From an optimization exercise on the open Yosys and OpenROAD flow, aimed at small area and a short achievable clock period; shortcuts taken in it are not production practice.
Where RTL was checked, it was by simulation tests only, not by an equivalence proof against the original.
Not every run is shown, and edits may drop behaviour that the tests do not exercise.
No functional check of the RTL was part of runs 2 to 7.

## design/flow/constraint.sdc

```tcl
create_clock -name core_clock -period 8.0 [get_ports {clk}]
set_input_delay 1.6000 -clock core_clock [delete_from_list [all_inputs] [get_ports {clk}]]
set_output_delay 1.6000 -clock core_clock [all_outputs]
set_load 0.01 [all_outputs]
```

## design/flow/design.v

```verilog
`timescale 1ns / 1ps
module accelerator #(
    parameter MAP_SIZE = 9'h00a,   
    parameter k = 9'h003,   
    parameter p = 9'h002,   
    parameter s = 1,        
    parameter ptype = 1,   
    parameter act_type = 0, 
    parameter N = 8,      
    parameter Q = 4,      
    parameter AW = 8,     
    parameter DW = 8,     
	 parameter [N-1:0] p_sqr_inv = 8'b00000100
    )(
    input clk,
    input global_rst,
    input ce,
    input [N-1:0] activation,
    input [(k*k)*N-1:0] weight1,
    output [N-1:0] data_out,
    output valid_op,
    output end_op,
    output [N-1:0] conv_out,
    output conv_valid,
    output conv_end
    );
    wire valid_ip;
    wire [N-1:0] relu_op;
    wire [N-1:0] tanh_op;
    wire [N-1:0] pooler_ip;
    wire [N-1:0] pooler_op;
    reg [N-1:0] pooler_op_reg;
	 wire [N-1:0] conv_out_0, conv_out_1;
	 wire valid_0, valid_1;
	 wire end_0, end_1;
	 reg [N-1:0] linebuf [0:k-1];
	 integer y;
	 always @(posedge clk or posedge global_rst) if (global_rst) begin
		for (y=0; y<k-1; y=y+1)
			linebuf[y] <= {N{1'b0}};
	 end else if (ce) begin
		linebuf[0] <= activation;
		for (y=1; y<k-1; y=y+1)
			linebuf[y] <= linebuf[y-1];
	 end
	 wire [N*k-1:0] window0 = {linebuf[2], linebuf[1], linebuf[0]};
	 wire [N*k-1:0] window1 = {linebuf[1], linebuf[0], activation};
	 convolver #(
		.MAP_SIZE(MAP_SIZE),
		.k(k),
		.s(s),
		.N(N),
		.Q(Q)
		) conv0 (
		.clk       (clk),
		.ce        (ce),
		.global_rst(global_rst),
		.activation(window0),     
		.weight1   (weight1),
		.conv_op   (conv_out_0),
		.valid_conv(valid_0),
		.end_conv  (end_0)
		);
		convolver #(
		.MAP_SIZE(MAP_SIZE),
		.k(k),
		.s(s),
		.N(N),
		.Q(Q)
		) conv1 (
		.clk       (clk),
		.ce        (ce),
		.global_rst(global_rst),
		.activation(window1),     
		.weight1   (weight1),
		.conv_op   (conv_out_1),
		.valid_conv(valid_1),
		.end_conv  (end_1)
		);
	   reg toggle;               
		always @(posedge clk or posedge global_rst) begin
			if (global_rst) begin
				toggle <= 0;
			end else if (valid_0 & valid_1) begin
				toggle <= ~toggle;
			end
		end
		wire [N-1:0] conv_op  = toggle ? conv_out_1  : conv_out_0;
		wire         conv_vld = toggle ? valid_1     : valid_0;
		wire         con_end = toggle ? end_1       : end_0;
		assign conv_out   = conv_op;
		assign conv_valid = conv_vld;
		assign conv_end   = con_end;     
		assign valid_ip = conv_valid && (!conv_end);
    relu #(.N(N)) act(                              
            .din_relu(conv_op),
            .dout_relu(relu_op)
        );
    tanh_lut #(.AW(AW),.DW(DW),.N(N),.Q(Q)) tanh(   
            .clk(clk),
            .rst(global_rst),
            .phase(conv_op),
            .tanh(tanh_op)
        );
    assign pooler_ip = act_type ? tanh_op : relu_op;
    pooler #(.N(N),.Q(Q),.m(MAP_SIZE-k+1),.p(p),.ptype(ptype),.p_sqr_inv(p_sqr_inv)) pool(  
            .clk(clk),
            .ce(valid_ip),
            .master_rst(global_rst),
            .data_in(pooler_ip),
            .data_out(pooler_op),
            .valid_op(valid_op),
            .end_op(end_op)
        );
    assign data_out = pooler_op;
endmodule
`timescale 1ns / 1ps
module convolver #(
  parameter MAP_SIZE = 9'h00a,         
  parameter k = 9'h003,         
  parameter s = 1,              
  parameter N = 8,             
  parameter Q = 4              
)(
  input          clk,
  input          ce,
  input          global_rst,
  input [N-1:0]  activation,
  input [(k*k)*N-1:0] weight1,
  output [N-1:0]  conv_op,
  output          valid_conv,
  output          end_conv
);
  wire [N-1:0] weight [0:k*k-1];
  wire [N-1:0] tmp    [0:k*k];
  genvar l;
  generate
    for (l = 0; l < k*k; l = l + 1) begin : UNP
      assign weight[l] = weight1[N*l +: N];
    end
  endgenerate
  assign tmp[0] = 'd0;
  genvar i;
  generate
    for (i = 0; i < k*k; i = i + 1) begin : MAC
      if ((i+1) % k == 0) begin
        if (i == k*k-1) begin
          mac_manual #(.N(N)) mac_end (
            .clk(clk), .ce(ce), .sclr(global_rst),
            .a(activation), .b(weight[i]), .c(tmp[i]),
            .p(conv_op)
          );
        end else begin
          wire [N-1:0] tmp2;
          mac_manual #(.N(N)) mac_mid (
            .clk(clk), .ce(ce), .sclr(global_rst),
            .a(activation), .b(weight[i]), .c(tmp[i]),
            .p(tmp2)
          );
          variable_shift_reg #(.WIDTH(N), .SIZE(MAP_SIZE-k)) SR (
            .clk(clk), .ce(ce), .rst(global_rst),
            .d(tmp2), .out(tmp[i+1])
          );
        end
      end else begin
        mac_manual #(.N(N), .Q(Q)) mac_core (
          .clk(clk), .ce(ce), .sclr(global_rst),
          .a(activation), .b(weight[i]), .c(tmp[i]),
          .p(tmp[i+1])
        );
      end
    end
  endgenerate
  localparam integer OUT_H     = (MAP_SIZE - k)/s + 1;
  localparam integer OUT_W     = (MAP_SIZE - k)/s + 1;
  localparam integer TOTAL_OUT = OUT_H * OUT_W;
  localparam integer FILL_CYCLES = (k-1)*MAP_SIZE + (k-1);
  reg [$clog2(FILL_CYCLES+1)-1:0] count;
  reg [$clog2(TOTAL_OUT)-1:0]     out_cnt;
  wire pipeline_ready = (count >= FILL_CYCLES);
  wire valid_here    = pipeline_ready && (((count - FILL_CYCLES) % s) == 0);
  always @(posedge clk or posedge global_rst) begin
    if (global_rst) begin
      count   <= 0;
      out_cnt <= 0;
    end else if (ce) begin
      count <= count + 1;
      if (valid_here)
        out_cnt <= out_cnt + 1;
    end
  end
  assign valid_conv = valid_here;
  assign end_conv   = valid_here && (out_cnt == TOTAL_OUT-1);
endmodule
module mac_manual #(parameter N = 8,parameter Q = 4)(
    input clk,sclr,ce,
    input [N-1:0] a,
    input [N-1:0] b,
    input [N-1:0] c,
    output [N-1:0] p
    );
    wire [N-1:0] mult,add;
    reg [N-1:0] tmp;
    wire ovr;
    qmult #(N,Q) mul (
                .clk(clk),
                .rst(sclr),
                .a(a),
                .b(b),
                .q_result(mult),
                .overflow(ovr)
                );
    qadd #(N,Q) add1 (
                .a(mult),
                .b(c),
                .c(add)
                );
    always@(posedge clk,posedge sclr)
           begin
               if(sclr)
               begin
                   tmp <= 0;
               end
               else if(ce)
               begin
                   tmp <= add;
               end
           end
           assign p = tmp;
endmodule
`timescale 1ns / 1ps
module qmult #(
	parameter N = 8,
	parameter Q = 4
	)
	(
	 input                  clk,
	 input                  rst,
	 input			[N-1:0]	a,
	 input			[N-1:0]	b,
	 output         [N-1:0] q_result,     
     output			overflow              
	 );
	wire [2*N-1:0]	f_result;		 
	wire [N-1:0]   multiplicand;
	wire [N-1:0]	multiplier;
	wire [N-1:0]    a_2cmp, b_2cmp;
	wire [N-2:0]    quantized_result,quantized_result_2cmp;
	assign a_2cmp = {~a[N-1],~a[N-2:0]+ 1'b1};   
	assign b_2cmp = {~b[N-1],~b[N-2:0]+ 1'b1};   
    assign multiplicand = (a[N-1]) ? a_2cmp : a;              
    assign multiplier   = (b[N-1]) ? b_2cmp : b;
     assign f_result = multiplicand[N-2:0] * multiplier[N-2:0];   
    assign q_result[N-1] = a[N-1]^b[N-1];                      
    assign quantized_result = f_result[N-2+Q:Q];               
    assign quantized_result_2cmp = ~quantized_result[N-2:0] + 1'b1;   
    assign q_result[N-2:0] = (a[N-1]^b[N-1]) ? quantized_result_2cmp : quantized_result;  
    assign overflow = (f_result[2*N-2:N-1+Q] > 0) ? 1'b1 : 1'b0;
endmodule
`timescale 1ns / 1ps
module qadd #(
	parameter N = 8,
	parameter Q = 4
	)
	(
    input [N-1:0] a,
    input [N-1:0] b,
    output [N-1:0] c
    );
assign c = a + b;
endmodule
`timescale 1ns / 1ps
module variable_shift_reg #(
  parameter WIDTH = 8,
  parameter SIZE  = 3
)(
  input               clk,
  input               ce,
  input               rst,
  input  [WIDTH-1:0]  d,
  output [WIDTH-1:0]  out
);
  reg [WIDTH-1:0] sr [0:SIZE-1];
  genvar i;
  generate
    for (i = 0; i < SIZE; i = i + 1) begin : SR_LOOP
      always @(posedge clk or posedge rst) begin
        if (rst)
          sr[i] <= {WIDTH{1'b0}};
        else if (ce)
          sr[i] <= (i == 0 ? d : sr[i-1]);
      end
    end
  endgenerate
  assign out = sr[SIZE-1];
endmodule
`timescale 1ns / 1ps
module relu #(parameter N = 8) (
    input  [N-1:0] din_relu,
    output [N-1:0] dout_relu
);
    assign dout_relu = din_relu[N-1] ? {N{1'b0}} : din_relu;
endmodule
`timescale 1ns / 1ps
module tanh_lut #(
    parameter AW = 8,          
    parameter DW = 8,          
    parameter N  = 8,          
    parameter Q  = 4           
)(
    input                 clk,
    input                 rst,
    input  [N-1:0]        phase,
    output [DW-1:0]       tanh
);
    (* ram_style = "block" *) reg [DW-1:0] mem [(1<<AW)-1:0];
    initial begin
        $readmemb("tanh_data.mem", mem);
    end
    reg [AW-1:0] addra_reg;
    reg [AW-1:0] addrb_reg;
    always @(posedge clk) begin
        if (rst) begin
            addra_reg <= 0;
            addrb_reg <= 0;
        end else begin
            addra_reg <= phase[AW-1:0];
            addrb_reg <= phase[AW-1:0] + 1'b1;
        end
    end
    wire [DW-1:0] tanh_a = mem[addra_reg];
    wire [DW-1:0] tanh_b = mem[addrb_reg];
    wire [Q-1:0] frac           = phase[Q-1:0];
    localparam [Q-1:0] ONE_Q   = {1'b1, {(Q-1){1'b0}}};
    wire [Q-1:0] one_minus_frac = ONE_Q - frac;
    wire [N-1:0] p1, p2;
    wire         ov1, ov2;
    qmult #( .N(N), .Q(Q) ) mul1 (
        .clk(clk), .rst(rst),
        .a(tanh_a), .b(frac),
        .q_result(p1), .overflow(ov1)
    );
    qmult #( .N(N), .Q(Q) ) mul2 (
        .clk(clk), .rst(rst),
        .a(tanh_b), .b(one_minus_frac),
        .q_result(p2), .overflow(ov2)
    );
    wire [DW-1:0] tanh_temp = p1 + p2;
    localparam [DW-1:0] SAT_POS = { 1'b0, {(DW-Q-1){1'b0}}, 1'b1, {(Q-1){1'b0}} };
    localparam [DW-1:0] SAT_NEG = { 1'b1, {(DW-Q-1){1'b1}}, 1'b0, {(Q-1){1'b0}} };
    assign tanh = phase[N-1]
        ? ( phase[N-2] ? SAT_NEG    
                        : (~tanh_temp + 1'b1) )  
        : ( phase[N-2] ? SAT_POS    
                        : tanh_temp );  
endmodule
`timescale 1ns / 1ps
module pooler #(
    parameter m = 9'h00c,
    parameter p = 9'h003,
    parameter N = 8,
    parameter Q = 4,
    parameter ptype = 1,  
    parameter [N-1:0] p_sqr_inv = 8'b00000100
    )(
    input clk,
    input ce,
    input master_rst,
    input [N-1:0] data_in,
    output [N-1:0] data_out,
    output valid_op,                
    output end_op                   
    );
    wire rst_m,load_sr,global_rst; 
    wire [1:0] sel;
    wire [N-1:0] comp_op;
    wire [N-1:0] sr_op;
    wire [N-1:0] max_reg_op;
    wire [N-1:0] div_op;
    wire ovr;
    wire [N-1:0] mux_out;
    control_logic2 #(m,p) log(     
	    clk,
	    master_rst,
	    ce,
	    sel,
	    rst_m,
	    valid_op,
	    load_sr,
	    global_rst,
	    end_op
      );
    comparator2 #(.N(N),.ptype(ptype)) cmp(
        ce,         
	    data_in,
	    mux_out,
	    comp_op
      );
    max_reg #(.N(N)) m1(               
    	clk,
    	ce,
	    comp_op,
	    rst_m,
	    master_rst,
	    max_reg_op
      );
    variable_shift_reg #(.WIDTH(N),.SIZE((m/p))) SR (
         .d(comp_op),                 
         .clk(clk),                 
         .ce(load_sr),                 
         .rst(global_rst && master_rst),         
         .out(sr_op)             
         );
   input_mux #(.N(N)) mux(sr_op,max_reg_op,sel,mux_out);
   qmult #(N,Q) mul (clk,rst_m,max_reg_op,p_sqr_inv,div_op,ovr); 
   assign data_out = ptype ? max_reg_op : div_op;  
endmodule
`timescale 1ns / 1ps
module control_logic2(
    input clk,
    input master_rst,
    input ce,
    output reg [1:0] sel,
    output reg rst_m,
    output reg op_en,
    output reg load_sr,
    output reg global_rst,
    output reg end_op
    );
    parameter m = 9'h01a;
    parameter p = 9'h002;
    integer row_count;
    integer col_count;
    integer count;
    integer nbgh_row_count;
    always@(posedge clk) begin 
        if(master_rst) begin
        sel <=0;
        load_sr <=0;
        rst_m <=0;
        op_en <=0;
        global_rst <=0;
        end_op <=0;
        end
        else begin
        if(((col_count+1)%p !=0)&&(row_count == p-1)&&(col_count == p*count + (p-2))&&ce)    
        begin     
        op_en <=1;
        end 
        else begin
        op_en <=0;
        end
            if(ce) 
            begin
                if(nbgh_row_count == m/p)     
                begin     
                    end_op <=1;
                end
                else 
                begin
                    end_op <=0;
                end
                if(((col_count+1) % p != 0)&&(col_count == m-2)&&(row_count == p-1))  
                begin   
                    global_rst <= 1;                            
                end
                else 
                begin
                    global_rst <= 0;
                end  
                if((((col_count+1) % p == 0)&&(count != m/p-1)&&(row_count != p-1))||((col_count == m-1)&&(row_count == p-1)))      
                begin    
                  rst_m <= 1;              
                end  
                else 
                begin
                    rst_m <= 0;
                end   
                if(((col_count+1) % p != 0)&&(col_count == m-2)&&(row_count == p-1)) 
                begin
                    sel <= 2'b10;
                end
                else 
                begin
                    if((((col_count) % p == 0)&&(count == m/p-1)&&(row_count != p-1))|| (((col_count) % p == 0)&&(count != m/p-1)&&(row_count == p-1))) begin      
                        sel<=2'b01;
                    end 
                    else 
                    begin
                        sel <= 2'b00;
                    end
                end
                if((((col_count+1) % p == 0)&&((count == m/p-1)))||((col_count+1) % p == 0)&&((count != m/p-1)))  
                begin     
                    load_sr <= 1;                                  
                end 
                else 
                begin
                    load_sr <= 0;
                end
            end
        end 
    end 
    always@(posedge clk) begin             
        if(master_rst) begin
            row_count <=0;
            col_count <=32'hffffffff;
            count <=32'hffffffff;
            nbgh_row_count <=0;
        end
        else 
        begin
            if(ce) 
            begin
                if(global_rst)
                begin
                   row_count <=0;
                   col_count <=32'h0; 
                   count <=32'h0; 
                   nbgh_row_count <= nbgh_row_count + 1'b1; 
                end
                else
                begin
                    if(((col_count+1) % p == 0)&&(count == m/p-1)&&(row_count != p-1))  
                    begin
                        col_count <= 0;
                        row_count <= row_count + 1'b1;
                        count <=0;
                    end
                    else 
                    begin
                        col_count<=col_count+1'b1;
                        if(((col_count+1) % p == 0)&&(count != m/p-1)) 
                        begin
                            count <= count+ 1'b1;
                        end 
                    end
                end
            end
        end  
    end 
    endmodule
`timescale 1ns / 1ps
module comparator2 #(
    parameter N = 8,
    parameter Q = 4,
    parameter ptype = 1
    )(
    input ce,
    input [N-1:0] ip1,
    input [N-1:0] ip2,
    output [N-1:0] comp_op
    );
    wire [N-1:0] ip1_2cmp, ip2_2cmp;   
    reg [N-1:0] temp;
    assign ip1_2cmp = {~ip1[N-1],~ip1[N-2:0] + 1'b1};
    assign ip2_2cmp = {~ip2[N-1],~ip2[N-2:0] + 1'b1};
    assign comp_op = ce ? temp : 'd0;
    always@(*)
    begin
        if(ptype == 0)
        begin
            temp = ip1 + ip2;         
        end
        else
        begin
            if( (ip1[N-1] == 0) & (ip2[N-1] == 0) )
            begin
                temp = (ip1>ip2) ? ip1:ip2;
            end
            else if ( (ip1[N-1] == 1) & (ip2[N-1] == 1) )
            begin
                temp = (ip1_2cmp > ip2_2cmp) ? ip2 : ip1;    
            end
            else if ( (ip1[N-1] == 1) & (ip2[N-1] == 0) )
            begin
                temp = ip2;
            end            
            else  
            begin
                temp = ip1;
            end
        end
    end
endmodule
`timescale 1ns / 1ps
module max_reg #(parameter N = 8) (
    input clk,
    input ce,
    input [N-1:0] din,
    input rst_m,
    input master_rst,
    output reg [N-1:0] reg_op
    );
    always@(posedge clk) 
    begin
    	if(master_rst)
    		reg_op <= 0;
    	else 
        begin
            if(ce) 
            begin
		   	  if(rst_m) begin
		    	 reg_op <=0;
		      end
		      else begin
		    	 reg_op <= din;
			 end
		    end
		end
	end
endmodule
`timescale 1ns / 1ps
module input_mux #(parameter N = 8)(
    input [N-1:0] ip1,
    input [N-1:0] ip2,
    input [1:0] sel,
    output [N-1:0] op
    );
    assign op = (sel == 2'b01) ? ip1 : ((sel == 2'b00) ? ip2: 0);
endmodule
```

## design/flow/tanh_data.mem

```
11110000
11110000
11110000
11110000
11110000
11110000
11110000
11110000
11110000
11110000
11110000
11110000
11110000
11110000
11110000
11110000
11110000
11110000
11110000
11110000
11110000
11110000
11110000
11110000
11110000
11110000
11110000
11110000
11110000
11110000
11110000
11110000
11110000
11110000
11110000
11110000
11110000
11110000
11110000
11110000
11110001
11110001
11110001
11110001
11110001
11110001
11110001
11110001
11110001
11110001
11110001
11110001
11110001
11110001
11110001
11110001
11110001
11110001
11110001
11110001
11110001
11110001
11110001
11110001
11110010
11110010
11110010
11110010
11110010
11110010
11110010
11110010
11110010
11110010
11110010
11110010
11110011
11110011
11110011
11110011
11110011
11110011
11110011
11110100
11110100
11110100
11110100
11110100
11110100
11110100
11110101
11110101
11110101
11110101
11110101
11110110
11110110
11110110
11110110
11110111
11110111
11110111
11110111
11111000
11111000
11111000
11111001
11111001
11111001
11111001
11111010
11111010
11111010
11111011
11111011
11111011
11111100
11111100
11111100
11111101
11111101
11111110
11111110
11111110
11111111
11111111
11111111
00000000
00000000
00000001
00000001
00000001
00000010
00000010
00000010
00000011
00000011
00000100
00000100
00000100
00000101
00000101
00000101
00000110
00000110
00000110
00000111
00000111
00000111
00000111
00001000
00001000
00001000
00001001
00001001
00001001
00001001
00001010
00001010
00001010
00001010
00001011
00001011
00001011
00001011
00001011
00001100
00001100
00001100
00001100
00001100
00001100
00001100
00001101
00001101
00001101
00001101
00001101
00001101
00001101
00001110
00001110
00001110
00001110
00001110
00001110
00001110
00001110
00001110
00001110
00001110
00001110
00001111
00001111
00001111
00001111
00001111
00001111
00001111
00001111
00001111
00001111
00001111
00001111
00001111
00001111
00001111
00001111
00001111
00001111
00001111
00001111
00001111
00001111
00001111
00001111
00010000
00010000
00010000
00010000
00010000
00010000
00010000
00010000
00010000
00010000
00010000
00010000
00010000
00010000
00010000
00010000
00010000
00010000
00010000
00010000
00010000
00010000
00010000
00010000
00010000
00010000
00010000
00010000
00010000
00010000
00010000
00010000
00010000
00010000
00010000
00010000
00010000
00010000
00010000
00010000
```

## design/flow/run.sh

```bash
#!/bin/bash
# synth_recipe.tcl (not shown) runs the flow's synth.tcl, then flattens the netlist and writes it again
# the make line also repeats each setting of config.mk as NAME=value (left out here)
make -C /OpenROAD-flow-scripts/flow DESIGN_CONFIG=/design/flow/config.mk WORK_HOME=/design/flow/orfs CLKGATE_MAP_FILE= SYNTH_SCRIPT=/design/flow/synth_recipe.tcl finish
```

## design/flow/config.mk

```make
export PLATFORM = sky130hd
export DESIGN_NAME = accelerator
export DESIGN_NICKNAME = accelerator
export VERILOG_FILES = /design/flow/design.v
export SDC_FILE = /design/flow/constraint.sdc
export NUM_CORES = 4
export LEC_CHECK = 0
export CAP_MARGIN = 20
export CORE_MARGIN = 2
export CORE_UTILIZATION = 40
export SLEW_MARGIN = 20
```

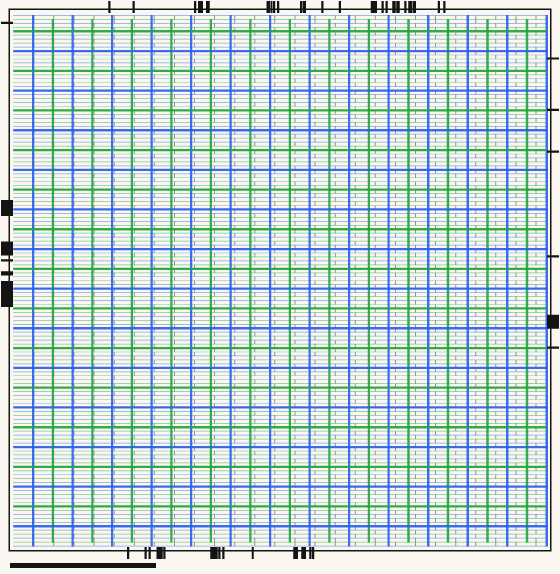
Run 1: PDN straps and rails
Scale bar: 100 um. Pins as bars on the die edge. Tap cells in gray.
| color | net |
|---|---|
| green | VDD |
| blue | VSS |
tap cells: 1,768
met4 straps: 27
met1 rails: 135
signal pins: 103

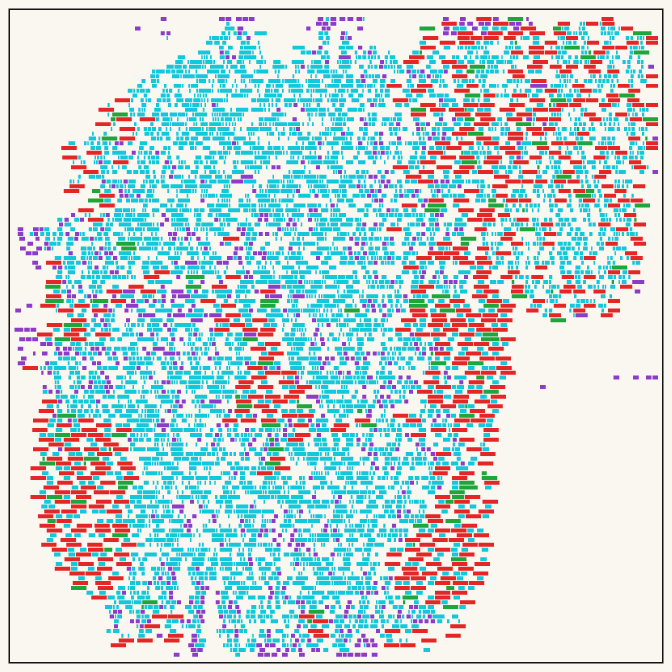
Run 1: cell classes on the final placement
| color | class | cells | share of their area |
|---|---|---|---|
| red | flip-flops | 568 | 22% |
| cyan | all other logic | 4,963 | 64% |
| green | clock drivers and dummy loads | 128 | 4.0% |
| purple | other buffers and delay cells | 725 | 9.7% |
final core utilization: 47.9%
Seq area share: 21.1%
Design Area, Final: 64,100 sq um

==> metrics.yaml, run 1 <==
worst_hold_path:
  min_path_type: "reg2reg"
  hold_end: "conv1.out_cnt[4]$_DFFE_PP0P_"
final_layout:
  nNonClkInverters: 536
  multi_input_area_share_pct: 59.0
  n_all_buffers: 725
  regArea_sq_um: 13500
  dominant-cell-class: "multi-input combinational cells"
  clock_area_share_pct: 3.91
  diodes: 1
  comb.multi_input.count: 4427
  finalNetCount: 7309
  syn_to_final_growth_pct: 19.0
  fillCellCount: 12500
  final_cell_mix: "nor2_1 (632), buf_4 (599), inv_1 (530)"
  final_common_cell: "nor2_1"
  clock_buffers: 95
  top_regs: "conv0.MAC.genblk1.genblk1.SR.sr: 112 flops, conv1.MAC.genblk1.genblk1.SR.sr: 112 flops"
routing:
  totalWireLength_um: 142000
  highest_layer: "met5"
  firstDrtPassIters: 5
  wl_met1_um: 66500
  wl_met3_um: 6550
  drc: 0
floorplan:
  io_pins: 103
  design.core.area_sq_um: 134000
  die_area_sq_um: 138000
  num_tap_cells: 1768
  die_w_um: 371
  rows: 134
grt:
  first_global_vias: 43000
  overflow: 0
  grt_use_total_pct: 21.1
  busiest_layer: "met2"
  use_met2_pct: 34.5
  antenna_found_initial: 5
  grt_max_degree: 180
logic_synthesis:
  yosysWarnings: 17
  synthTopCellsByArea: "dfrtp_1 (20%), fa_1 (15%), ha_1 (12%), mux2_2 (8.1%), xnor2_1 (7.8%)"
  yosysSeqAreaShare_pct: 25.1
  synth_flop_cell: "dfrtp_1"
  synth_xor_xnor_area_share_pct: 11.1
  synth_cell_type_count: 93
  synth_fp_nets: 6758
  synth_area_sq_um: 53900
  synthMuxAreaShare_pct: 8.88
  synth_edf_count: 0
  netlist_instances: 5777
  synth_top_area_cell: "dfrtp_1"
  async_flop_share_pct: 75.2
  synth_top_family_by_area: "adder cells"
  avgSynthCellArea_sq_um: 9.32
  yosys_register_bits: 568
place:
  placedCellCount: 8024
  gp_congestion: 0.895
  place_ws_ns: -0.469
  io_buffers: 101
sta:
  drv_slew: 0
  worst_pin_slew_ns: 1.07
  rsz0062_at_grt: "true"
  tns_ns: 0
  fin_ws_ns: 0.332
  min_period_over_period_pct: 95.9
  maxSlewHeadroom_pct: 28.6
  hold_viol_final: 0
  setup_viol_count_final: 0
  period_needed_ns: 7.67
  holdWs_ns: 0.469
  finClkSkew_ns: 0.0436
outcome:
  status: "finished clean"
job:
  drv_cap: 0
worst_setup_path:
  critPathSlowestCell: "fa_1"
  critical_path_buf_inv_count: 7
  timing.rr.start: "linebuf[0][2]$_DFFE_PP0P_"
  critPathKind: "in2reg"
  crit_family: "adder cells"
clock_network:
  cts_buffer_depth: 3
  cts_max_level: 3
  insertion_delay_ns: 0.67
  cts.sinks: 568
  root_buffer: "clkbuf_16"
  cts_resized: 0
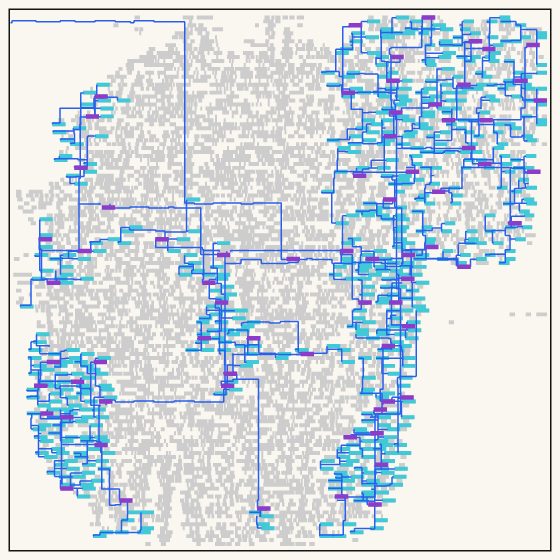
Run 1: clock distribution
[cyan] flip-flops | count: 568
[purple] cells driving clock nets | count: 70
[blue] clock wires | length: 8,530 um
routed clock nets: 71
flops lie: all over the die

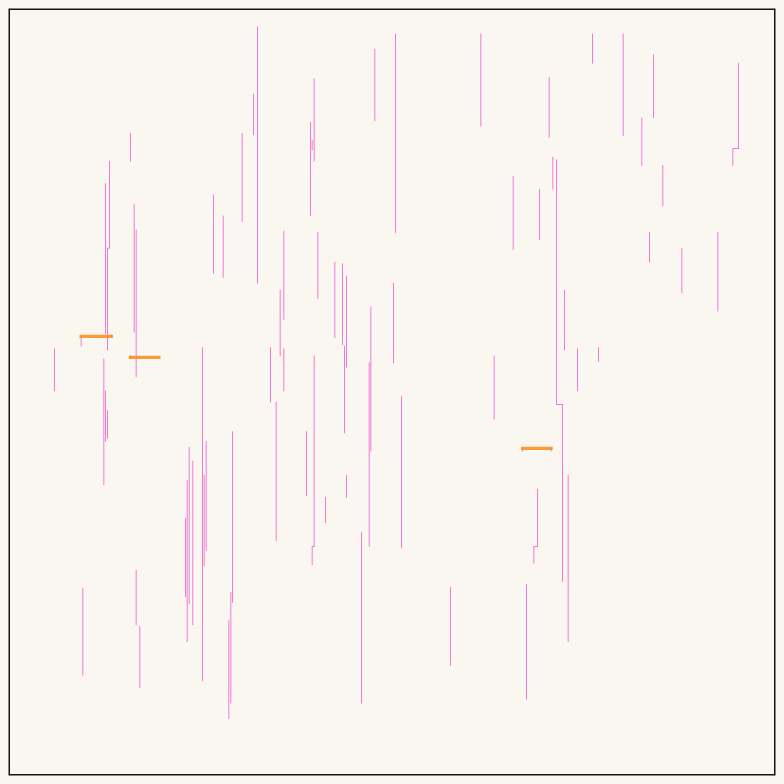
Run 1: metal layers overlaid
Two of the layers only.
| color | layer | wire length |
|---|---|---|
| orange | met5 | 42.3 um |
| magenta | met4 | 3,550 um |

## Run 2: files that changed since run 1, shown whole
removed: design/flow/tanh_data.mem
==> design/flow/design.v <==
`timescale 1ns / 1ps
module accelerator #(
    parameter MAP_SIZE = 9'h00a,
    parameter k = 9'h003,
    parameter p = 9'h002,
    parameter s = 1,
    parameter ptype = 1,
    parameter act_type = 0,
    parameter N = 8,
    parameter Q = 4,
    parameter AW = 8,
    parameter DW = 8,
    parameter [N-1:0] p_sqr_inv = 8'b00000100
    )(
    input clk,
    input global_rst,
    input ce,
    input [N-1:0] activation,
    input [(k*k)*N-1:0] weight1,
    output [N-1:0] data_out,
    output valid_op,
    output end_op,
    output [N-1:0] conv_out,
    output conv_valid,
    output conv_end
    );
    integer i;
    reg [7:0] wv [0:8];      
    reg [8:0] ws;            
    always @(posedge clk) begin
        for (i = 0; i < 9; i = i + 1) begin
            wv[i] <= (weight1[8*i +: 8] == 8'h80) ? 8'h00 : weight1[8*i +: 8];
            ws[i] <= weight1[8*i+7];
        end
    end
    wire x80 = activation[7] & ~|activation[6:0];
    wire [8:0] xb = {activation, 1'b0};
    wire [3:0] e_one, e_two, e_neg;
    genvar gk;
    generate
        for (gk = 0; gk < 4; gk = gk + 1) begin : ENC
            assign e_one[gk] = xb[2*gk+1] ^ xb[2*gk];
            assign e_two[gk] = ((xb[2*gk+2] & ~xb[2*gk+1] & ~xb[2*gk]) |
                                (~xb[2*gk+2] & xb[2*gk+1] & xb[2*gk])) & ~(gk == 3 && x80);
            assign e_neg[gk] = xb[2*gk+2];
        end
    endgenerate
    reg [3:0] l_one, l_two, l_neg;
    reg l_sgn;
    always @(posedge clk or posedge global_rst) begin
        if (global_rst) begin
            l_one <= 4'd0;
            l_two <= 4'd0;
            l_neg <= 4'd0;
            l_sgn <= 1'b0;
        end else if (ce) begin
            l_one <= e_one;
            l_two <= e_two;
            l_neg <= e_neg;
            l_sgn <= activation[7];
        end
    end
    reg [7:0] mac [0:7];
    reg [7:0] sr1 [0:6];
    reg [7:0] sr2 [0:6];
    wire [7:0] cin_t [0:7];
    wire [7:0] res_t [0:7];
    assign cin_t[0] = 8'd0;
    assign cin_t[1] = mac[0];
    assign cin_t[2] = mac[1];
    assign cin_t[3] = sr1[6];
    assign cin_t[4] = mac[3];
    assign cin_t[5] = mac[4];
    assign cin_t[6] = sr2[6];
    assign cin_t[7] = mac[6];
    genvar gt;
    generate
        for (gt = 0; gt < 8; gt = gt + 1) begin : TAP
            tap_mac t (.one(l_one), .two(l_two), .neg(l_neg), .wv(wv[gt]),
                       .s(l_sgn ^ ws[gt]), .c(cin_t[gt]), .r(res_t[gt]));
        end
    endgenerate
    always @(posedge clk or posedge global_rst) begin
        if (global_rst) mac[0] <= 8'd0;
        else if (ce) mac[0] <= res_t[0];
    end
    always @(posedge clk) begin
        if (ce) begin
            for (i = 1; i < 8; i = i + 1) mac[i] <= res_t[i];
            sr1[0] <= mac[2];
            sr2[0] <= mac[5];
            for (i = 1; i < 7; i = i + 1) begin
                sr1[i] <= sr1[i-1];
                sr2[i] <= sr2[i-1];
            end
        end
    end
    wire s8 = activation[7] ^ ws[8];
    wire [6:0] f_ah, f_bh;
    wire f_cin;
    tap_front tf (.one(e_one), .two(e_two), .neg(e_neg), .wv(wv[8]), .s(s8),
                  .ah(f_ah), .bh(f_bh), .cin(f_cin));
    reg [6:0] p_ah, p_bh;
    reg p_cin, p_s;
    always @(posedge clk) begin
        if (ce) begin
            p_ah <= f_ah;
            p_bh <= f_bh;
            p_cin <= f_cin;
            p_s <= s8;
        end
    end
    wire [7:0] res;
    tap_add ta (.ah(p_ah), .bh(p_bh), .cin(p_cin), .s(p_s), .c(mac[7]), .r(res));
    reg [7:0] prev;
    always @(posedge clk) begin
        if (ce) prev <= res;
    end
    reg [4:0] count;
    reg [5:0] out_cnt;
    reg first;       
    reg toggle;
    wire valid = count[4] & (count[3] | (count[2] & count[1]));    
    wire cend = valid & (&out_cnt);
    always @(posedge clk or posedge global_rst) begin
        if (global_rst) begin
            count <= 5'd0;
            out_cnt <= 6'd0;
            first <= 1'b1;
        end else if (ce) begin
            count <= count + 5'd1;
            if (valid) out_cnt <= out_cnt + 6'd1;
            if (&count) first <= 1'b0;
        end
    end
    always @(posedge clk or posedge global_rst) begin
        if (global_rst) toggle <= 1'b0;
        else if (valid) toggle <= ~toggle;
    end
    wire fix = first & (count == 5'd22) & ws[0];
    assign conv_out = toggle ? {res[7] ^ fix, res[6:0]} : prev;
    assign conv_valid = valid;
    assign conv_end = cend;
    wire pce = valid & ~cend;
    wire [6:0] relu = conv_out[7] ? 7'd0 : conv_out[6:0];
    reg [3:0] pos;
    reg [2:0] nb;
    reg g;
    reg [1:0] sel;
    reg rst_m, op_en, load_sr, end_r;
    always @(posedge clk) begin
        if (global_rst) begin
            pos <= 4'd15;
            nb <= 3'd0;
            g <= 1'b0;
            sel <= 2'd0;
            rst_m <= 1'b0;
            op_en <= 1'b0;
            load_sr <= 1'b0;
            end_r <= 1'b0;
        end else begin
            op_en <= pce & pos[3] & ~pos[0];
            if (pce) begin
                pos <= pos + 4'd1;
                if (g && nb != 3'd5) nb <= nb + 3'd1;
                end_r <= (nb == 3'd4);
                g <= (pos == 4'd14);
                rst_m <= (pos == 4'd1) | (pos == 4'd3) | (pos == 4'd5) | (pos == 4'd15);
                sel <= (pos == 4'd14) ? 2'b10 :
                       ((pos == 4'd6) | (pos == 4'd8) | (pos == 4'd10) | (pos == 4'd12)) ? 2'b01 : 2'b00;
                load_sr <= pos[0];
            end
        end
    end
    reg [6:0] maxr;
    reg [7:0] psr [0:3];
    wire [7:0] mux_out = (sel == 2'b01) ? psr[3] : ((sel == 2'b00) ? {1'b0, maxr} : 8'd0);
    wire [6:0] comp = pce ? ((mux_out[7] | (relu > mux_out[6:0])) ? relu : mux_out[6:0]) : 7'd0;
    always @(posedge clk) begin
        if (global_rst) maxr <= 7'd0;
        else if (pce) maxr <= rst_m ? 7'd0 : comp;
    end
    wire psr_rst = g && global_rst;
    always @(posedge clk or posedge psr_rst) begin
        if (psr_rst) begin
            for (i = 0; i < 4; i = i + 1) psr[i] <= 8'd0;
        end else if (load_sr) begin
            psr[0] <= {1'b0, comp};
            for (i = 1; i < 4; i = i + 1) psr[i] <= psr[i-1];
        end
    end
    assign data_out = {1'b0, maxr};
    assign valid_op = op_en;
    assign end_op = end_r;
endmodule
module tap_mac (
    input  [3:0] one,
    input  [3:0] two,
    input  [3:0] neg,
    input  [7:0] wv,
    input        s,
    input  [7:0] c,
    output [7:0] r
);
    wire p_t0 = (((one[0] & wv[6]) | (two[0] & wv[5])) ^ neg[0]) ^ (((one[1] & wv[4]) | (two[1] & wv[3])) ^ neg[1]);
    wire p_t1 = (((one[0] & wv[6]) | (two[0] & wv[5])) ^ neg[0]) & (((one[1] & wv[4]) | (two[1] & wv[3])) ^ neg[1]);
    wire p_t2 = (((one[0] & wv[7]) | (two[0] & wv[6])) ^ neg[0]) ^ (((one[1] & wv[5]) | (two[1] & wv[4])) ^ neg[1]);
    wire p_t3 = (((one[0] & wv[7]) | (two[0] & wv[6])) ^ neg[0]) & (((one[1] & wv[5]) | (two[1] & wv[4])) ^ neg[1]);
    wire p_t4 = ~(((one[0] & wv[7]) | (two[0] & wv[7])) ^ neg[0]) ^ (((one[1] & wv[6]) | (two[1] & wv[5])) ^ neg[1]) ^ (((one[2] & wv[4]) | (two[2] & wv[3])) ^ neg[2]);
    wire p_t5 = (~(((one[0] & wv[7]) | (two[0] & wv[7])) ^ neg[0]) & (((one[1] & wv[6]) | (two[1] & wv[5])) ^ neg[1])) | (~(((one[0] & wv[7]) | (two[0] & wv[7])) ^ neg[0]) & (((one[2] & wv[4]) | (two[2] & wv[3])) ^ neg[2])) | ((((one[1] & wv[6]) | (two[1] & wv[5])) ^ neg[1]) & (((one[2] & wv[4]) | (two[2] & wv[3])) ^ neg[2]));
    wire p_t6 = (((one[1] & wv[7]) | (two[1] & wv[6])) ^ neg[1]) ^ (((one[2] & wv[5]) | (two[2] & wv[4])) ^ neg[2]);
    wire p_t7 = (((one[1] & wv[7]) | (two[1] & wv[6])) ^ neg[1]) & (((one[2] & wv[5]) | (two[2] & wv[4])) ^ neg[2]);
    wire p_t8 = (((one[1] & wv[7]) | (two[1] & wv[7])) ^ neg[1]) ^ (((one[2] & wv[6]) | (two[2] & wv[5])) ^ neg[2]);
    wire p_t9 = (((one[1] & wv[7]) | (two[1] & wv[7])) ^ neg[1]) & (((one[2] & wv[6]) | (two[2] & wv[5])) ^ neg[2]);
    wire p_t10 = (((one[0] & wv[2]) | (two[0] & wv[1])) ^ neg[0]) ^ ((one[1] & wv[0]) ^ neg[1]);
    wire p_t11 = (((one[0] & wv[2]) | (two[0] & wv[1])) ^ neg[0]) & ((one[1] & wv[0]) ^ neg[1]);
    wire p_t12 = (((one[0] & wv[3]) | (two[0] & wv[2])) ^ neg[0]) ^ (((one[1] & wv[1]) | (two[1] & wv[0])) ^ neg[1]);
    wire p_t13 = (((one[0] & wv[3]) | (two[0] & wv[2])) ^ neg[0]) & (((one[1] & wv[1]) | (two[1] & wv[0])) ^ neg[1]);
    wire p_t14 = (((one[0] & wv[4]) | (two[0] & wv[3])) ^ neg[0]) ^ (((one[1] & wv[2]) | (two[1] & wv[1])) ^ neg[1]) ^ ((one[2] & wv[0]) ^ neg[2]);
    wire p_t15 = ((((one[0] & wv[4]) | (two[0] & wv[3])) ^ neg[0]) & (((one[1] & wv[2]) | (two[1] & wv[1])) ^ neg[1])) | ((((one[0] & wv[4]) | (two[0] & wv[3])) ^ neg[0]) & ((one[2] & wv[0]) ^ neg[2])) | ((((one[1] & wv[2]) | (two[1] & wv[1])) ^ neg[1]) & ((one[2] & wv[0]) ^ neg[2]));
    wire p_t16 = (((one[0] & wv[5]) | (two[0] & wv[4])) ^ neg[0]) ^ (((one[1] & wv[3]) | (two[1] & wv[2])) ^ neg[1]);
    wire p_t17 = (((one[0] & wv[5]) | (two[0] & wv[4])) ^ neg[0]) & (((one[1] & wv[3]) | (two[1] & wv[2])) ^ neg[1]);
    wire p_t18 = p_t0 ^ (((one[2] & wv[2]) | (two[2] & wv[1])) ^ neg[2]) ^ ((one[3] & wv[0]) ^ neg[3]);
    wire p_t19 = (p_t0 & (((one[2] & wv[2]) | (two[2] & wv[1])) ^ neg[2])) | (p_t0 & ((one[3] & wv[0]) ^ neg[3])) | ((((one[2] & wv[2]) | (two[2] & wv[1])) ^ neg[2]) & ((one[3] & wv[0]) ^ neg[3]));
    wire p_t20 = p_t1 ^ p_t2 ^ (((one[2] & wv[3]) | (two[2] & wv[2])) ^ neg[2]);
    wire p_t21 = (p_t1 & p_t2) | (p_t1 & (((one[2] & wv[3]) | (two[2] & wv[2])) ^ neg[2])) | (p_t2 & (((one[2] & wv[3]) | (two[2] & wv[2])) ^ neg[2]));
    wire p_t22 = p_t3 ^ p_t4 ^ (((one[3] & wv[2]) | (two[3] & wv[1])) ^ neg[3]);
    wire p_t23 = (p_t3 & p_t4) | (p_t3 & (((one[3] & wv[2]) | (two[3] & wv[1])) ^ neg[3])) | (p_t4 & (((one[3] & wv[2]) | (two[3] & wv[1])) ^ neg[3]));
    wire p_t24 = p_t5 ^ p_t6 ^ (((one[3] & wv[3]) | (two[3] & wv[2])) ^ neg[3]);
    wire p_t25 = (p_t5 & p_t6) | (p_t5 & (((one[3] & wv[3]) | (two[3] & wv[2])) ^ neg[3])) | (p_t6 & (((one[3] & wv[3]) | (two[3] & wv[2])) ^ neg[3]));
    wire p_t26 = p_t7 ^ p_t8 ^ (((one[3] & wv[4]) | (two[3] & wv[3])) ^ neg[3]);
    wire p_t27 = (p_t7 & p_t8) | (p_t7 & (((one[3] & wv[4]) | (two[3] & wv[3])) ^ neg[3])) | (p_t8 & (((one[3] & wv[4]) | (two[3] & wv[3])) ^ neg[3]));
    wire p_t28 = ((one[0] & wv[0]) ^ neg[0]) ^ neg[0];
    wire p_t29 = ((one[0] & wv[0]) ^ neg[0]) & neg[0];
    wire p_t30 = (((one[0] & wv[1]) | (two[0] & wv[0])) ^ neg[0]) ^ s;
    wire p_t31 = (((one[0] & wv[1]) | (two[0] & wv[0])) ^ neg[0]) & s;
    wire p_t32 = p_t10 ^ neg[1] ^ s;
    wire p_t33 = (p_t10 & neg[1]) | (p_t10 & s) | (neg[1] & s);
    wire p_t34 = p_t11 ^ p_t12 ^ s;
    wire p_t35 = (p_t11 & p_t12) | (p_t11 & s) | (p_t12 & s);
    wire p_t36 = p_t13 ^ p_t14 ^ neg[2];
    wire p_t37 = (p_t13 & p_t14) | (p_t13 & neg[2]) | (p_t14 & neg[2]);
    wire p_t38 = p_t15 ^ p_t16 ^ (((one[2] & wv[1]) | (two[2] & wv[0])) ^ neg[2]);
    wire p_t39 = (p_t15 & p_t16) | (p_t15 & (((one[2] & wv[1]) | (two[2] & wv[0])) ^ neg[2])) | (p_t16 & (((one[2] & wv[1]) | (two[2] & wv[0])) ^ neg[2]));
    wire p_t40 = p_t17 ^ p_t18 ^ neg[3];
    wire p_t41 = (p_t17 & p_t18) | (p_t17 & neg[3]) | (p_t18 & neg[3]);
    wire p_t42 = p_t19 ^ p_t20 ^ (((one[3] & wv[1]) | (two[3] & wv[0])) ^ neg[3]);
    wire p_t43 = (p_t19 & p_t20) | (p_t19 & (((one[3] & wv[1]) | (two[3] & wv[0])) ^ neg[3])) | (p_t20 & (((one[3] & wv[1]) | (two[3] & wv[0])) ^ neg[3]));
    wire p_t44 = p_t21 ^ p_t22 ^ 1'b1;
    wire p_t45 = (p_t21 & p_t22) | (p_t21 & 1'b1) | (p_t22 & 1'b1);
    wire p_t46 = p_t23 ^ p_t24 ^ 1'b1;
    wire p_t47 = (p_t23 & p_t24) | (p_t23 & 1'b1) | (p_t24 & 1'b1);
    wire p_t48 = p_t25 ^ p_t26 ^ 1'b1;
    wire p_t49 = (p_t25 & p_t26) | (p_t25 & 1'b1) | (p_t26 & 1'b1);
    wire [10:0] a = {p_t47, p_t45, p_t43, p_t41, p_t39, p_t37, p_t35, p_t33, p_t31, p_t29, p_t28};
    wire [10:0] b = {p_t48, p_t46, p_t44, p_t42, p_t40, p_t38, p_t36, p_t34, p_t32, p_t30, s};
    wire [4:0] lo = a[3:0] + b[3:0];
    wire cin = lo[4];
    tap_add add (.ah(a[10:4]), .bh(b[10:4]), .cin(cin), .s(s), .c(c), .r(r));
endmodule
module tap_front (
    input  [3:0] one,
    input  [3:0] two,
    input  [3:0] neg,
    input  [7:0] wv,
    input        s,
    output [6:0] ah,
    output [6:0] bh,
    output cin
);
    wire p_t0 = (((one[0] & wv[6]) | (two[0] & wv[5])) ^ neg[0]) ^ (((one[1] & wv[4]) | (two[1] & wv[3])) ^ neg[1]);
    wire p_t1 = (((one[0] & wv[6]) | (two[0] & wv[5])) ^ neg[0]) & (((one[1] & wv[4]) | (two[1] & wv[3])) ^ neg[1]);
    wire p_t2 = (((one[0] & wv[7]) | (two[0] & wv[6])) ^ neg[0]) ^ (((one[1] & wv[5]) | (two[1] & wv[4])) ^ neg[1]);
    wire p_t3 = (((one[0] & wv[7]) | (two[0] & wv[6])) ^ neg[0]) & (((one[1] & wv[5]) | (two[1] & wv[4])) ^ neg[1]);
    wire p_t4 = ~(((one[0] & wv[7]) | (two[0] & wv[7])) ^ neg[0]) ^ (((one[1] & wv[6]) | (two[1] & wv[5])) ^ neg[1]) ^ (((one[2] & wv[4]) | (two[2] & wv[3])) ^ neg[2]);
    wire p_t5 = (~(((one[0] & wv[7]) | (two[0] & wv[7])) ^ neg[0]) & (((one[1] & wv[6]) | (two[1] & wv[5])) ^ neg[1])) | (~(((one[0] & wv[7]) | (two[0] & wv[7])) ^ neg[0]) & (((one[2] & wv[4]) | (two[2] & wv[3])) ^ neg[2])) | ((((one[1] & wv[6]) | (two[1] & wv[5])) ^ neg[1]) & (((one[2] & wv[4]) | (two[2] & wv[3])) ^ neg[2]));
    wire p_t6 = (((one[1] & wv[7]) | (two[1] & wv[6])) ^ neg[1]) ^ (((one[2] & wv[5]) | (two[2] & wv[4])) ^ neg[2]);
    wire p_t7 = (((one[1] & wv[7]) | (two[1] & wv[6])) ^ neg[1]) & (((one[2] & wv[5]) | (two[2] & wv[4])) ^ neg[2]);
    wire p_t8 = (((one[1] & wv[7]) | (two[1] & wv[7])) ^ neg[1]) ^ (((one[2] & wv[6]) | (two[2] & wv[5])) ^ neg[2]);
    wire p_t9 = (((one[1] & wv[7]) | (two[1] & wv[7])) ^ neg[1]) & (((one[2] & wv[6]) | (two[2] & wv[5])) ^ neg[2]);
    wire p_t10 = (((one[0] & wv[2]) | (two[0] & wv[1])) ^ neg[0]) ^ ((one[1] & wv[0]) ^ neg[1]);
    wire p_t11 = (((one[0] & wv[2]) | (two[0] & wv[1])) ^ neg[0]) & ((one[1] & wv[0]) ^ neg[1]);
    wire p_t12 = (((one[0] & wv[3]) | (two[0] & wv[2])) ^ neg[0]) ^ (((one[1] & wv[1]) | (two[1] & wv[0])) ^ neg[1]);
    wire p_t13 = (((one[0] & wv[3]) | (two[0] & wv[2])) ^ neg[0]) & (((one[1] & wv[1]) | (two[1] & wv[0])) ^ neg[1]);
    wire p_t14 = (((one[0] & wv[4]) | (two[0] & wv[3])) ^ neg[0]) ^ (((one[1] & wv[2]) | (two[1] & wv[1])) ^ neg[1]) ^ ((one[2] & wv[0]) ^ neg[2]);
    wire p_t15 = ((((one[0] & wv[4]) | (two[0] & wv[3])) ^ neg[0]) & (((one[1] & wv[2]) | (two[1] & wv[1])) ^ neg[1])) | ((((one[0] & wv[4]) | (two[0] & wv[3])) ^ neg[0]) & ((one[2] & wv[0]) ^ neg[2])) | ((((one[1] & wv[2]) | (two[1] & wv[1])) ^ neg[1]) & ((one[2] & wv[0]) ^ neg[2]));
    wire p_t16 = (((one[0] & wv[5]) | (two[0] & wv[4])) ^ neg[0]) ^ (((one[1] & wv[3]) | (two[1] & wv[2])) ^ neg[1]);
    wire p_t17 = (((one[0] & wv[5]) | (two[0] & wv[4])) ^ neg[0]) & (((one[1] & wv[3]) | (two[1] & wv[2])) ^ neg[1]);
    wire p_t18 = p_t0 ^ (((one[2] & wv[2]) | (two[2] & wv[1])) ^ neg[2]) ^ ((one[3] & wv[0]) ^ neg[3]);
    wire p_t19 = (p_t0 & (((one[2] & wv[2]) | (two[2] & wv[1])) ^ neg[2])) | (p_t0 & ((one[3] & wv[0]) ^ neg[3])) | ((((one[2] & wv[2]) | (two[2] & wv[1])) ^ neg[2]) & ((one[3] & wv[0]) ^ neg[3]));
    wire p_t20 = p_t1 ^ p_t2 ^ (((one[2] & wv[3]) | (two[2] & wv[2])) ^ neg[2]);
    wire p_t21 = (p_t1 & p_t2) | (p_t1 & (((one[2] & wv[3]) | (two[2] & wv[2])) ^ neg[2])) | (p_t2 & (((one[2] & wv[3]) | (two[2] & wv[2])) ^ neg[2]));
    wire p_t22 = p_t3 ^ p_t4 ^ (((one[3] & wv[2]) | (two[3] & wv[1])) ^ neg[3]);
    wire p_t23 = (p_t3 & p_t4) | (p_t3 & (((one[3] & wv[2]) | (two[3] & wv[1])) ^ neg[3])) | (p_t4 & (((one[3] & wv[2]) | (two[3] & wv[1])) ^ neg[3]));
    wire p_t24 = p_t5 ^ p_t6 ^ (((one[3] & wv[3]) | (two[3] & wv[2])) ^ neg[3]);
    wire p_t25 = (p_t5 & p_t6) | (p_t5 & (((one[3] & wv[3]) | (two[3] & wv[2])) ^ neg[3])) | (p_t6 & (((one[3] & wv[3]) | (two[3] & wv[2])) ^ neg[3]));
    wire p_t26 = p_t7 ^ p_t8 ^ (((one[3] & wv[4]) | (two[3] & wv[3])) ^ neg[3]);
    wire p_t27 = (p_t7 & p_t8) | (p_t7 & (((one[3] & wv[4]) | (two[3] & wv[3])) ^ neg[3])) | (p_t8 & (((one[3] & wv[4]) | (two[3] & wv[3])) ^ neg[3]));
    wire p_t28 = ((one[0] & wv[0]) ^ neg[0]) ^ neg[0];
    wire p_t29 = ((one[0] & wv[0]) ^ neg[0]) & neg[0];
    wire p_t30 = (((one[0] & wv[1]) | (two[0] & wv[0])) ^ neg[0]) ^ s;
    wire p_t31 = (((one[0] & wv[1]) | (two[0] & wv[0])) ^ neg[0]) & s;
    wire p_t32 = p_t10 ^ neg[1] ^ s;
    wire p_t33 = (p_t10 & neg[1]) | (p_t10 & s) | (neg[1] & s);
    wire p_t34 = p_t11 ^ p_t12 ^ s;
    wire p_t35 = (p_t11 & p_t12) | (p_t11 & s) | (p_t12 & s);
    wire p_t36 = p_t13 ^ p_t14 ^ neg[2];
    wire p_t37 = (p_t13 & p_t14) | (p_t13 & neg[2]) | (p_t14 & neg[2]);
    wire p_t38 = p_t15 ^ p_t16 ^ (((one[2] & wv[1]) | (two[2] & wv[0])) ^ neg[2]);
    wire p_t39 = (p_t15 & p_t16) | (p_t15 & (((one[2] & wv[1]) | (two[2] & wv[0])) ^ neg[2])) | (p_t16 & (((one[2] & wv[1]) | (two[2] & wv[0])) ^ neg[2]));
    wire p_t40 = p_t17 ^ p_t18 ^ neg[3];
    wire p_t41 = (p_t17 & p_t18) | (p_t17 & neg[3]) | (p_t18 & neg[3]);
    wire p_t42 = p_t19 ^ p_t20 ^ (((one[3] & wv[1]) | (two[3] & wv[0])) ^ neg[3]);
    wire p_t43 = (p_t19 & p_t20) | (p_t19 & (((one[3] & wv[1]) | (two[3] & wv[0])) ^ neg[3])) | (p_t20 & (((one[3] & wv[1]) | (two[3] & wv[0])) ^ neg[3]));
    wire p_t44 = p_t21 ^ p_t22 ^ 1'b1;
    wire p_t45 = (p_t21 & p_t22) | (p_t21 & 1'b1) | (p_t22 & 1'b1);
    wire p_t46 = p_t23 ^ p_t24 ^ 1'b1;
    wire p_t47 = (p_t23 & p_t24) | (p_t23 & 1'b1) | (p_t24 & 1'b1);
    wire p_t48 = p_t25 ^ p_t26 ^ 1'b1;
    wire p_t49 = (p_t25 & p_t26) | (p_t25 & 1'b1) | (p_t26 & 1'b1);
    wire [10:0] a = {p_t47, p_t45, p_t43, p_t41, p_t39, p_t37, p_t35, p_t33, p_t31, p_t29, p_t28};
    wire [10:0] b = {p_t48, p_t46, p_t44, p_t42, p_t40, p_t38, p_t36, p_t34, p_t32, p_t30, s};
    wire [4:0] lo = a[3:0] + b[3:0];
    assign cin = lo[4];
    assign ah = a[10:4];
    assign bh = b[10:4];
endmodule
module tap_add (
    input  [6:0] ah,
    input  [6:0] bh,
    input        cin,
    input        s,
    input  [7:0] c,
    output [7:0] r
);
    wire [7:0] hs = ah + bh + cin;         
    wire [6:0] x = c[6:0] ^ ah ^ bh;
    wire [6:0] y = (c[6:0] & ah) | (c[6:0] & bh) | (ah & bh);
    wire [7:0] w = {1'b0, x} + {y, 1'b0} + cin;
    assign r = {c[7] ^ s ^ w[7] ^ hs[7], w[6:0]};
endmodule
==> design/flow/config.mk <==
export PLATFORM = sky130hd
export DESIGN_NAME = accelerator
export DESIGN_NICKNAME = accelerator
export VERILOG_FILES = /design/flow/design.v
export SDC_FILE = /design/flow/constraint.sdc
export NUM_CORES = 4
export LEC_CHECK = 0
export CAP_MARGIN = 20
export CORE_MARGIN = 2
export CORE_UTILIZATION = 40
export SETUP_SLACK_MARGIN = 3.0
export SLEW_MARGIN = 20
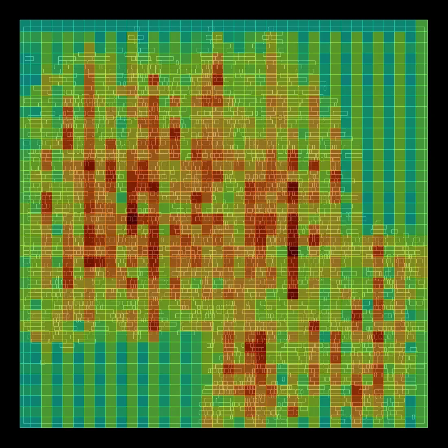
Run 2: congestion heat map
met3 Usage GRT: 2.58%
Routed WL per cell: 18.5 um

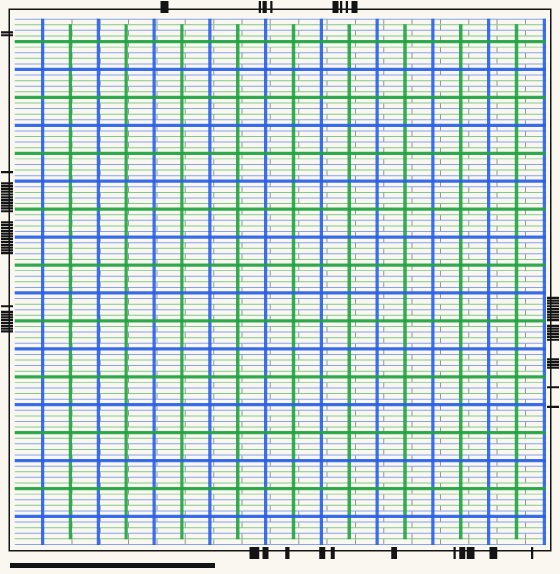
Run 2: PDN straps and rails
Scale bar: 100 um. Pins as bars on the die edge. Tap cells in gray.
| color | net |
|---|---|
| blue | VSS |
| green | VDD |
met1 rails: 95
met5 straps: 18
rows: 94
signal pins: 103
overall die width: 263 um
core area: 66,100 sq um
Die Height: 263 um

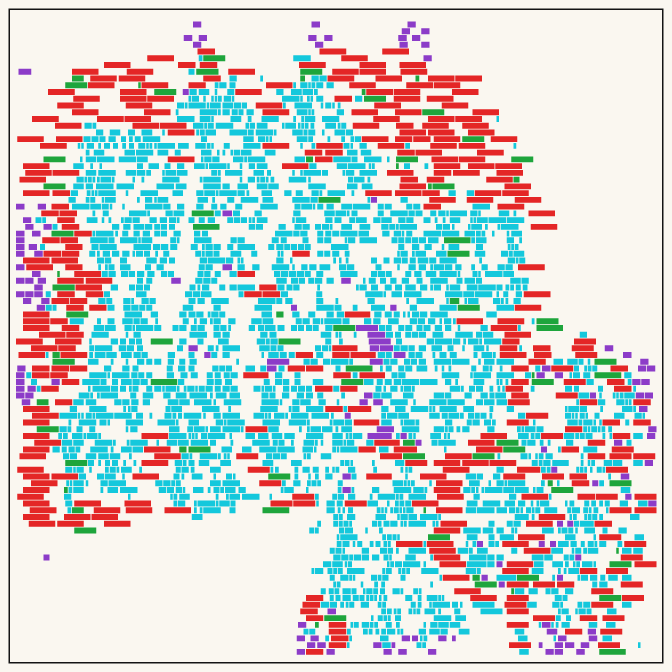
Run 2: cell classes on the final placement
Seq area share: 31.0%
Design Area, Final: 30,200 sq um
standard-cell rows: 94

==> run 2 against run 1 <==
  * Routed wire length is 56% lower
  * Global-route usage is 3.1 points lower
  * First-iteration DRC count is 61% lower
  * Still clean
==> metrics.yaml, run 2 <==
outcome:
  status: "finished clean"  # unchanged
logic_synthesis:
  yosysSeqAreaShare_pct: 34.8  # was 25.1%
  synthMuxAreaShare_pct: 1.87  # was 8.88%
  synthTopCellsByArea: "edfxtp_1 (22%), fa_1 (13%), ha_1 (12%), xnor2_1 (10%), dfxtp_1 (7.5%)"  # was dfrtp_1 (20%), fa_1 (15%), ha_1 (12%), mux2_2 (8.1%), xnor2_1 (7.8%)
  synth_area_sq_um: 26800  # was 53,900 sq um
  yosys_register_bits: 354  # was 568
  synth_edf_count: 192  # was 0
  yosysWarnings: 11  # was 17
  avgSynthCellArea_sq_um: 10.6  # was 9.32 sq um
  synth_cell_type_count: 69  # was 93
grt:
  busiest_layer: "met2"  # unchanged
  antenna_found_initial: 0  # was 5
  overflow: 0  # unchanged
  use_met2_pct: 31.2  # was 34.5%
sta:
  finClkSkew_ns: 0.0401  # was 0.0436 ns
  drv_slew: 0  # unchanged
  setup_viol_count_final: 0  # unchanged
  holdWs_ns: 0.302  # was 0.469 ns
  maxSlewHeadroom_pct: 34.0  # was 28.6%
  tns_ns: 0  # unchanged
  period_needed_ns: 4.99  # was 7.67 ns
  fin_ws_ns: 3.01  # was 0.332 ns
final_layout:
  fillCellCount: 6110  # was 12.5k
  clock_buffers: 56  # was 95
  diodes: 2  # was 1
  n_all_buffers: 143  # was 725
  multi_input_area_share_pct: 51.8  # was 59.0%
  post-route-util_pct: 45.7  # was 47.9%
  top_regs: "wv: 72 flops, mac: 64 flops"  # was conv0.MAC.genblk1.genblk1.SR.sr: 112 flops, conv1.MAC.genblk1.genblk1.SR.sr: 112 flops
routing:
  wl_met1_um: 27100  # was 66,500 um
  highest_layer: "met4"  # was met5
  totalWireLength_um: 63100  # was 142,000 um
  wl_met3_um: 3370  # was 6550 um
  drc: 0  # unchanged
clock_network:
  cts_resized: 21  # was 0
  insertion_delay_ns: 0.60  # was 0.67 ns
  cts.sinks: 354  # was 568
  cts_max_level: 2  # was 3
job:
  drv_cap: 0  # unchanged
floorplan:
  die_area_sq_um: 69100  # was 138,000 sq um
  io_pins: 103  # unchanged
place:
  placedCellCount: 3300  # was 8,024
  io_buffers: 101  # unchanged
worst_setup_path:
  critPathSlowestCell: "fa_1"  # unchanged
  critical_path_buf_inv_count: 2  # was 7
  crit_family: "adder cells"  # unchanged
worst_hold_path:
  min_path_type: "reg2async"  # was reg2reg
==> run 3, diff against run 2 <==
--- a/design/flow/config.mk
+++ b/design/flow/config.mk
@@ -10,3 +10,3 @@
 export CORE_UTILIZATION = 40
-export SETUP_SLACK_MARGIN = 3.0
+export SETUP_SLACK_MARGIN = 4.0
 export SLEW_MARGIN = 20
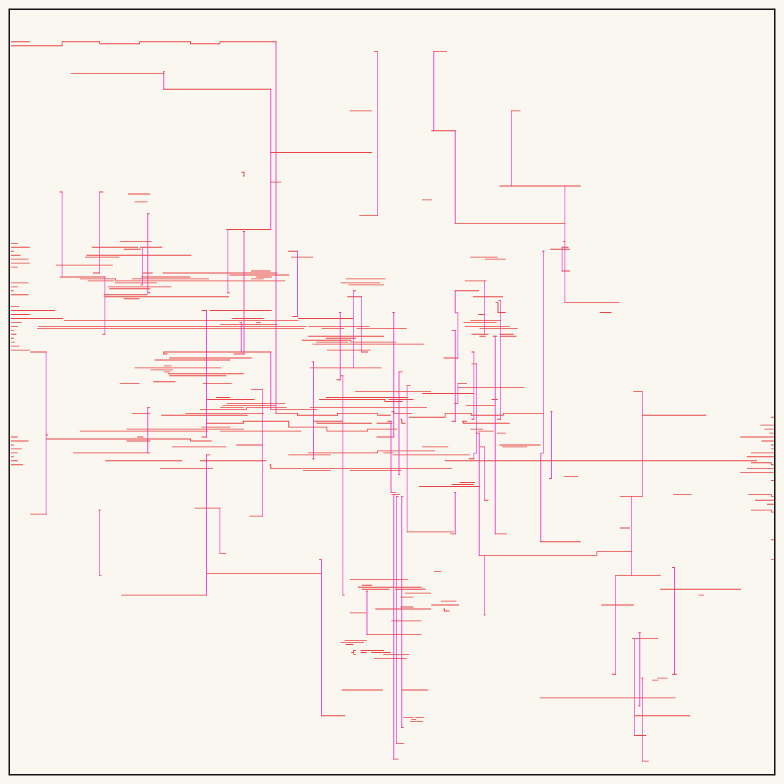
Run 3: metal layers overlaid
Two of the layers only.
GR Util All Layers: 19.5%
via count: 18.9k
final WL: 67,800 um
Routed WL per cell: 19.3 um

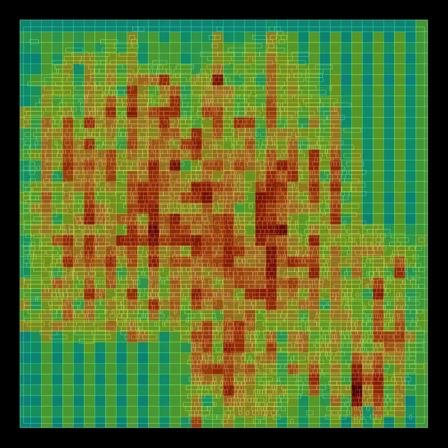
Run 3: congestion heat map
GR Layer Usage met1: 24.5%
met3 Usage GRT: 3.20%
GR peak layer: met2
final core utilization: 49.7%

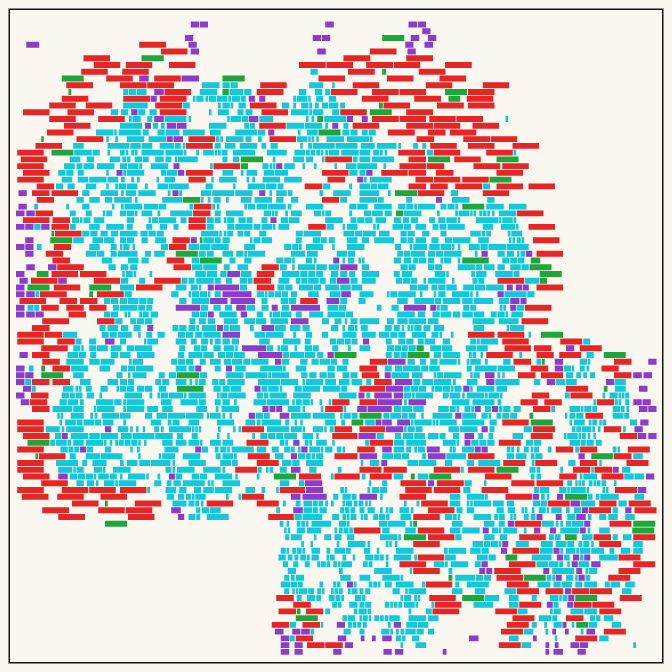
Run 3: cell classes on the final placement
| color | class | cells | share of their area |
|---|---|---|---|
| red | flip-flops | 354 | 29% |
| cyan | all other logic | 1,962 | 58% |
| purple | other buffers and delay cells | 263 | 8.7% |
| green | clock drivers and dummy loads | 76 | 4.3% |

==> run 3 against run 2 <==
  * Synthesized cell count unchanged
  * Count of clock-buffer cells in the layout down 2
  * Cell count up 3.4%
  * Register-to-register slack better by 0.20 ns
  * First-iteration DRC count up 32%
  * Clock skew down 0.0033 ns
  * Via count up 4.2%
==> metrics.yaml, run 3 <==
outcome:
  status: "finished clean"  # unchanged
sta:
  tns_ns: 0  # unchanged
  worst_pin_slew_ns: 1.35  # was 0.990 ns
  period_needed_ns: 4.85  # was 4.99 ns
  rsz0062_at_grt: "true"  # unchanged
  maxSlewHeadroom_pct: 9.61  # was 34.0%
  hold_viol_final: 0  # unchanged
  min_period_over_period_pct: 60.7  # was 62.3%
grt:
  use_met2_pct: 33.9  # was 31.2%
  first_global_vias: 19600  # was 18.7k
  overflow: 0  # unchanged
logic_synthesis:
  synth_flop_cell: "edfxtp_1"  # unchanged
  synthMuxAreaShare_pct: 1.87  # unchanged
  synth_fp_nets: 3046  # unchanged
  synth_xor_xnor_area_share_pct: 12.1  # unchanged
  synthTopCellsByArea: "edfxtp_1 (22%), fa_1 (13%), ha_1 (12%), xnor2_1 (10%), dfxtp_1 (7.5%)"  # unchanged
  avgSynthCellArea_sq_um: 10.6  # unchanged
  synth_top_area_cell: "edfxtp_1"  # unchanged
  async_flop_share_pct: 17.2  # unchanged
final_layout:
  comb.multi_input.count: 1669  # unchanged
  multi_input_area_share_pct: 52.2  # was 51.8%
  nNonClkInverters: 293  # unchanged
  fillCellCount: 5826  # was 6,110
place:
  placedCellCount: 3296  # was 3,300
  place_ws_ns: 2.56  # was 2.80 ns
  gp_congestion: 0.866  # was 0.855
clock_network:
  cts_max_level: 2  # unchanged
  insertion_delay_ns: 0.60  # about the same
  root_buffer: "clkbuf_16"  # unchanged
worst_setup_path:
  critical_path_buf_inv_count: 3  # was 2
  critPathSlowestCell: "fa_2"  # was fa_1
  crit_family: "compound AO/OA/AOI/OAI gates"  # was adder cells
floorplan:
  rows: 94  # unchanged
  dieHeight_um: 263  # unchanged
  die_area_sq_um: 69100  # unchanged
  num_tap_cells: 864  # unchanged
  die_w_um: 263  # unchanged
routing:
  wl_met3_um: 3880  # was 3370 um
## Run 4: files that changed since run 3, shown whole
==> design/flow/design.v <==
`timescale 1ns / 1ps
module accelerator #(
    parameter MAP_SIZE = 9'h00a,
    parameter k = 9'h003,
    parameter p = 9'h002,
    parameter s = 1,
    parameter ptype = 1,
    parameter act_type = 0,
    parameter N = 8,
    parameter Q = 4,
    parameter AW = 8,
    parameter DW = 8,
    parameter [N-1:0] p_sqr_inv = 8'b00000100
    )(
    input clk,
    input global_rst,
    input ce,
    input [N-1:0] activation,
    input [(k*k)*N-1:0] weight1,
    output [N-1:0] data_out,
    output valid_op,
    output end_op,
    output [N-1:0] conv_out,
    output conv_valid,
    output conv_end
    );
    integer i;
    reg [7:0] w [0:8];
    wire [7:0] wv [0:8];     
    wire [8:0] ws;           
    always @(posedge clk) begin
        for (i = 0; i < 9; i = i + 1) w[i] <= weight1[8*i +: 8];
    end
    genvar gw;
    generate
        for (gw = 0; gw < 9; gw = gw + 1) begin : WDEC
            assign wv[gw] = {w[gw][7] & |w[gw][6:0], w[gw][6:0]};
            assign ws[gw] = w[gw][7];
        end
    endgenerate
    wire x80 = activation[7] & ~|activation[6:0];
    wire [8:0] xb = {activation, 1'b0};
    wire [3:0] e_one, e_two, e_neg;
    genvar gk;
    generate
        for (gk = 0; gk < 4; gk = gk + 1) begin : ENC
            assign e_one[gk] = xb[2*gk+1] ^ xb[2*gk];
            assign e_two[gk] = ((xb[2*gk+2] & ~xb[2*gk+1] & ~xb[2*gk]) |
                                (~xb[2*gk+2] & xb[2*gk+1] & xb[2*gk])) & ~(gk == 3 && x80);
            assign e_neg[gk] = xb[2*gk+2];
        end
    endgenerate
    reg [3:0] l_one, l_two, l_neg;
    reg l_sgn;
    always @(posedge clk or posedge global_rst) begin
        if (global_rst) begin
            l_one <= 4'd0;
            l_two <= 4'd0;
            l_neg <= 4'd0;
            l_sgn <= 1'b0;
        end else if (ce) begin
            l_one <= e_one;
            l_two <= e_two;
            l_neg <= e_neg;
            l_sgn <= activation[7];
        end
    end
    reg [7:0] mac [0:7];
    reg [7:0] sr1 [0:6];
    reg [7:0] sr2 [0:6];
    wire [7:0] cin_t [0:7];
    wire [7:0] res_t [0:7];
    assign cin_t[0] = 8'd0;
    assign cin_t[1] = mac[0];
    assign cin_t[2] = mac[1];
    assign cin_t[3] = sr1[6];
    assign cin_t[4] = mac[3];
    assign cin_t[5] = mac[4];
    assign cin_t[6] = sr2[6];
    assign cin_t[7] = mac[6];
    genvar gt;
    generate
        for (gt = 0; gt < 8; gt = gt + 1) begin : TAP
            tap_mac t (.one(l_one), .two(l_two), .neg(l_neg), .wv(wv[gt]),
                       .s(l_sgn ^ ws[gt]), .c(cin_t[gt]), .r(res_t[gt]));
        end
    endgenerate
    always @(posedge clk or posedge global_rst) begin
        if (global_rst) mac[0] <= 8'd0;
        else if (ce) mac[0] <= res_t[0];
    end
    always @(posedge clk) begin
        if (ce) begin
            for (i = 1; i < 8; i = i + 1) mac[i] <= res_t[i];
            sr1[0] <= mac[2];
            sr2[0] <= mac[5];
            for (i = 1; i < 7; i = i + 1) begin
                sr1[i] <= sr1[i-1];
                sr2[i] <= sr2[i-1];
            end
        end
    end
    wire [7:0] q8;
    tap_prod tp (.one(e_one), .two(e_two), .neg(e_neg), .wv(wv[8]),
                 .s(activation[7] ^ ws[8]), .q(q8));
    reg [7:0] p8;
    always @(posedge clk) begin
        if (ce) p8 <= q8;
    end
    wire [7:0] res = mac[7] + p8;
    reg [7:0] prev;
    always @(posedge clk) begin
        if (ce) prev <= res;
    end
    reg [4:0] count;
    reg [5:0] out_cnt;
    reg first;       
    reg toggle;
    wire valid = count[4] & (count[3] | (count[2] & count[1]));    
    wire cend = valid & (&out_cnt);
    always @(posedge clk or posedge global_rst) begin
        if (global_rst) begin
            count <= 5'd0;
            out_cnt <= 6'd0;
            first <= 1'b1;
        end else if (ce) begin
            count <= count + 5'd1;
            if (valid) out_cnt <= out_cnt + 6'd1;
            if (&count) first <= 1'b0;
        end
    end
    always @(posedge clk or posedge global_rst) begin
        if (global_rst) toggle <= 1'b0;
        else if (valid) toggle <= ~toggle;
    end
    wire fix = first & (count == 5'd22) & ws[0];
    assign conv_out = toggle ? {res[7] ^ fix, res[6:0]} : prev;
    assign conv_valid = valid;
    assign conv_end = cend;
    wire pce = valid & ~cend;
    wire [6:0] relu = conv_out[7] ? 7'd0 : conv_out[6:0];
    reg [3:0] pos;
    reg [2:0] nb;
    reg g;
    reg [1:0] sel;
    reg rst_m, op_en, load_sr, end_r;
    always @(posedge clk) begin
        if (global_rst) begin
            pos <= 4'd15;
            nb <= 3'd0;
            g <= 1'b0;
            sel <= 2'd0;
            rst_m <= 1'b0;
            op_en <= 1'b0;
            load_sr <= 1'b0;
            end_r <= 1'b0;
        end else begin
            op_en <= pce & pos[3] & ~pos[0];
            if (pce) begin
                pos <= pos + 4'd1;
                if (g && nb != 3'd5) nb <= nb + 3'd1;
                end_r <= (nb == 3'd4);
                g <= (pos == 4'd14);
                rst_m <= (pos == 4'd1) | (pos == 4'd3) | (pos == 4'd5) | (pos == 4'd15);
                sel <= (pos == 4'd14) ? 2'b10 :
                       ((pos == 4'd6) | (pos == 4'd8) | (pos == 4'd10) | (pos == 4'd12)) ? 2'b01 : 2'b00;
                load_sr <= pos[0];
            end
        end
    end
    reg [6:0] maxr;
    reg [6:0] psr [0:3];
    wire [6:0] mux_out = (sel == 2'b01) ? psr[3] : ((sel == 2'b00) ? maxr : 7'd0);
    wire [6:0] comp = pce ? ((relu > mux_out) ? relu : mux_out) : 7'd0;
    always @(posedge clk) begin
        if (global_rst) maxr <= 7'd0;
        else if (pce) maxr <= rst_m ? 7'd0 : comp;
    end
    wire psr_rst = g && global_rst;
    always @(posedge clk or posedge psr_rst) begin
        if (psr_rst) begin
            for (i = 0; i < 4; i = i + 1) psr[i] <= 7'd0;
        end else if (load_sr) begin
            psr[0] <= comp;
            for (i = 1; i < 4; i = i + 1) psr[i] <= psr[i-1];
        end
    end
    assign data_out = {1'b0, maxr};
    assign valid_op = op_en;
    assign end_op = end_r;
endmodule
module tap_mac (
    input  [3:0] one,
    input  [3:0] two,
    input  [3:0] neg,
    input  [7:0] wv,
    input        s,
    input  [7:0] c,
    output [7:0] r
);
    wire p_t0 = (((one[0] & wv[6]) | (two[0] & wv[5])) ^ neg[0]) ^ (((one[1] & wv[4]) | (two[1] & wv[3])) ^ neg[1]);
    wire p_t1 = (((one[0] & wv[6]) | (two[0] & wv[5])) ^ neg[0]) & (((one[1] & wv[4]) | (two[1] & wv[3])) ^ neg[1]);
    wire p_t2 = (((one[0] & wv[7]) | (two[0] & wv[6])) ^ neg[0]) ^ (((one[1] & wv[5]) | (two[1] & wv[4])) ^ neg[1]);
    wire p_t3 = (((one[0] & wv[7]) | (two[0] & wv[6])) ^ neg[0]) & (((one[1] & wv[5]) | (two[1] & wv[4])) ^ neg[1]);
    wire p_t4 = (((one[0] & wv[7]) | (two[0] & wv[7])) ^ neg[0]) ^ (((one[1] & wv[6]) | (two[1] & wv[5])) ^ neg[1]);
    wire p_t5 = (((one[0] & wv[7]) | (two[0] & wv[7])) ^ neg[0]) & (((one[1] & wv[6]) | (two[1] & wv[5])) ^ neg[1]);
    wire p_t6 = (((one[0] & wv[7]) | (two[0] & wv[7])) ^ neg[0]) ^ (((one[1] & wv[7]) | (two[1] & wv[6])) ^ neg[1]);
    wire p_t7 = (((one[0] & wv[7]) | (two[0] & wv[7])) ^ neg[0]) & (((one[1] & wv[7]) | (two[1] & wv[6])) ^ neg[1]);
    wire p_t8 = (((one[0] & wv[7]) | (two[0] & wv[7])) ^ neg[0]) ^ (((one[1] & wv[7]) | (two[1] & wv[7])) ^ neg[1]);
    wire p_t9 = (((one[0] & wv[7]) | (two[0] & wv[7])) ^ neg[0]) & (((one[1] & wv[7]) | (two[1] & wv[7])) ^ neg[1]);
    wire p_t10 = (((one[0] & wv[2]) | (two[0] & wv[1])) ^ neg[0]) ^ ((one[1] & wv[0]) ^ neg[1]);
    wire p_t11 = (((one[0] & wv[2]) | (two[0] & wv[1])) ^ neg[0]) & ((one[1] & wv[0]) ^ neg[1]);
    wire p_t12 = (((one[0] & wv[3]) | (two[0] & wv[2])) ^ neg[0]) ^ (((one[1] & wv[1]) | (two[1] & wv[0])) ^ neg[1]);
    wire p_t13 = (((one[0] & wv[3]) | (two[0] & wv[2])) ^ neg[0]) & (((one[1] & wv[1]) | (two[1] & wv[0])) ^ neg[1]);
    wire p_t14 = (((one[0] & wv[4]) | (two[0] & wv[3])) ^ neg[0]) ^ (((one[1] & wv[2]) | (two[1] & wv[1])) ^ neg[1]) ^ ((one[2] & wv[0]) ^ neg[2]);
    wire p_t15 = ((((one[0] & wv[4]) | (two[0] & wv[3])) ^ neg[0]) & (((one[1] & wv[2]) | (two[1] & wv[1])) ^ neg[1])) | ((((one[0] & wv[4]) | (two[0] & wv[3])) ^ neg[0]) & ((one[2] & wv[0]) ^ neg[2])) | ((((one[1] & wv[2]) | (two[1] & wv[1])) ^ neg[1]) & ((one[2] & wv[0]) ^ neg[2]));
    wire p_t16 = (((one[0] & wv[5]) | (two[0] & wv[4])) ^ neg[0]) ^ (((one[1] & wv[3]) | (two[1] & wv[2])) ^ neg[1]);
    wire p_t17 = (((one[0] & wv[5]) | (two[0] & wv[4])) ^ neg[0]) & (((one[1] & wv[3]) | (two[1] & wv[2])) ^ neg[1]);
    wire p_t18 = p_t0 ^ (((one[2] & wv[2]) | (two[2] & wv[1])) ^ neg[2]) ^ ((one[3] & wv[0]) ^ neg[3]);
    wire p_t19 = (p_t0 & (((one[2] & wv[2]) | (two[2] & wv[1])) ^ neg[2])) | (p_t0 & ((one[3] & wv[0]) ^ neg[3])) | ((((one[2] & wv[2]) | (two[2] & wv[1])) ^ neg[2]) & ((one[3] & wv[0]) ^ neg[3]));
    wire p_t20 = p_t1 ^ p_t2 ^ (((one[2] & wv[3]) | (two[2] & wv[2])) ^ neg[2]);
    wire p_t21 = (p_t1 & p_t2) | (p_t1 & (((one[2] & wv[3]) | (two[2] & wv[2])) ^ neg[2])) | (p_t2 & (((one[2] & wv[3]) | (two[2] & wv[2])) ^ neg[2]));
    wire p_t22 = p_t3 ^ p_t4 ^ (((one[2] & wv[4]) | (two[2] & wv[3])) ^ neg[2]);
    wire p_t23 = (p_t3 & p_t4) | (p_t3 & (((one[2] & wv[4]) | (two[2] & wv[3])) ^ neg[2])) | (p_t4 & (((one[2] & wv[4]) | (two[2] & wv[3])) ^ neg[2]));
    wire p_t24 = p_t5 ^ p_t6 ^ (((one[2] & wv[5]) | (two[2] & wv[4])) ^ neg[2]);
    wire p_t25 = (p_t5 & p_t6) | (p_t5 & (((one[2] & wv[5]) | (two[2] & wv[4])) ^ neg[2])) | (p_t6 & (((one[2] & wv[5]) | (two[2] & wv[4])) ^ neg[2]));
    wire p_t26 = p_t7 ^ p_t8 ^ (((one[2] & wv[6]) | (two[2] & wv[5])) ^ neg[2]);
    wire p_t27 = (p_t7 & p_t8) | (p_t7 & (((one[2] & wv[6]) | (two[2] & wv[5])) ^ neg[2])) | (p_t8 & (((one[2] & wv[6]) | (two[2] & wv[5])) ^ neg[2]));
    wire p_t28 = ((one[0] & wv[0]) ^ neg[0]) ^ neg[0];
    wire p_t29 = ((one[0] & wv[0]) ^ neg[0]) & neg[0];
    wire p_t30 = (((one[0] & wv[1]) | (two[0] & wv[0])) ^ neg[0]) ^ s;
    wire p_t31 = (((one[0] & wv[1]) | (two[0] & wv[0])) ^ neg[0]) & s;
    wire p_t32 = p_t10 ^ neg[1] ^ s;
    wire p_t33 = (p_t10 & neg[1]) | (p_t10 & s) | (neg[1] & s);
    wire p_t34 = p_t11 ^ p_t12 ^ s;
    wire p_t35 = (p_t11 & p_t12) | (p_t11 & s) | (p_t12 & s);
    wire p_t36 = p_t13 ^ p_t14 ^ neg[2];
    wire p_t37 = (p_t13 & p_t14) | (p_t13 & neg[2]) | (p_t14 & neg[2]);
    wire p_t38 = p_t15 ^ p_t16 ^ (((one[2] & wv[1]) | (two[2] & wv[0])) ^ neg[2]);
    wire p_t39 = (p_t15 & p_t16) | (p_t15 & (((one[2] & wv[1]) | (two[2] & wv[0])) ^ neg[2])) | (p_t16 & (((one[2] & wv[1]) | (two[2] & wv[0])) ^ neg[2]));
    wire p_t40 = p_t17 ^ p_t18 ^ neg[3];
    wire p_t41 = (p_t17 & p_t18) | (p_t17 & neg[3]) | (p_t18 & neg[3]);
    wire p_t42 = p_t19 ^ p_t20 ^ (((one[3] & wv[1]) | (two[3] & wv[0])) ^ neg[3]);
    wire p_t43 = (p_t19 & p_t20) | (p_t19 & (((one[3] & wv[1]) | (two[3] & wv[0])) ^ neg[3])) | (p_t20 & (((one[3] & wv[1]) | (two[3] & wv[0])) ^ neg[3]));
    wire p_t44 = p_t21 ^ p_t22 ^ (((one[3] & wv[2]) | (two[3] & wv[1])) ^ neg[3]);
    wire p_t45 = (p_t21 & p_t22) | (p_t21 & (((one[3] & wv[2]) | (two[3] & wv[1])) ^ neg[3])) | (p_t22 & (((one[3] & wv[2]) | (two[3] & wv[1])) ^ neg[3]));
    wire p_t46 = p_t23 ^ p_t24 ^ (((one[3] & wv[3]) | (two[3] & wv[2])) ^ neg[3]);
    wire p_t47 = (p_t23 & p_t24) | (p_t23 & (((one[3] & wv[3]) | (two[3] & wv[2])) ^ neg[3])) | (p_t24 & (((one[3] & wv[3]) | (two[3] & wv[2])) ^ neg[3]));
    wire p_t48 = p_t25 ^ p_t26 ^ (((one[3] & wv[4]) | (two[3] & wv[3])) ^ neg[3]);
    wire p_t49 = (p_t25 & p_t26) | (p_t25 & (((one[3] & wv[4]) | (two[3] & wv[3])) ^ neg[3])) | (p_t26 & (((one[3] & wv[4]) | (two[3] & wv[3])) ^ neg[3]));
    wire [10:0] a = {p_t47, p_t45, p_t43, p_t41, p_t39, p_t37, p_t35, p_t33, p_t31, p_t29, p_t28};
    wire [10:0] b = {p_t48, p_t46, p_t44, p_t42, p_t40, p_t38, p_t36, p_t34, p_t32, p_t30, s};
    wire [10:0] t = a + b;
    assign r = c + {s, t[10:4]};
endmodule
module tap_prod (
    input  [3:0] one,
    input  [3:0] two,
    input  [3:0] neg,
    input  [7:0] wv,
    input        s,
    output [7:0] q
);
    wire p_t0 = (((one[0] & wv[6]) | (two[0] & wv[5])) ^ neg[0]) ^ (((one[1] & wv[4]) | (two[1] & wv[3])) ^ neg[1]);
    wire p_t1 = (((one[0] & wv[6]) | (two[0] & wv[5])) ^ neg[0]) & (((one[1] & wv[4]) | (two[1] & wv[3])) ^ neg[1]);
    wire p_t2 = (((one[0] & wv[7]) | (two[0] & wv[6])) ^ neg[0]) ^ (((one[1] & wv[5]) | (two[1] & wv[4])) ^ neg[1]);
    wire p_t3 = (((one[0] & wv[7]) | (two[0] & wv[6])) ^ neg[0]) & (((one[1] & wv[5]) | (two[1] & wv[4])) ^ neg[1]);
    wire p_t4 = (((one[0] & wv[7]) | (two[0] & wv[7])) ^ neg[0]) ^ (((one[1] & wv[6]) | (two[1] & wv[5])) ^ neg[1]);
    wire p_t5 = (((one[0] & wv[7]) | (two[0] & wv[7])) ^ neg[0]) & (((one[1] & wv[6]) | (two[1] & wv[5])) ^ neg[1]);
    wire p_t6 = (((one[0] & wv[7]) | (two[0] & wv[7])) ^ neg[0]) ^ (((one[1] & wv[7]) | (two[1] & wv[6])) ^ neg[1]);
    wire p_t7 = (((one[0] & wv[7]) | (two[0] & wv[7])) ^ neg[0]) & (((one[1] & wv[7]) | (two[1] & wv[6])) ^ neg[1]);
    wire p_t8 = (((one[0] & wv[7]) | (two[0] & wv[7])) ^ neg[0]) ^ (((one[1] & wv[7]) | (two[1] & wv[7])) ^ neg[1]);
    wire p_t9 = (((one[0] & wv[7]) | (two[0] & wv[7])) ^ neg[0]) & (((one[1] & wv[7]) | (two[1] & wv[7])) ^ neg[1]);
    wire p_t10 = (((one[0] & wv[2]) | (two[0] & wv[1])) ^ neg[0]) ^ ((one[1] & wv[0]) ^ neg[1]);
    wire p_t11 = (((one[0] & wv[2]) | (two[0] & wv[1])) ^ neg[0]) & ((one[1] & wv[0]) ^ neg[1]);
    wire p_t12 = (((one[0] & wv[3]) | (two[0] & wv[2])) ^ neg[0]) ^ (((one[1] & wv[1]) | (two[1] & wv[0])) ^ neg[1]);
    wire p_t13 = (((one[0] & wv[3]) | (two[0] & wv[2])) ^ neg[0]) & (((one[1] & wv[1]) | (two[1] & wv[0])) ^ neg[1]);
    wire p_t14 = (((one[0] & wv[4]) | (two[0] & wv[3])) ^ neg[0]) ^ (((one[1] & wv[2]) | (two[1] & wv[1])) ^ neg[1]) ^ ((one[2] & wv[0]) ^ neg[2]);
    wire p_t15 = ((((one[0] & wv[4]) | (two[0] & wv[3])) ^ neg[0]) & (((one[1] & wv[2]) | (two[1] & wv[1])) ^ neg[1])) | ((((one[0] & wv[4]) | (two[0] & wv[3])) ^ neg[0]) & ((one[2] & wv[0]) ^ neg[2])) | ((((one[1] & wv[2]) | (two[1] & wv[1])) ^ neg[1]) & ((one[2] & wv[0]) ^ neg[2]));
    wire p_t16 = (((one[0] & wv[5]) | (two[0] & wv[4])) ^ neg[0]) ^ (((one[1] & wv[3]) | (two[1] & wv[2])) ^ neg[1]);
    wire p_t17 = (((one[0] & wv[5]) | (two[0] & wv[4])) ^ neg[0]) & (((one[1] & wv[3]) | (two[1] & wv[2])) ^ neg[1]);
    wire p_t18 = p_t0 ^ (((one[2] & wv[2]) | (two[2] & wv[1])) ^ neg[2]) ^ ((one[3] & wv[0]) ^ neg[3]);
    wire p_t19 = (p_t0 & (((one[2] & wv[2]) | (two[2] & wv[1])) ^ neg[2])) | (p_t0 & ((one[3] & wv[0]) ^ neg[3])) | ((((one[2] & wv[2]) | (two[2] & wv[1])) ^ neg[2]) & ((one[3] & wv[0]) ^ neg[3]));
    wire p_t20 = p_t1 ^ p_t2 ^ (((one[2] & wv[3]) | (two[2] & wv[2])) ^ neg[2]);
    wire p_t21 = (p_t1 & p_t2) | (p_t1 & (((one[2] & wv[3]) | (two[2] & wv[2])) ^ neg[2])) | (p_t2 & (((one[2] & wv[3]) | (two[2] & wv[2])) ^ neg[2]));
    wire p_t22 = p_t3 ^ p_t4 ^ (((one[2] & wv[4]) | (two[2] & wv[3])) ^ neg[2]);
    wire p_t23 = (p_t3 & p_t4) | (p_t3 & (((one[2] & wv[4]) | (two[2] & wv[3])) ^ neg[2])) | (p_t4 & (((one[2] & wv[4]) | (two[2] & wv[3])) ^ neg[2]));
    wire p_t24 = p_t5 ^ p_t6 ^ (((one[2] & wv[5]) | (two[2] & wv[4])) ^ neg[2]);
    wire p_t25 = (p_t5 & p_t6) | (p_t5 & (((one[2] & wv[5]) | (two[2] & wv[4])) ^ neg[2])) | (p_t6 & (((one[2] & wv[5]) | (two[2] & wv[4])) ^ neg[2]));
    wire p_t26 = p_t7 ^ p_t8 ^ (((one[2] & wv[6]) | (two[2] & wv[5])) ^ neg[2]);
    wire p_t27 = (p_t7 & p_t8) | (p_t7 & (((one[2] & wv[6]) | (two[2] & wv[5])) ^ neg[2])) | (p_t8 & (((one[2] & wv[6]) | (two[2] & wv[5])) ^ neg[2]));
    wire p_t28 = ((one[0] & wv[0]) ^ neg[0]) ^ neg[0];
    wire p_t29 = ((one[0] & wv[0]) ^ neg[0]) & neg[0];
    wire p_t30 = (((one[0] & wv[1]) | (two[0] & wv[0])) ^ neg[0]) ^ s;
    wire p_t31 = (((one[0] & wv[1]) | (two[0] & wv[0])) ^ neg[0]) & s;
    wire p_t32 = p_t10 ^ neg[1] ^ s;
    wire p_t33 = (p_t10 & neg[1]) | (p_t10 & s) | (neg[1] & s);
    wire p_t34 = p_t11 ^ p_t12 ^ s;
    wire p_t35 = (p_t11 & p_t12) | (p_t11 & s) | (p_t12 & s);
    wire p_t36 = p_t13 ^ p_t14 ^ neg[2];
    wire p_t37 = (p_t13 & p_t14) | (p_t13 & neg[2]) | (p_t14 & neg[2]);
    wire p_t38 = p_t15 ^ p_t16 ^ (((one[2] & wv[1]) | (two[2] & wv[0])) ^ neg[2]);
    wire p_t39 = (p_t15 & p_t16) | (p_t15 & (((one[2] & wv[1]) | (two[2] & wv[0])) ^ neg[2])) | (p_t16 & (((one[2] & wv[1]) | (two[2] & wv[0])) ^ neg[2]));
    wire p_t40 = p_t17 ^ p_t18 ^ neg[3];
    wire p_t41 = (p_t17 & p_t18) | (p_t17 & neg[3]) | (p_t18 & neg[3]);
    wire p_t42 = p_t19 ^ p_t20 ^ (((one[3] & wv[1]) | (two[3] & wv[0])) ^ neg[3]);
    wire p_t43 = (p_t19 & p_t20) | (p_t19 & (((one[3] & wv[1]) | (two[3] & wv[0])) ^ neg[3])) | (p_t20 & (((one[3] & wv[1]) | (two[3] & wv[0])) ^ neg[3]));
    wire p_t44 = p_t21 ^ p_t22 ^ (((one[3] & wv[2]) | (two[3] & wv[1])) ^ neg[3]);
    wire p_t45 = (p_t21 & p_t22) | (p_t21 & (((one[3] & wv[2]) | (two[3] & wv[1])) ^ neg[3])) | (p_t22 & (((one[3] & wv[2]) | (two[3] & wv[1])) ^ neg[3]));
    wire p_t46 = p_t23 ^ p_t24 ^ (((one[3] & wv[3]) | (two[3] & wv[2])) ^ neg[3]);
    wire p_t47 = (p_t23 & p_t24) | (p_t23 & (((one[3] & wv[3]) | (two[3] & wv[2])) ^ neg[3])) | (p_t24 & (((one[3] & wv[3]) | (two[3] & wv[2])) ^ neg[3]));
    wire p_t48 = p_t25 ^ p_t26 ^ (((one[3] & wv[4]) | (two[3] & wv[3])) ^ neg[3]);
    wire p_t49 = (p_t25 & p_t26) | (p_t25 & (((one[3] & wv[4]) | (two[3] & wv[3])) ^ neg[3])) | (p_t26 & (((one[3] & wv[4]) | (two[3] & wv[3])) ^ neg[3]));
    wire [10:0] a = {p_t47, p_t45, p_t43, p_t41, p_t39, p_t37, p_t35, p_t33, p_t31, p_t29, p_t28};
    wire [10:0] b = {p_t48, p_t46, p_t44, p_t42, p_t40, p_t38, p_t36, p_t34, p_t32, p_t30, s};
    wire [10:0] t = a + b;
    assign q = {s, t[10:4]};
endmodule
==> design/flow/config.mk <==
export PLATFORM = sky130hd
export DESIGN_NAME = accelerator
export DESIGN_NICKNAME = accelerator
export VERILOG_FILES = /design/flow/design.v
export SDC_FILE = /design/flow/constraint.sdc
export NUM_CORES = 4
export LEC_CHECK = 0
export ABC_AREA = 1
export CAP_MARGIN = 20
export CORE_MARGIN = 2
export CORE_UTILIZATION = 40
export SETUP_SLACK_MARGIN = 3.0
export SLEW_MARGIN = 20
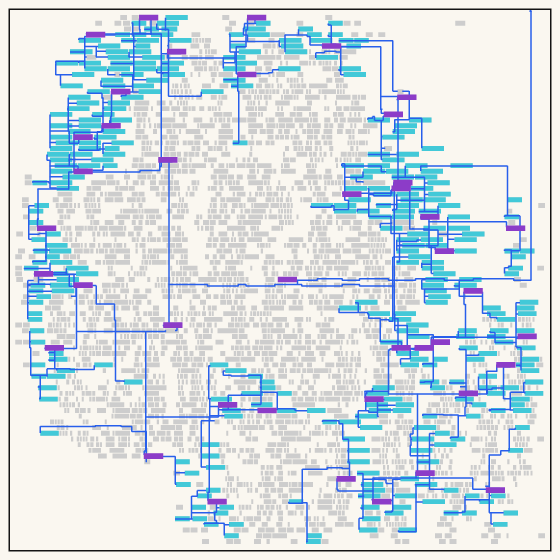
Run 4: clock distribution
clk_skew: 0.0213 ns

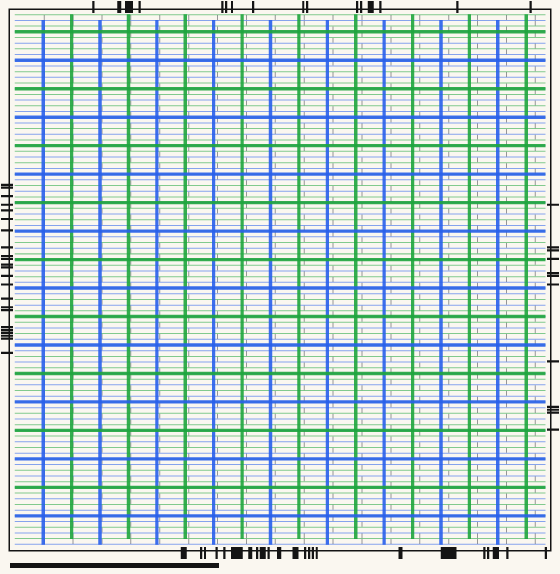
Run 4: PDN straps and rails
Scale bar: 100 um. Pins as bars on the die edge. Tap cells in gray.
| color | net |
|---|---|
| green | VDD |
| blue | VSS |
rows: 93
met5 straps: 18
signal pins: 103
met4 straps: 18
met1 rails: 94
Die Height: 258 um
core area: 64,100 sq um
overall die width: 258 um

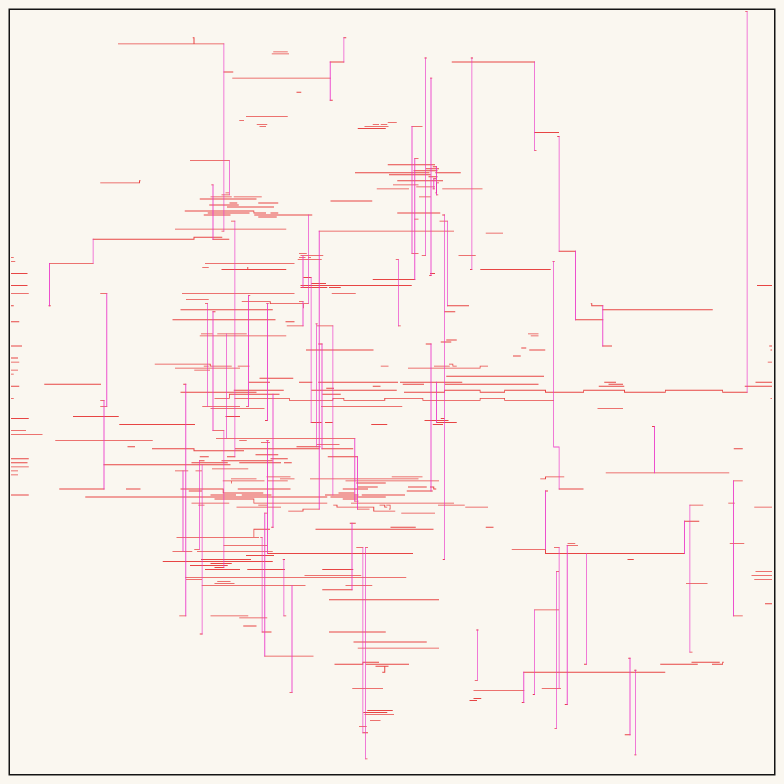
Run 4: metal layers overlaid
Two of the layers only.
GR Util All Layers: 19.4%
final WL: 67,200 um

==> run 4 against run 3 <==
  * Die area shrank 3.7%
  * Sequential share of layout area grew 1.4 points
  * Routed wire length decreased by 0.77%
  * Via count grew 5.3%
  * Flip-flop and latch count shrank 17
  * Still clean on timing, DRC and antenna
  * Design area is 9.0% lower
  * Cell count increased by 9.4%
  * Non-clock buffer count fell by 98
  * Register-to-register slack worse by 0.21 ns
  * Critical path type is now reg2reg
  * Hold slack worse by 0.090 ns
  * Clock skew shrank 0.016 ns
==> metrics.yaml, run 4 <==
outcome:
  status: "finished clean"  # unchanged
final_layout:
  final_common_cell: "inv_1"  # was xnor2_1
  regArea_sq_um: 8910  # was 9350 sq um
  final_cell_mix: "inv_1 (455), nand2_1 (451), xor2_1 (324)"  # was xnor2_1 (286), inv_1 (247), ha_1 (211)
  finish.instance_area_sq_um: 29900  # was 32,800 sq um
  diodes: 0  # unchanged
  fillCellCount: 5983  # was 5,826
  dominant-cell-class: "multi-input combinational cells"  # unchanged
  clock_area_share_pct: 4.70  # was 4.19%
  finalNetCount: 3396  # was 3,141
  post-route-util_pct: 46.6  # was 49.7%
  syn_to_final_growth_pct: 15.9  # was 22.5%
  comb.multi_input.count: 1928  # was 1,669
  nNonClkInverters: 489  # was 293
  n_all_buffers: 165  # was 263
sta:
  holdWs_ns: 0.257  # was 0.347 ns
  min_period_over_period_pct: 60.2  # was 60.7%
  tns_ns: 0  # unchanged
  hold_viol_final: 0  # unchanged
  drv_slew: 0  # unchanged
  setup_viol_count_final: 0  # unchanged
  rsz0062_at_grt: "true"  # unchanged
  fin_ws_ns: 3.19  # was 3.15 ns
  period_needed_ns: 4.81  # was 4.85 ns
logic_synthesis:
  synth_top_family_by_area: "adder cells"  # unchanged
  async_flop_share_pct: 18.1  # was 17.2%
  synth_xor_xnor_area_share_pct: 12.7  # was 12.1%
  synth_compound_gate_area_share_pct: 11.0  # was 12.5%
  yosys_register_bits: 337  # was 354
  synthMuxAreaShare_pct: 0.121  # was 1.87%
  synth_edf_count: 184  # was 192
  netlist_instances: 2847  # was 2,527
  synth_area_sq_um: 25800  # was 26,800 sq um
  synth_fp_nets: 3281  # was 3,046
  yosysSeqAreaShare_pct: 34.5  # was 34.8%
  yosysWarnings: 11  # unchanged
  synth_flop_cell: "edfxtp_1"  # unchanged
  synth_cell_type_count: 59  # was 69
  avgSynthCellArea_sq_um: 9.06  # was 10.6 sq um
  synth_top_area_cell: "edfxtp_1"  # unchanged
grt:
  use_met2_pct: 32.6  # was 33.9%
  antenna_found_initial: 0  # unchanged
  first_global_vias: 19700  # was 19.6k
  busiest_layer: "met2"  # unchanged
  use_met3_pct: 2.63  # was 3.20%
  grt_max_degree: 80  # was 119
  use_met1_pct: 25.4  # was 24.5%
  overflow: 0  # unchanged
clock_network:
  root_buffer: "clkbuf_16"  # unchanged
  cts_buffer_depth: 3  # unchanged
  cts_max_level: 2  # unchanged
  cts.sinks: 337  # was 354
  insertion_delay_ns: 0.57  # was 0.60 ns
  cts_resized: 47  # was 291
floorplan:
  rows: 93  # was 94
  num_tap_cells: 855  # was 864
  io_pins: 103  # unchanged
routing:
  route.detailed.wl_per_inst_um: 17.5  # was 19.3 um
  highest_layer: "met4"  # unchanged
  via_count: 19900  # was 18.9k
  drc: 0  # unchanged
  firstDrtPassIters: 5  # was 7
  wl_met1_um: 28900  # was 28,000 um
  wl_met3_um: 3920  # was 3880 um
worst_hold_path:
  min_path_type: "reg2async"  # unchanged
worst_setup_path:
  critical_path_buf_inv_count: 6  # was 3
  crit_family: "adder cells"  # was compound AO/OA/AOI/OAI gates
  critPathSlowestCell: "fa_1"  # was fa_2
  critPathKind: "reg2reg"  # was reg2out
  crit_path_cell_trace: "buf_12 -> clkinv_16 -> buf_8 -> o22ai_1 -> xor2_1 -> fa_1 -> fa_1 -> inv_1 -> ha_1 -> inv_1 -> nor3_2 -> nand2_1 -> nand2_1 -> nand2_1 -> nand2_1 -> inv_1 -> ha_1 -> a21oi_1 -> nand2_1 -> a21o_1 -> a21oi_1 -> o21ai_0 -> a21oi_1 -> xor2_1"  # was fa_2 -> ha_4 -> buf_4 -> a211o_1 -> a21oi_2 -> o21ai_2 -> and3_4 -> o21a_1 -> nor3b_2 -> inv_2 -> buf_2
job:
  drv_cap: 0  # unchanged
place:
  io_buffers: 101  # unchanged
  placedCellCount: 3733  # was 3,296
  place_ws_ns: 1.88  # was 2.56 ns
  gp_congestion: 0.895  # was 0.866
==> run 5, diff against run 4 <==
--- a/design/flow/config.mk
+++ b/design/flow/config.mk
@@ -7,3 +7,2 @@
 export LEC_CHECK = 0
-export ABC_AREA = 1
 export CAP_MARGIN = 20
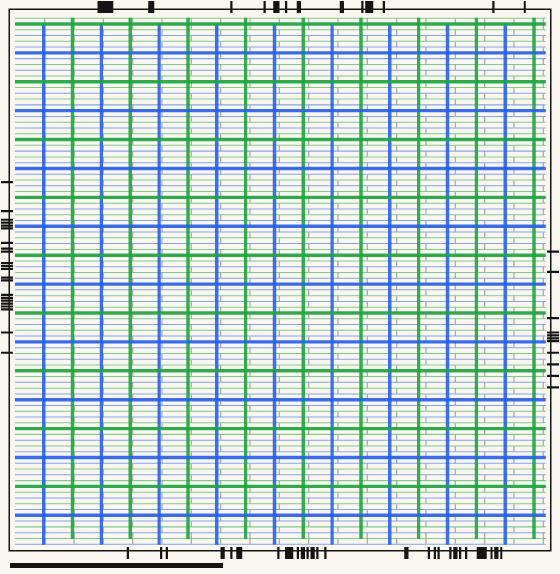
Run 5: PDN straps and rails
Scale bar: 100 um. Pins as bars on the die edge. Tap cells in gray.
| color | net |
|---|---|
| blue | VSS |
| green | VDD |
tap cells: 837
signal pins: 103

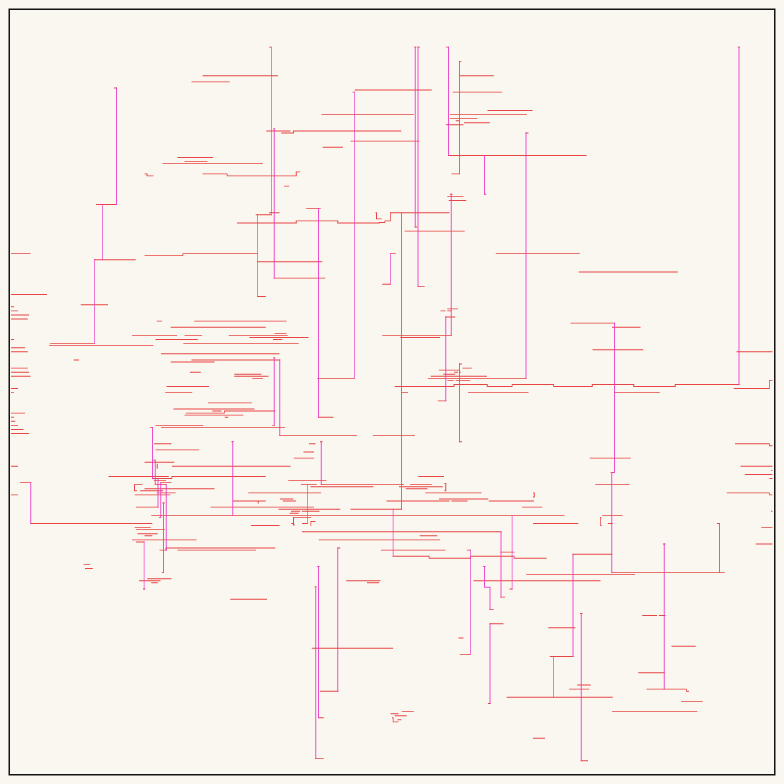
Run 5: metal layers overlaid
Two of the layers only.
GR Util All Layers: 19.2%
Routed WL per cell: 18.7 um

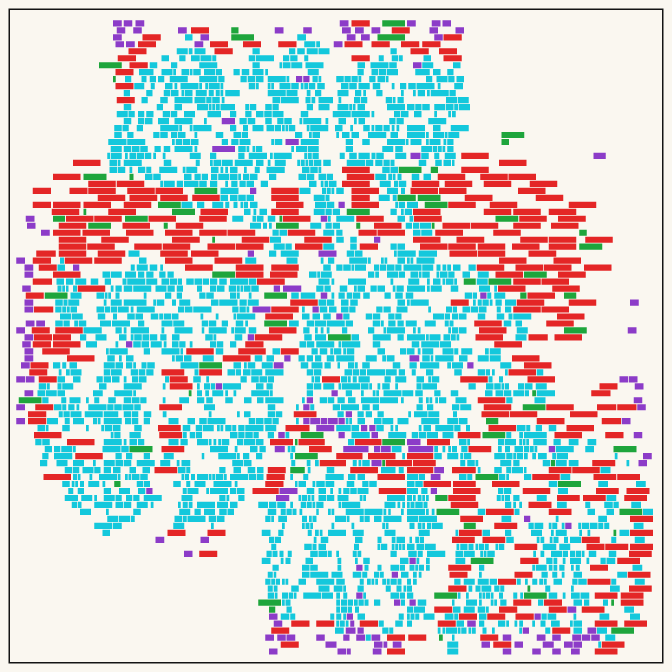
Run 5: cell classes on the final placement
| color | class | cells | share of their area |
|---|---|---|---|
| green | clock drivers and dummy loads | 76 | 4.9% |
| cyan | all other logic | 1,882 | 57% |
| purple | other buffers and delay cells | 169 | 6.1% |
| red | flip-flops | 337 | 32% |
Design Area, Final: 28,800 sq um
final core utilization: 46.5%
standard-cell rows: 91
core area: 61,800 sq um
Seq area share: 31.1%

==> run 5 against run 4 <==
  * Design area down 3.7%
  * Cell count shrank 14%
  * Synthesized area is 3.0% lower
  * Maximum frequency shrank 1.5%
  * Routed wire length down 8.0%
  * Clock skew rose by 0.0032 ns
  * Global-route usage shrank 0.27 points
  * Via count shrank 11%
  * Flip-flop and latch count is the same
  * Highest routed layer unchanged
==> metrics.yaml, run 5 <==
outcome:
  status: "finished clean"  # unchanged
sta:
  hold_viol_final: 0  # unchanged
  fin_ws_ns: 3.11  # was 3.19 ns
  worst_pin_slew_ns: 1.03  # was 0.945 ns
  finClkSkew_ns: 0.0245  # was 0.0213 ns
  setup_viol_count_final: 0  # unchanged
  period_needed_ns: 4.89  # was 4.81 ns
  holdWs_ns: 0.404  # was 0.257 ns
  min_period_over_period_pct: 61.1  # was 60.2%
  rsz0062_at_grt: "true"  # unchanged
place:
  placedCellCount: 3187  # was 3,733
  io_buffers: 101  # unchanged
  gp_congestion: 0.827  # was 0.895
  place_ws_ns: 1.69  # was 1.88 ns
final_layout:
  clock_buffers: 60  # was 58
  final_common_cell: "xnor2_1"  # was inv_1
  fillCellCount: 5683  # was 5,983
  n_all_buffers: 169  # was 165
  diodes: 0  # unchanged
  top_regs: "w: 72 flops, mac: 64 flops"  # unchanged
  comb.multi_input.count: 1657  # was 1,928
  regArea_sq_um: 8940  # was 8910 sq um
  nNonClkInverters: 225  # was 489
  finalNetCount: 2865  # was 3,396
  multi_input_area_share_pct: 51.7  # was 49.5%
  final_cell_mix: "xnor2_1 (338), ha_1 (222), inv_1 (220)"  # was inv_1 (455), nand2_1 (451), xor2_1 (324)
  dominant-cell-class: "multi-input combinational cells"  # unchanged
routing:
  wl_met1_um: 27700  # was 28,900 um
  totalWireLength_um: 61800  # was 67,200 um
  firstDrtPassIters: 6  # was 5
  drc: 0  # unchanged
  vias_per_cell: 5.32  # was 5.16
  wl_met3_um: 3220  # was 3920 um
  highest_layer: "met4"  # unchanged
logic_synthesis:
  yosysWarnings: 11  # unchanged
  synth_edf_count: 184  # unchanged
  synth_area_sq_um: 25000  # was 25,800 sq um
  synthMuxAreaShare_pct: 2.09  # was 0.121%
  async_flop_share_pct: 18.1  # unchanged
  synth_cell_type_count: 71  # was 59
  synthTopCellsByArea: "edfxtp_1 (22%), xnor2_1 (12%), ha_1 (11%), fa_1 (10%), dfxtp_1 (7.4%)"  # was edfxtp_1 (21%), xor2_1 (11%), ha_1 (11%), fa_1 (9.7%), dfxtp_1 (7.1%)
  netlist_instances: 2380  # was 2,847
  synth_flop_cell: "edfxtp_1"  # unchanged
  synth_compound_gate_area_share_pct: 14.5  # was 11.0%
  ys_top_cells_by_count: "xnor2_1 (341), ha_1 (226), inv_1 (221)"  # was inv_1 (466), nand2_1 (455), xor2_1 (325)
  yosysSeqAreaShare_pct: 35.6  # was 34.5%
  yosys_register_bits: 337  # unchanged
  synth_top_area_cell: "edfxtp_1"  # unchanged
  synth_fp_nets: 2814  # was 3,281
  avgSynthCellArea_sq_um: 10.5  # was 9.06 sq um
  synth_top_family_by_area: "adder cells"  # unchanged
grt:
  use_met2_pct: 31.6  # was 32.6%
  use_met1_pct: 25.9  # was 25.4%
  grt_max_degree: 81  # was 80
  use_met3_pct: 2.78  # was 2.63%
  antenna_found_initial: 0  # unchanged
  first_global_vias: 17800  # was 19.7k
  overflow: 0  # unchanged
  busiest_layer: "met2"  # unchanged
floorplan:
  die_area_sq_um: 64600  # was 66,500 sq um
  num_tap_cells: 837  # was 855
  io_pins: 103  # unchanged
  die_w_um: 254  # was 258 um
  dieHeight_um: 254  # was 258 um
worst_hold_path:
  min_path_type: "reg2reg"  # was reg2async
  min_from: "mac[5][1]$_DFFE_PP_"
  hold_end: "sr2[0][1]$_DFFE_PP_"
worst_setup_path:
  timing.rr.start: "l_two[1]$_DFFE_PP0P_"  # was l_one[0]$_DFFE_PP0P_
  crit_family: "adder cells"  # unchanged
  crit_path_cell_trace: "clkdlybuf4s50_1 -> inv_1 -> xnor2_1 -> fa_1 -> fa_1 -> inv_1 -> ha_1 -> nand4_1 -> o221ai_1 -> a21o_1 -> a21oi_1 -> xnor2_1"  # was buf_12 -> clkinv_16 -> buf_8 -> o22ai_1 -> xor2_1 -> fa_1 -> fa_1 -> inv_1 -> ha_1 -> inv_1 -> nor3_2 -> nand2_1 -> nand2_1 -> nand2_1 -> nand2_1 -> inv_1 -> ha_1 -> a21oi_1 -> nand2_1 -> a21o_1 -> a21oi_1 -> o21ai_0 -> a21oi_1 -> xor2_1
  critPathKind: "in2reg"  # was reg2reg
  critical_path_buf_inv_count: 3  # was 6
  critPathSlowestCell: "clkdlybuf4s50_1"  # was fa_1
clock_network:
  cts_max_level: 2  # unchanged
  root_buffer: "clkbuf_16"  # unchanged
  insertion_delay_ns: 0.58  # was 0.57 ns
  cts_buffer_depth: 3  # unchanged
  cts.sinks: 337  # unchanged
  cts_resized: 36  # was 47
job:
  drv_cap: 0  # unchanged
==> run 6, diff against run 5 <==
--- a/design/flow/config.mk
+++ b/design/flow/config.mk
@@ -9,3 +9,4 @@
 export CORE_MARGIN = 2
-export CORE_UTILIZATION = 40
+export CORE_UTILIZATION = 65
+export PLACE_DENSITY = 0.75
 export SETUP_SLACK_MARGIN = 3.0
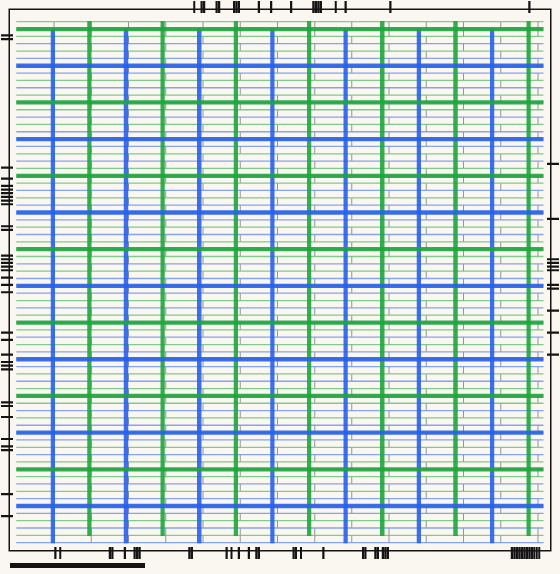
Run 6: PDN straps and rails
Scale bar: 50 um. Pins as bars on the die edge. Tap cells in gray.
| color | net |
|---|---|
| green | VDD |
| blue | VSS |
met4 straps: 14
signal pins: 103

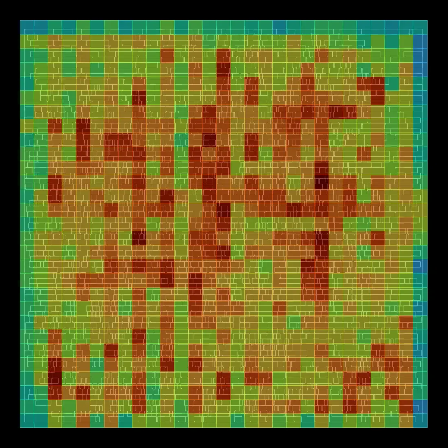
Run 6: congestion heat map
Routed WL per cell: 19.8 um
met2 usage: 46.7%

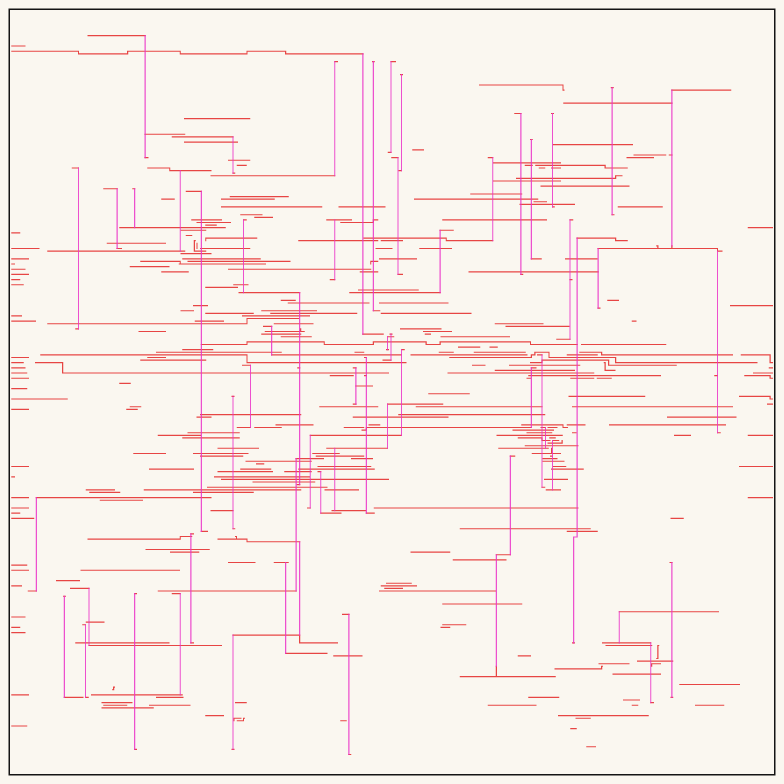
Run 6: metal layers overlaid
Two of the layers only.
| color | layer | wire length |
|---|---|---|
| magenta | met4 | 1,680 um |
| red | met3 | 4,360 um |
GR Util All Layers: 28.5%
via count: 17.8k
final WL: 58,400 um

==> run 6 against run 5 <==
  * Critical path depth decreased by 5
  * Cell count decreased by 11%
  * Sequential share of layout area increased by 0.80 points
  * First-iteration DRC count increased by 23%
  * Design area decreased by 2.6%
  * Setup slack improved by 0.023 ns
  * Maximum frequency increased by 0.47%
  * Routed wire length decreased by 5.6%
  * Largest cell class unchanged
==> metrics.yaml, run 6 <==
outcome:
  status: "finished clean"  # unchanged
routing:
  wl_met3_um: 4360  # was 3220 um
  highest_layer: "met4"  # unchanged
place:
  io_buffers: 101  # unchanged
  gp_congestion: 0.866  # was 0.827
  placedCellCount: 2855  # was 3,187
logic_synthesis:
  synth_edf_count: 184  # unchanged
  netlist_instances: 2380  # unchanged
  yosysSeqAreaShare_pct: 35.6  # unchanged
  avgSynthCellArea_sq_um: 10.5  # unchanged
  synthTopCellsByArea: "edfxtp_1 (22%), xnor2_1 (12%), ha_1 (11%), fa_1 (10%), dfxtp_1 (7.4%)"  # unchanged
  yosys_register_bits: 337  # unchanged
  synth_flop_cell: "edfxtp_1"  # unchanged
sta:
  maxSlewHeadroom_pct: 33.5  # was 30.8%
  setup_viol_count_final: 0  # unchanged
  min_period_over_period_pct: 60.8  # was 61.1%
  tns_ns: 0  # unchanged
final_layout:
  n_all_buffers: 151  # was 169
  final_cell_mix: "xnor2_1 (341), ha_1 (224), inv_1 (221)"  # was xnor2_1 (338), ha_1 (222), inv_1 (220)
  dominant-cell-class: "multi-input combinational cells"  # unchanged
  clock_area_share_pct: 4.52  # was 4.70%
  syn_to_final_growth_pct: 12.0  # was 15.0%
  finish.instance_area_sq_um: 28000  # was 28,800 sq um
  clock_buffers: 47  # was 60
  diodes: 0  # unchanged
  top_regs: "w: 72 flops, mac: 64 flops"  # unchanged
  final_common_cell: "xnor2_1"  # unchanged
worst_hold_path:
  min_path_type: "reg2reg"  # unchanged
clock_network:
  root_buffer: "clkbuf_16"  # unchanged
  cts_buffer_depth: 3  # unchanged
job:
  drv_cap: 0  # unchanged
floorplan:
  io_pins: 103  # unchanged
  die_area_sq_um: 40100  # was 64,600 sq um
  rows: 71  # was 91
  dieHeight_um: 200  # was 254 um
  num_tap_cells: 511  # was 837
grt:
  grt_max_degree: 81  # unchanged
  overflow: 0  # unchanged
  first_global_vias: 17700  # was 17.8k
worst_setup_path:
  critical_path_buf_inv_count: 1  # was 3
==> run 7, diff against run 6 <==
--- a/design/flow/config.mk
+++ b/design/flow/config.mk
@@ -10,2 +10,3 @@
 export CORE_UTILIZATION = 65
+export CTS_BUF_LIST = sky130_fd_sc_hd__clkbuf_4 sky130_fd_sc_hd__clkbuf_8
 export PLACE_DENSITY = 0.75
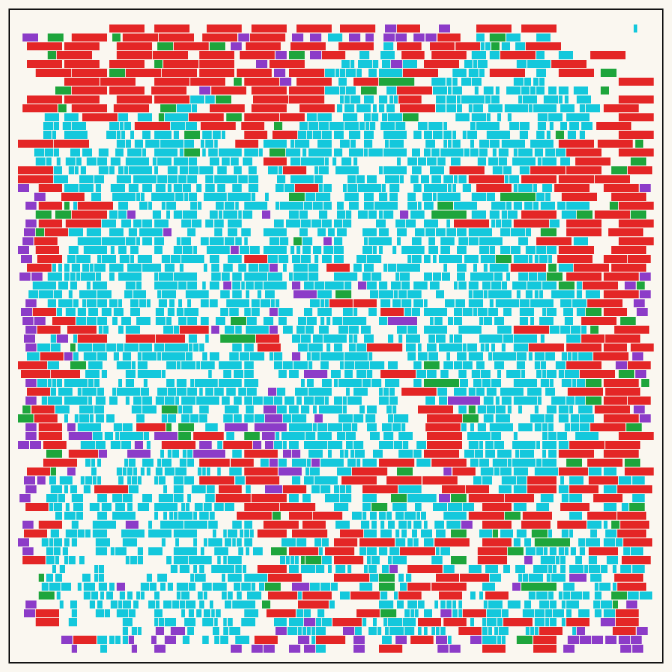
Run 7: cell classes on the final placement
core area: 37,800 sq um
Seq area share: 31.7%
Design Area, Final: 28,100 sq um
standard-cell rows: 71

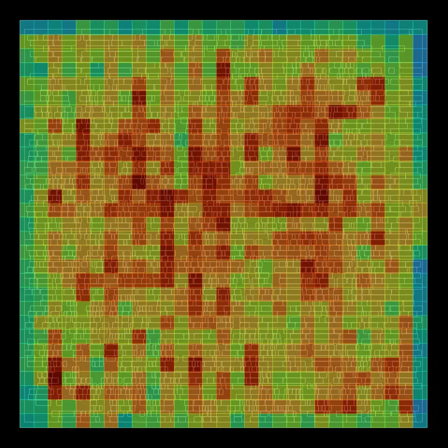
Run 7: congestion heat map
GR Layer Usage met1: 38.9%
final core utilization: 74.6%
met3 Usage GRT: 4.38%
Routed WL per cell: 19.6 um
GR Util All Layers: 28.4%

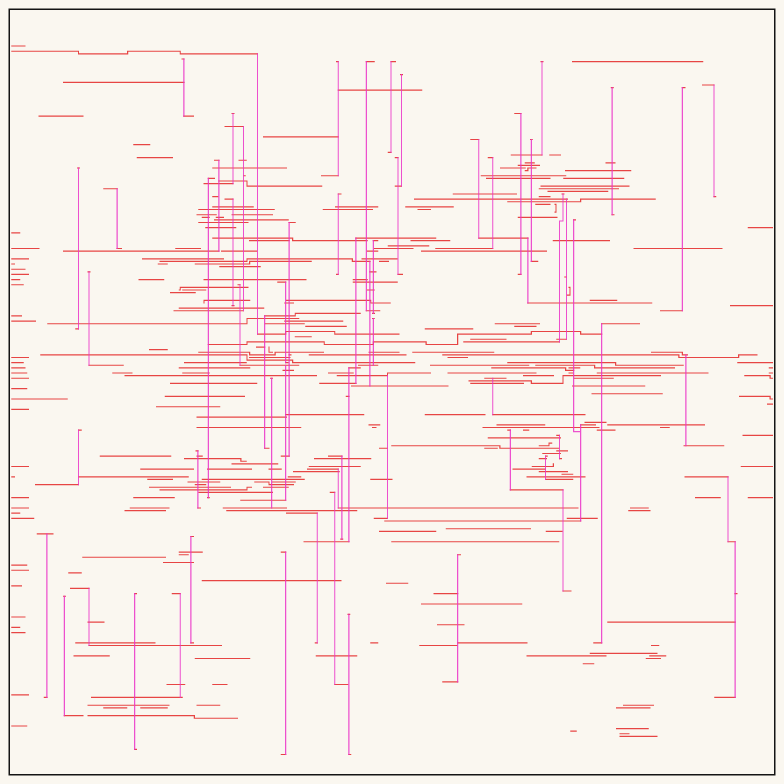
Run 7: metal layers overlaid
Two of the layers only.
| color | layer | wire length |
|---|---|---|
| magenta | met4 | 2,090 um |
| red | met3 | 4,300 um |

==> run 7 against run 6 <==
  * Cell count rose by 1.4%
  * Die area did not move
  * Non-clock buffer count rose by 5
  * Still clean on timing, DRC and antenna
  * Setup slack improved by 0.011 ns
  * Via count rose by 0.48%
  * Hold slack barely moved
  * Sequential share of layout area fell by 0.12 points
  * First-iteration DRC count fell by 0.38%
  * Critical path depth rose by 11
  * Flip-flop and latch count did not move
==> metrics.yaml, run 7 <==
outcome:
  status: "finished clean"  # unchanged
job:
  drv_cap: 0  # unchanged
logic_synthesis:
  synth_flop_cell: "edfxtp_1"  # unchanged
  synthTopCellsByArea: "edfxtp_1 (22%), xnor2_1 (12%), ha_1 (11%), fa_1 (10%), dfxtp_1 (7.4%)"  # unchanged
  avgSynthCellArea_sq_um: 10.5  # unchanged
  synth_top_family_by_area: "adder cells"  # unchanged
  synth_fp_nets: 2814  # unchanged
  netlist_instances: 2380  # unchanged
  synth_xor_xnor_area_share_pct: 14.3  # unchanged
  synth_compound_gate_area_share_pct: 14.5  # unchanged
  synth_top_area_cell: "edfxtp_1"  # unchanged
  synth_area_sq_um: 25000  # unchanged
  synth_edf_count: 184  # unchanged
  async_flop_share_pct: 18.1  # unchanged
  synthMuxAreaShare_pct: 2.09  # unchanged
  synth_cell_type_count: 71  # unchanged
  yosysSeqAreaShare_pct: 35.6  # unchanged
  yosysWarnings: 11  # unchanged
  ys_top_cells_by_count: "xnor2_1 (341), ha_1 (226), inv_1 (221)"  # unchanged
  yosys_register_bits: 337  # unchanged
grt:
  overflow: 0  # unchanged
  antenna_found_initial: 0  # unchanged
  grt_pass1_wl_um: 92100  # about the same
  first_global_vias: 17800  # was 17.7k
  use_met2_pct: 45.9  # was 46.7%
  busiest_layer: "met2"  # unchanged
  grt_max_degree: 81  # unchanged
sta:
  setup_viol_count_final: 0  # unchanged
  period_needed_ns: 4.85  # was 4.86 ns
  holdWs_ns: 0.414  # about the same
  tns_ns: 0  # unchanged
  drv_slew: 0  # unchanged
  finClkSkew_ns: 0.0203  # was 0.0122 ns
  hold_viol_final: 0  # unchanged
  rsz0062_at_grt: "true"  # unchanged
  fin_ws_ns: 3.15  # was 3.14 ns
  maxSlewHeadroom_pct: 32.1  # was 33.5%
  min_period_over_period_pct: 60.7  # was 60.8%
  worst_pin_slew_ns: 1.02  # was 0.997 ns
routing:
  totalWireLength_um: 58500  # was 58,400 um
  vias_per_cell: 6.00  # was 6.05
  highest_layer: "met4"  # unchanged
  wl_met3_um: 4300  # was 4360 um
  drc: 0  # unchanged
  drt_iter0_drc: 1577  # was 1,583
  via_count: 17900  # was 17.8k
  firstDrtPassIters: 6  # unchanged
  wl_met1_um: 25100  # was 24,800 um
worst_setup_path:
  timing.rr.start: "l_two[0]$_DFFE_PP0P_"  # was l_neg[2]$_DFFE_PP0P_
  critPathSlowestCell: "dfrtp_4"  # was clkdlybuf4s50_1
  critical_path_buf_inv_count: 2  # was 1
  crit_family: "adder cells"  # was compound AO/OA/AOI/OAI gates
  critPathKind: "reg2reg"  # was reg2out
  crit_path_cell_trace: "buf_6 -> a22oi_1 -> xnor2_1 -> fa_1 -> fa_1 -> inv_1 -> ha_1 -> a21o_1 -> a21o_1 -> a21oi_1 -> o31ai_2 -> a31o_2 -> a21oi_1 -> xnor2_1 -> ha_1 -> a21oi_1 -> o21ai_0 -> xnor2_1"  # was ha_1 -> fa_1 -> a21oi_1 -> o21ai_0 -> a311o_1 -> mux2_2 -> clkdlybuf4s50_1
  cp-end-kind: "flop"  # was output port
clock_network:
  cts_buffer_depth: 3  # unchanged
  cts_max_level: 2  # unchanged
  root_buffer: "clkbuf_8"  # was clkbuf_16
  insertion_delay_ns: 0.65  # was 0.56 ns
  cts_resized: 31  # unchanged
  cts_hold_buf: 0  # unchanged
  cts.sinks: 337  # unchanged
final_layout:
  finalNetCount: 2866  # was 2,844
  n_all_buffers: 156  # was 151
  dominant-cell-class: "multi-input combinational cells"  # unchanged
  syn_to_final_growth_pct: 12.5  # was 12.0%
  fillCellCount: 2597  # was 2,566
  clock_area_share_pct: 4.70  # was 4.52%
  clock_buffers: 84  # was 47
  final_common_cell: "xnor2_1"  # unchanged
  regArea_sq_um: 8930  # about the same
  top_regs: "w: 72 flops, mac: 64 flops"  # unchanged
  diodes: 0  # unchanged
  comb.multi_input.count: 1657  # unchanged
  top_register: "w"  # unchanged
  final_cells: 2990  # was 2,950
  final_cell_mix: "xnor2_1 (340), ha_1 (224), inv_1 (221)"  # was xnor2_1 (341), ha_1 (224), inv_1 (221)
  nNonClkInverters: 225  # unchanged
  multi_input_area_share_pct: 52.5  # was 52.6%
floorplan:
  die_w_um: 200  # unchanged
  die_area_sq_um: 40100  # unchanged
  dieHeight_um: 200  # unchanged
  num_tap_cells: 511  # unchanged
  io_pins: 103  # unchanged
worst_hold_path:
  min_path_type: "reg2reg"  # unchanged
  min_from: "sr1[5][1]$_DFFE_PP_"  # was sr1[0][0]$_DFFE_PP_
  hold_end: "sr1[6][1]$_DFFE_PP_"  # was sr1[1][0]$_DFFE_PP_
place:
  place_ws_ns: 1.83  # unchanged
  io_buffers: 101  # unchanged
  gp_congestion: 0.866  # unchanged
  placedCellCount: 2855  # unchanged

==> notes/layouts.md <==
Pictures saved along the way, in no particular order.

Congestion heat map.
image #1
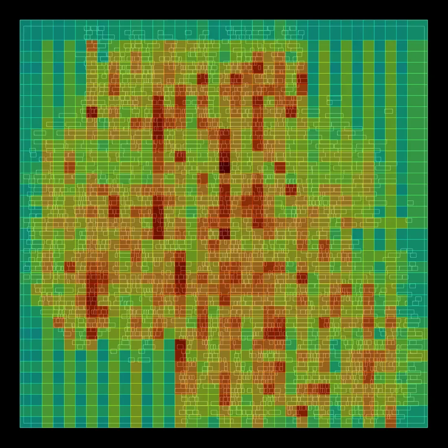
image #2
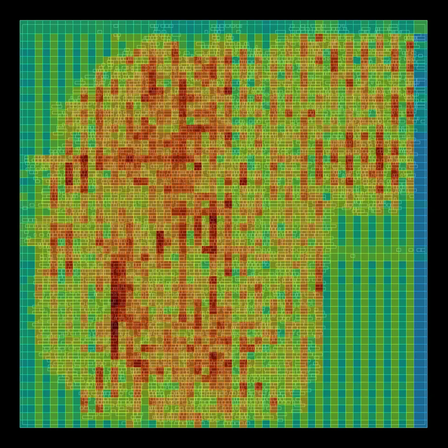
| from | picture |
|---|---|
| run 5 | image #1 |
| run 1 | image #2 |


==> notes/layouts.md <==
Pictures saved along the way, in no particular order.

Clock distribution.
Plate I
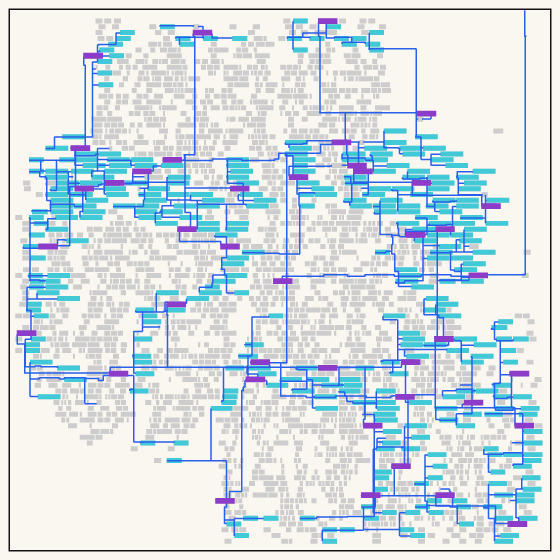
Plate II
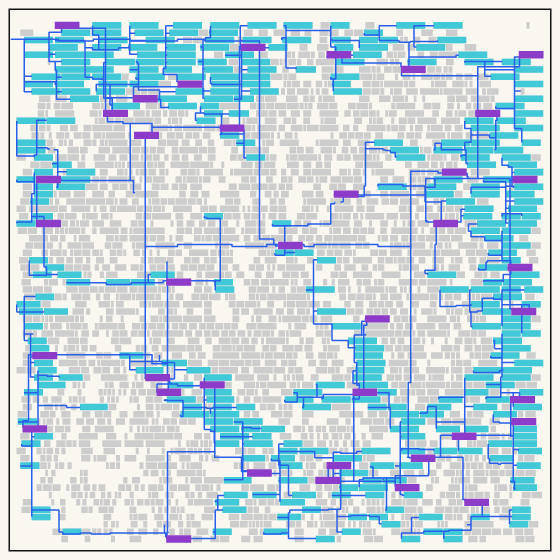
Plate III
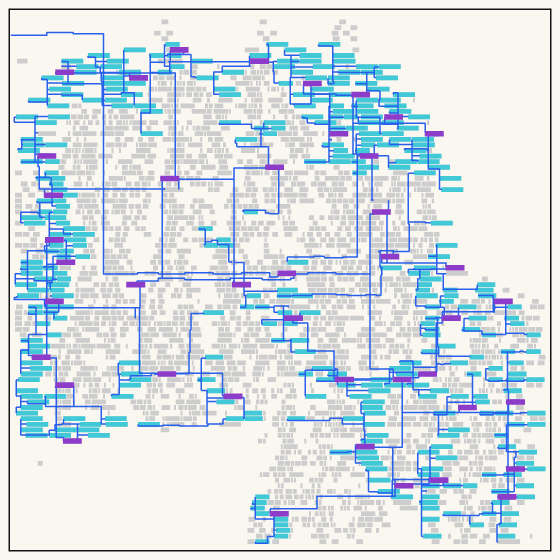
Run 5 is Plate I.
Run 6 is Plate II.
Run 2 is Plate III.

Key to Plate II:
[blue] clock wires | length: 4,170 um
[cyan] flip-flops | count: 337
[purple] cells driving clock nets | count: 38
routed clock nets: 39

==> afterwards: timing with drivers on the ports <==
No port has a modelled driver above. Below, the same layouts with a new extraction and two added sets of constraints. Step 1, drivers: a clkbuf_16 drives clk and a buf_2 each remaining input, both assumed. Step 2 adds t to the input delays and takes it off the output delays; t is the mean of the earliest and latest rising clock arrival at the registers after step 1. Input paths then give back, and output paths get back, about the clock's delay inside the block. Three values: no drivers, after step 1, after step 2; two values: the first two.
run | t, ns | setup slack, ns | clock arrival spread, ns | worst slew at a driven data input, ns | cell pins on the clock port's net
run 1 | 0.738 | 0.332 / 0.381 / -0.357 | 0.066 / 0.065 | 0.15 | 1
run 2 | 0.647 | 3.015 / 2.950 / 2.804 | 0.041 / 0.040 | 0.13 | 1
run 3 | 0.649 | 3.145 / 3.080 / 3.401 | 0.042 / 0.042 | 0.08 | 1
run 4 | 0.624 | 3.187 / 3.187 / 2.641 | 0.022 / 0.022 | 0.05 | 1
run 5 | 0.622 | 3.112 / 3.098 / 2.525 | 0.029 / 0.028 | 0.06 | 1
run 6 | 0.602 | 3.136 / 3.084 / 2.621 | 0.019 / 0.018 | 0.05 | 1
run 7 | 0.684 | 3.146 / 3.115 / 2.579 | 0.022 / 0.022 | 0.06 | 1
Met with ideal ports but missed after step 2: setup timing in run 1. The setup slack of run 1, which loses most, moves by +0.049 ns with the drivers and by -0.689 ns with both steps.
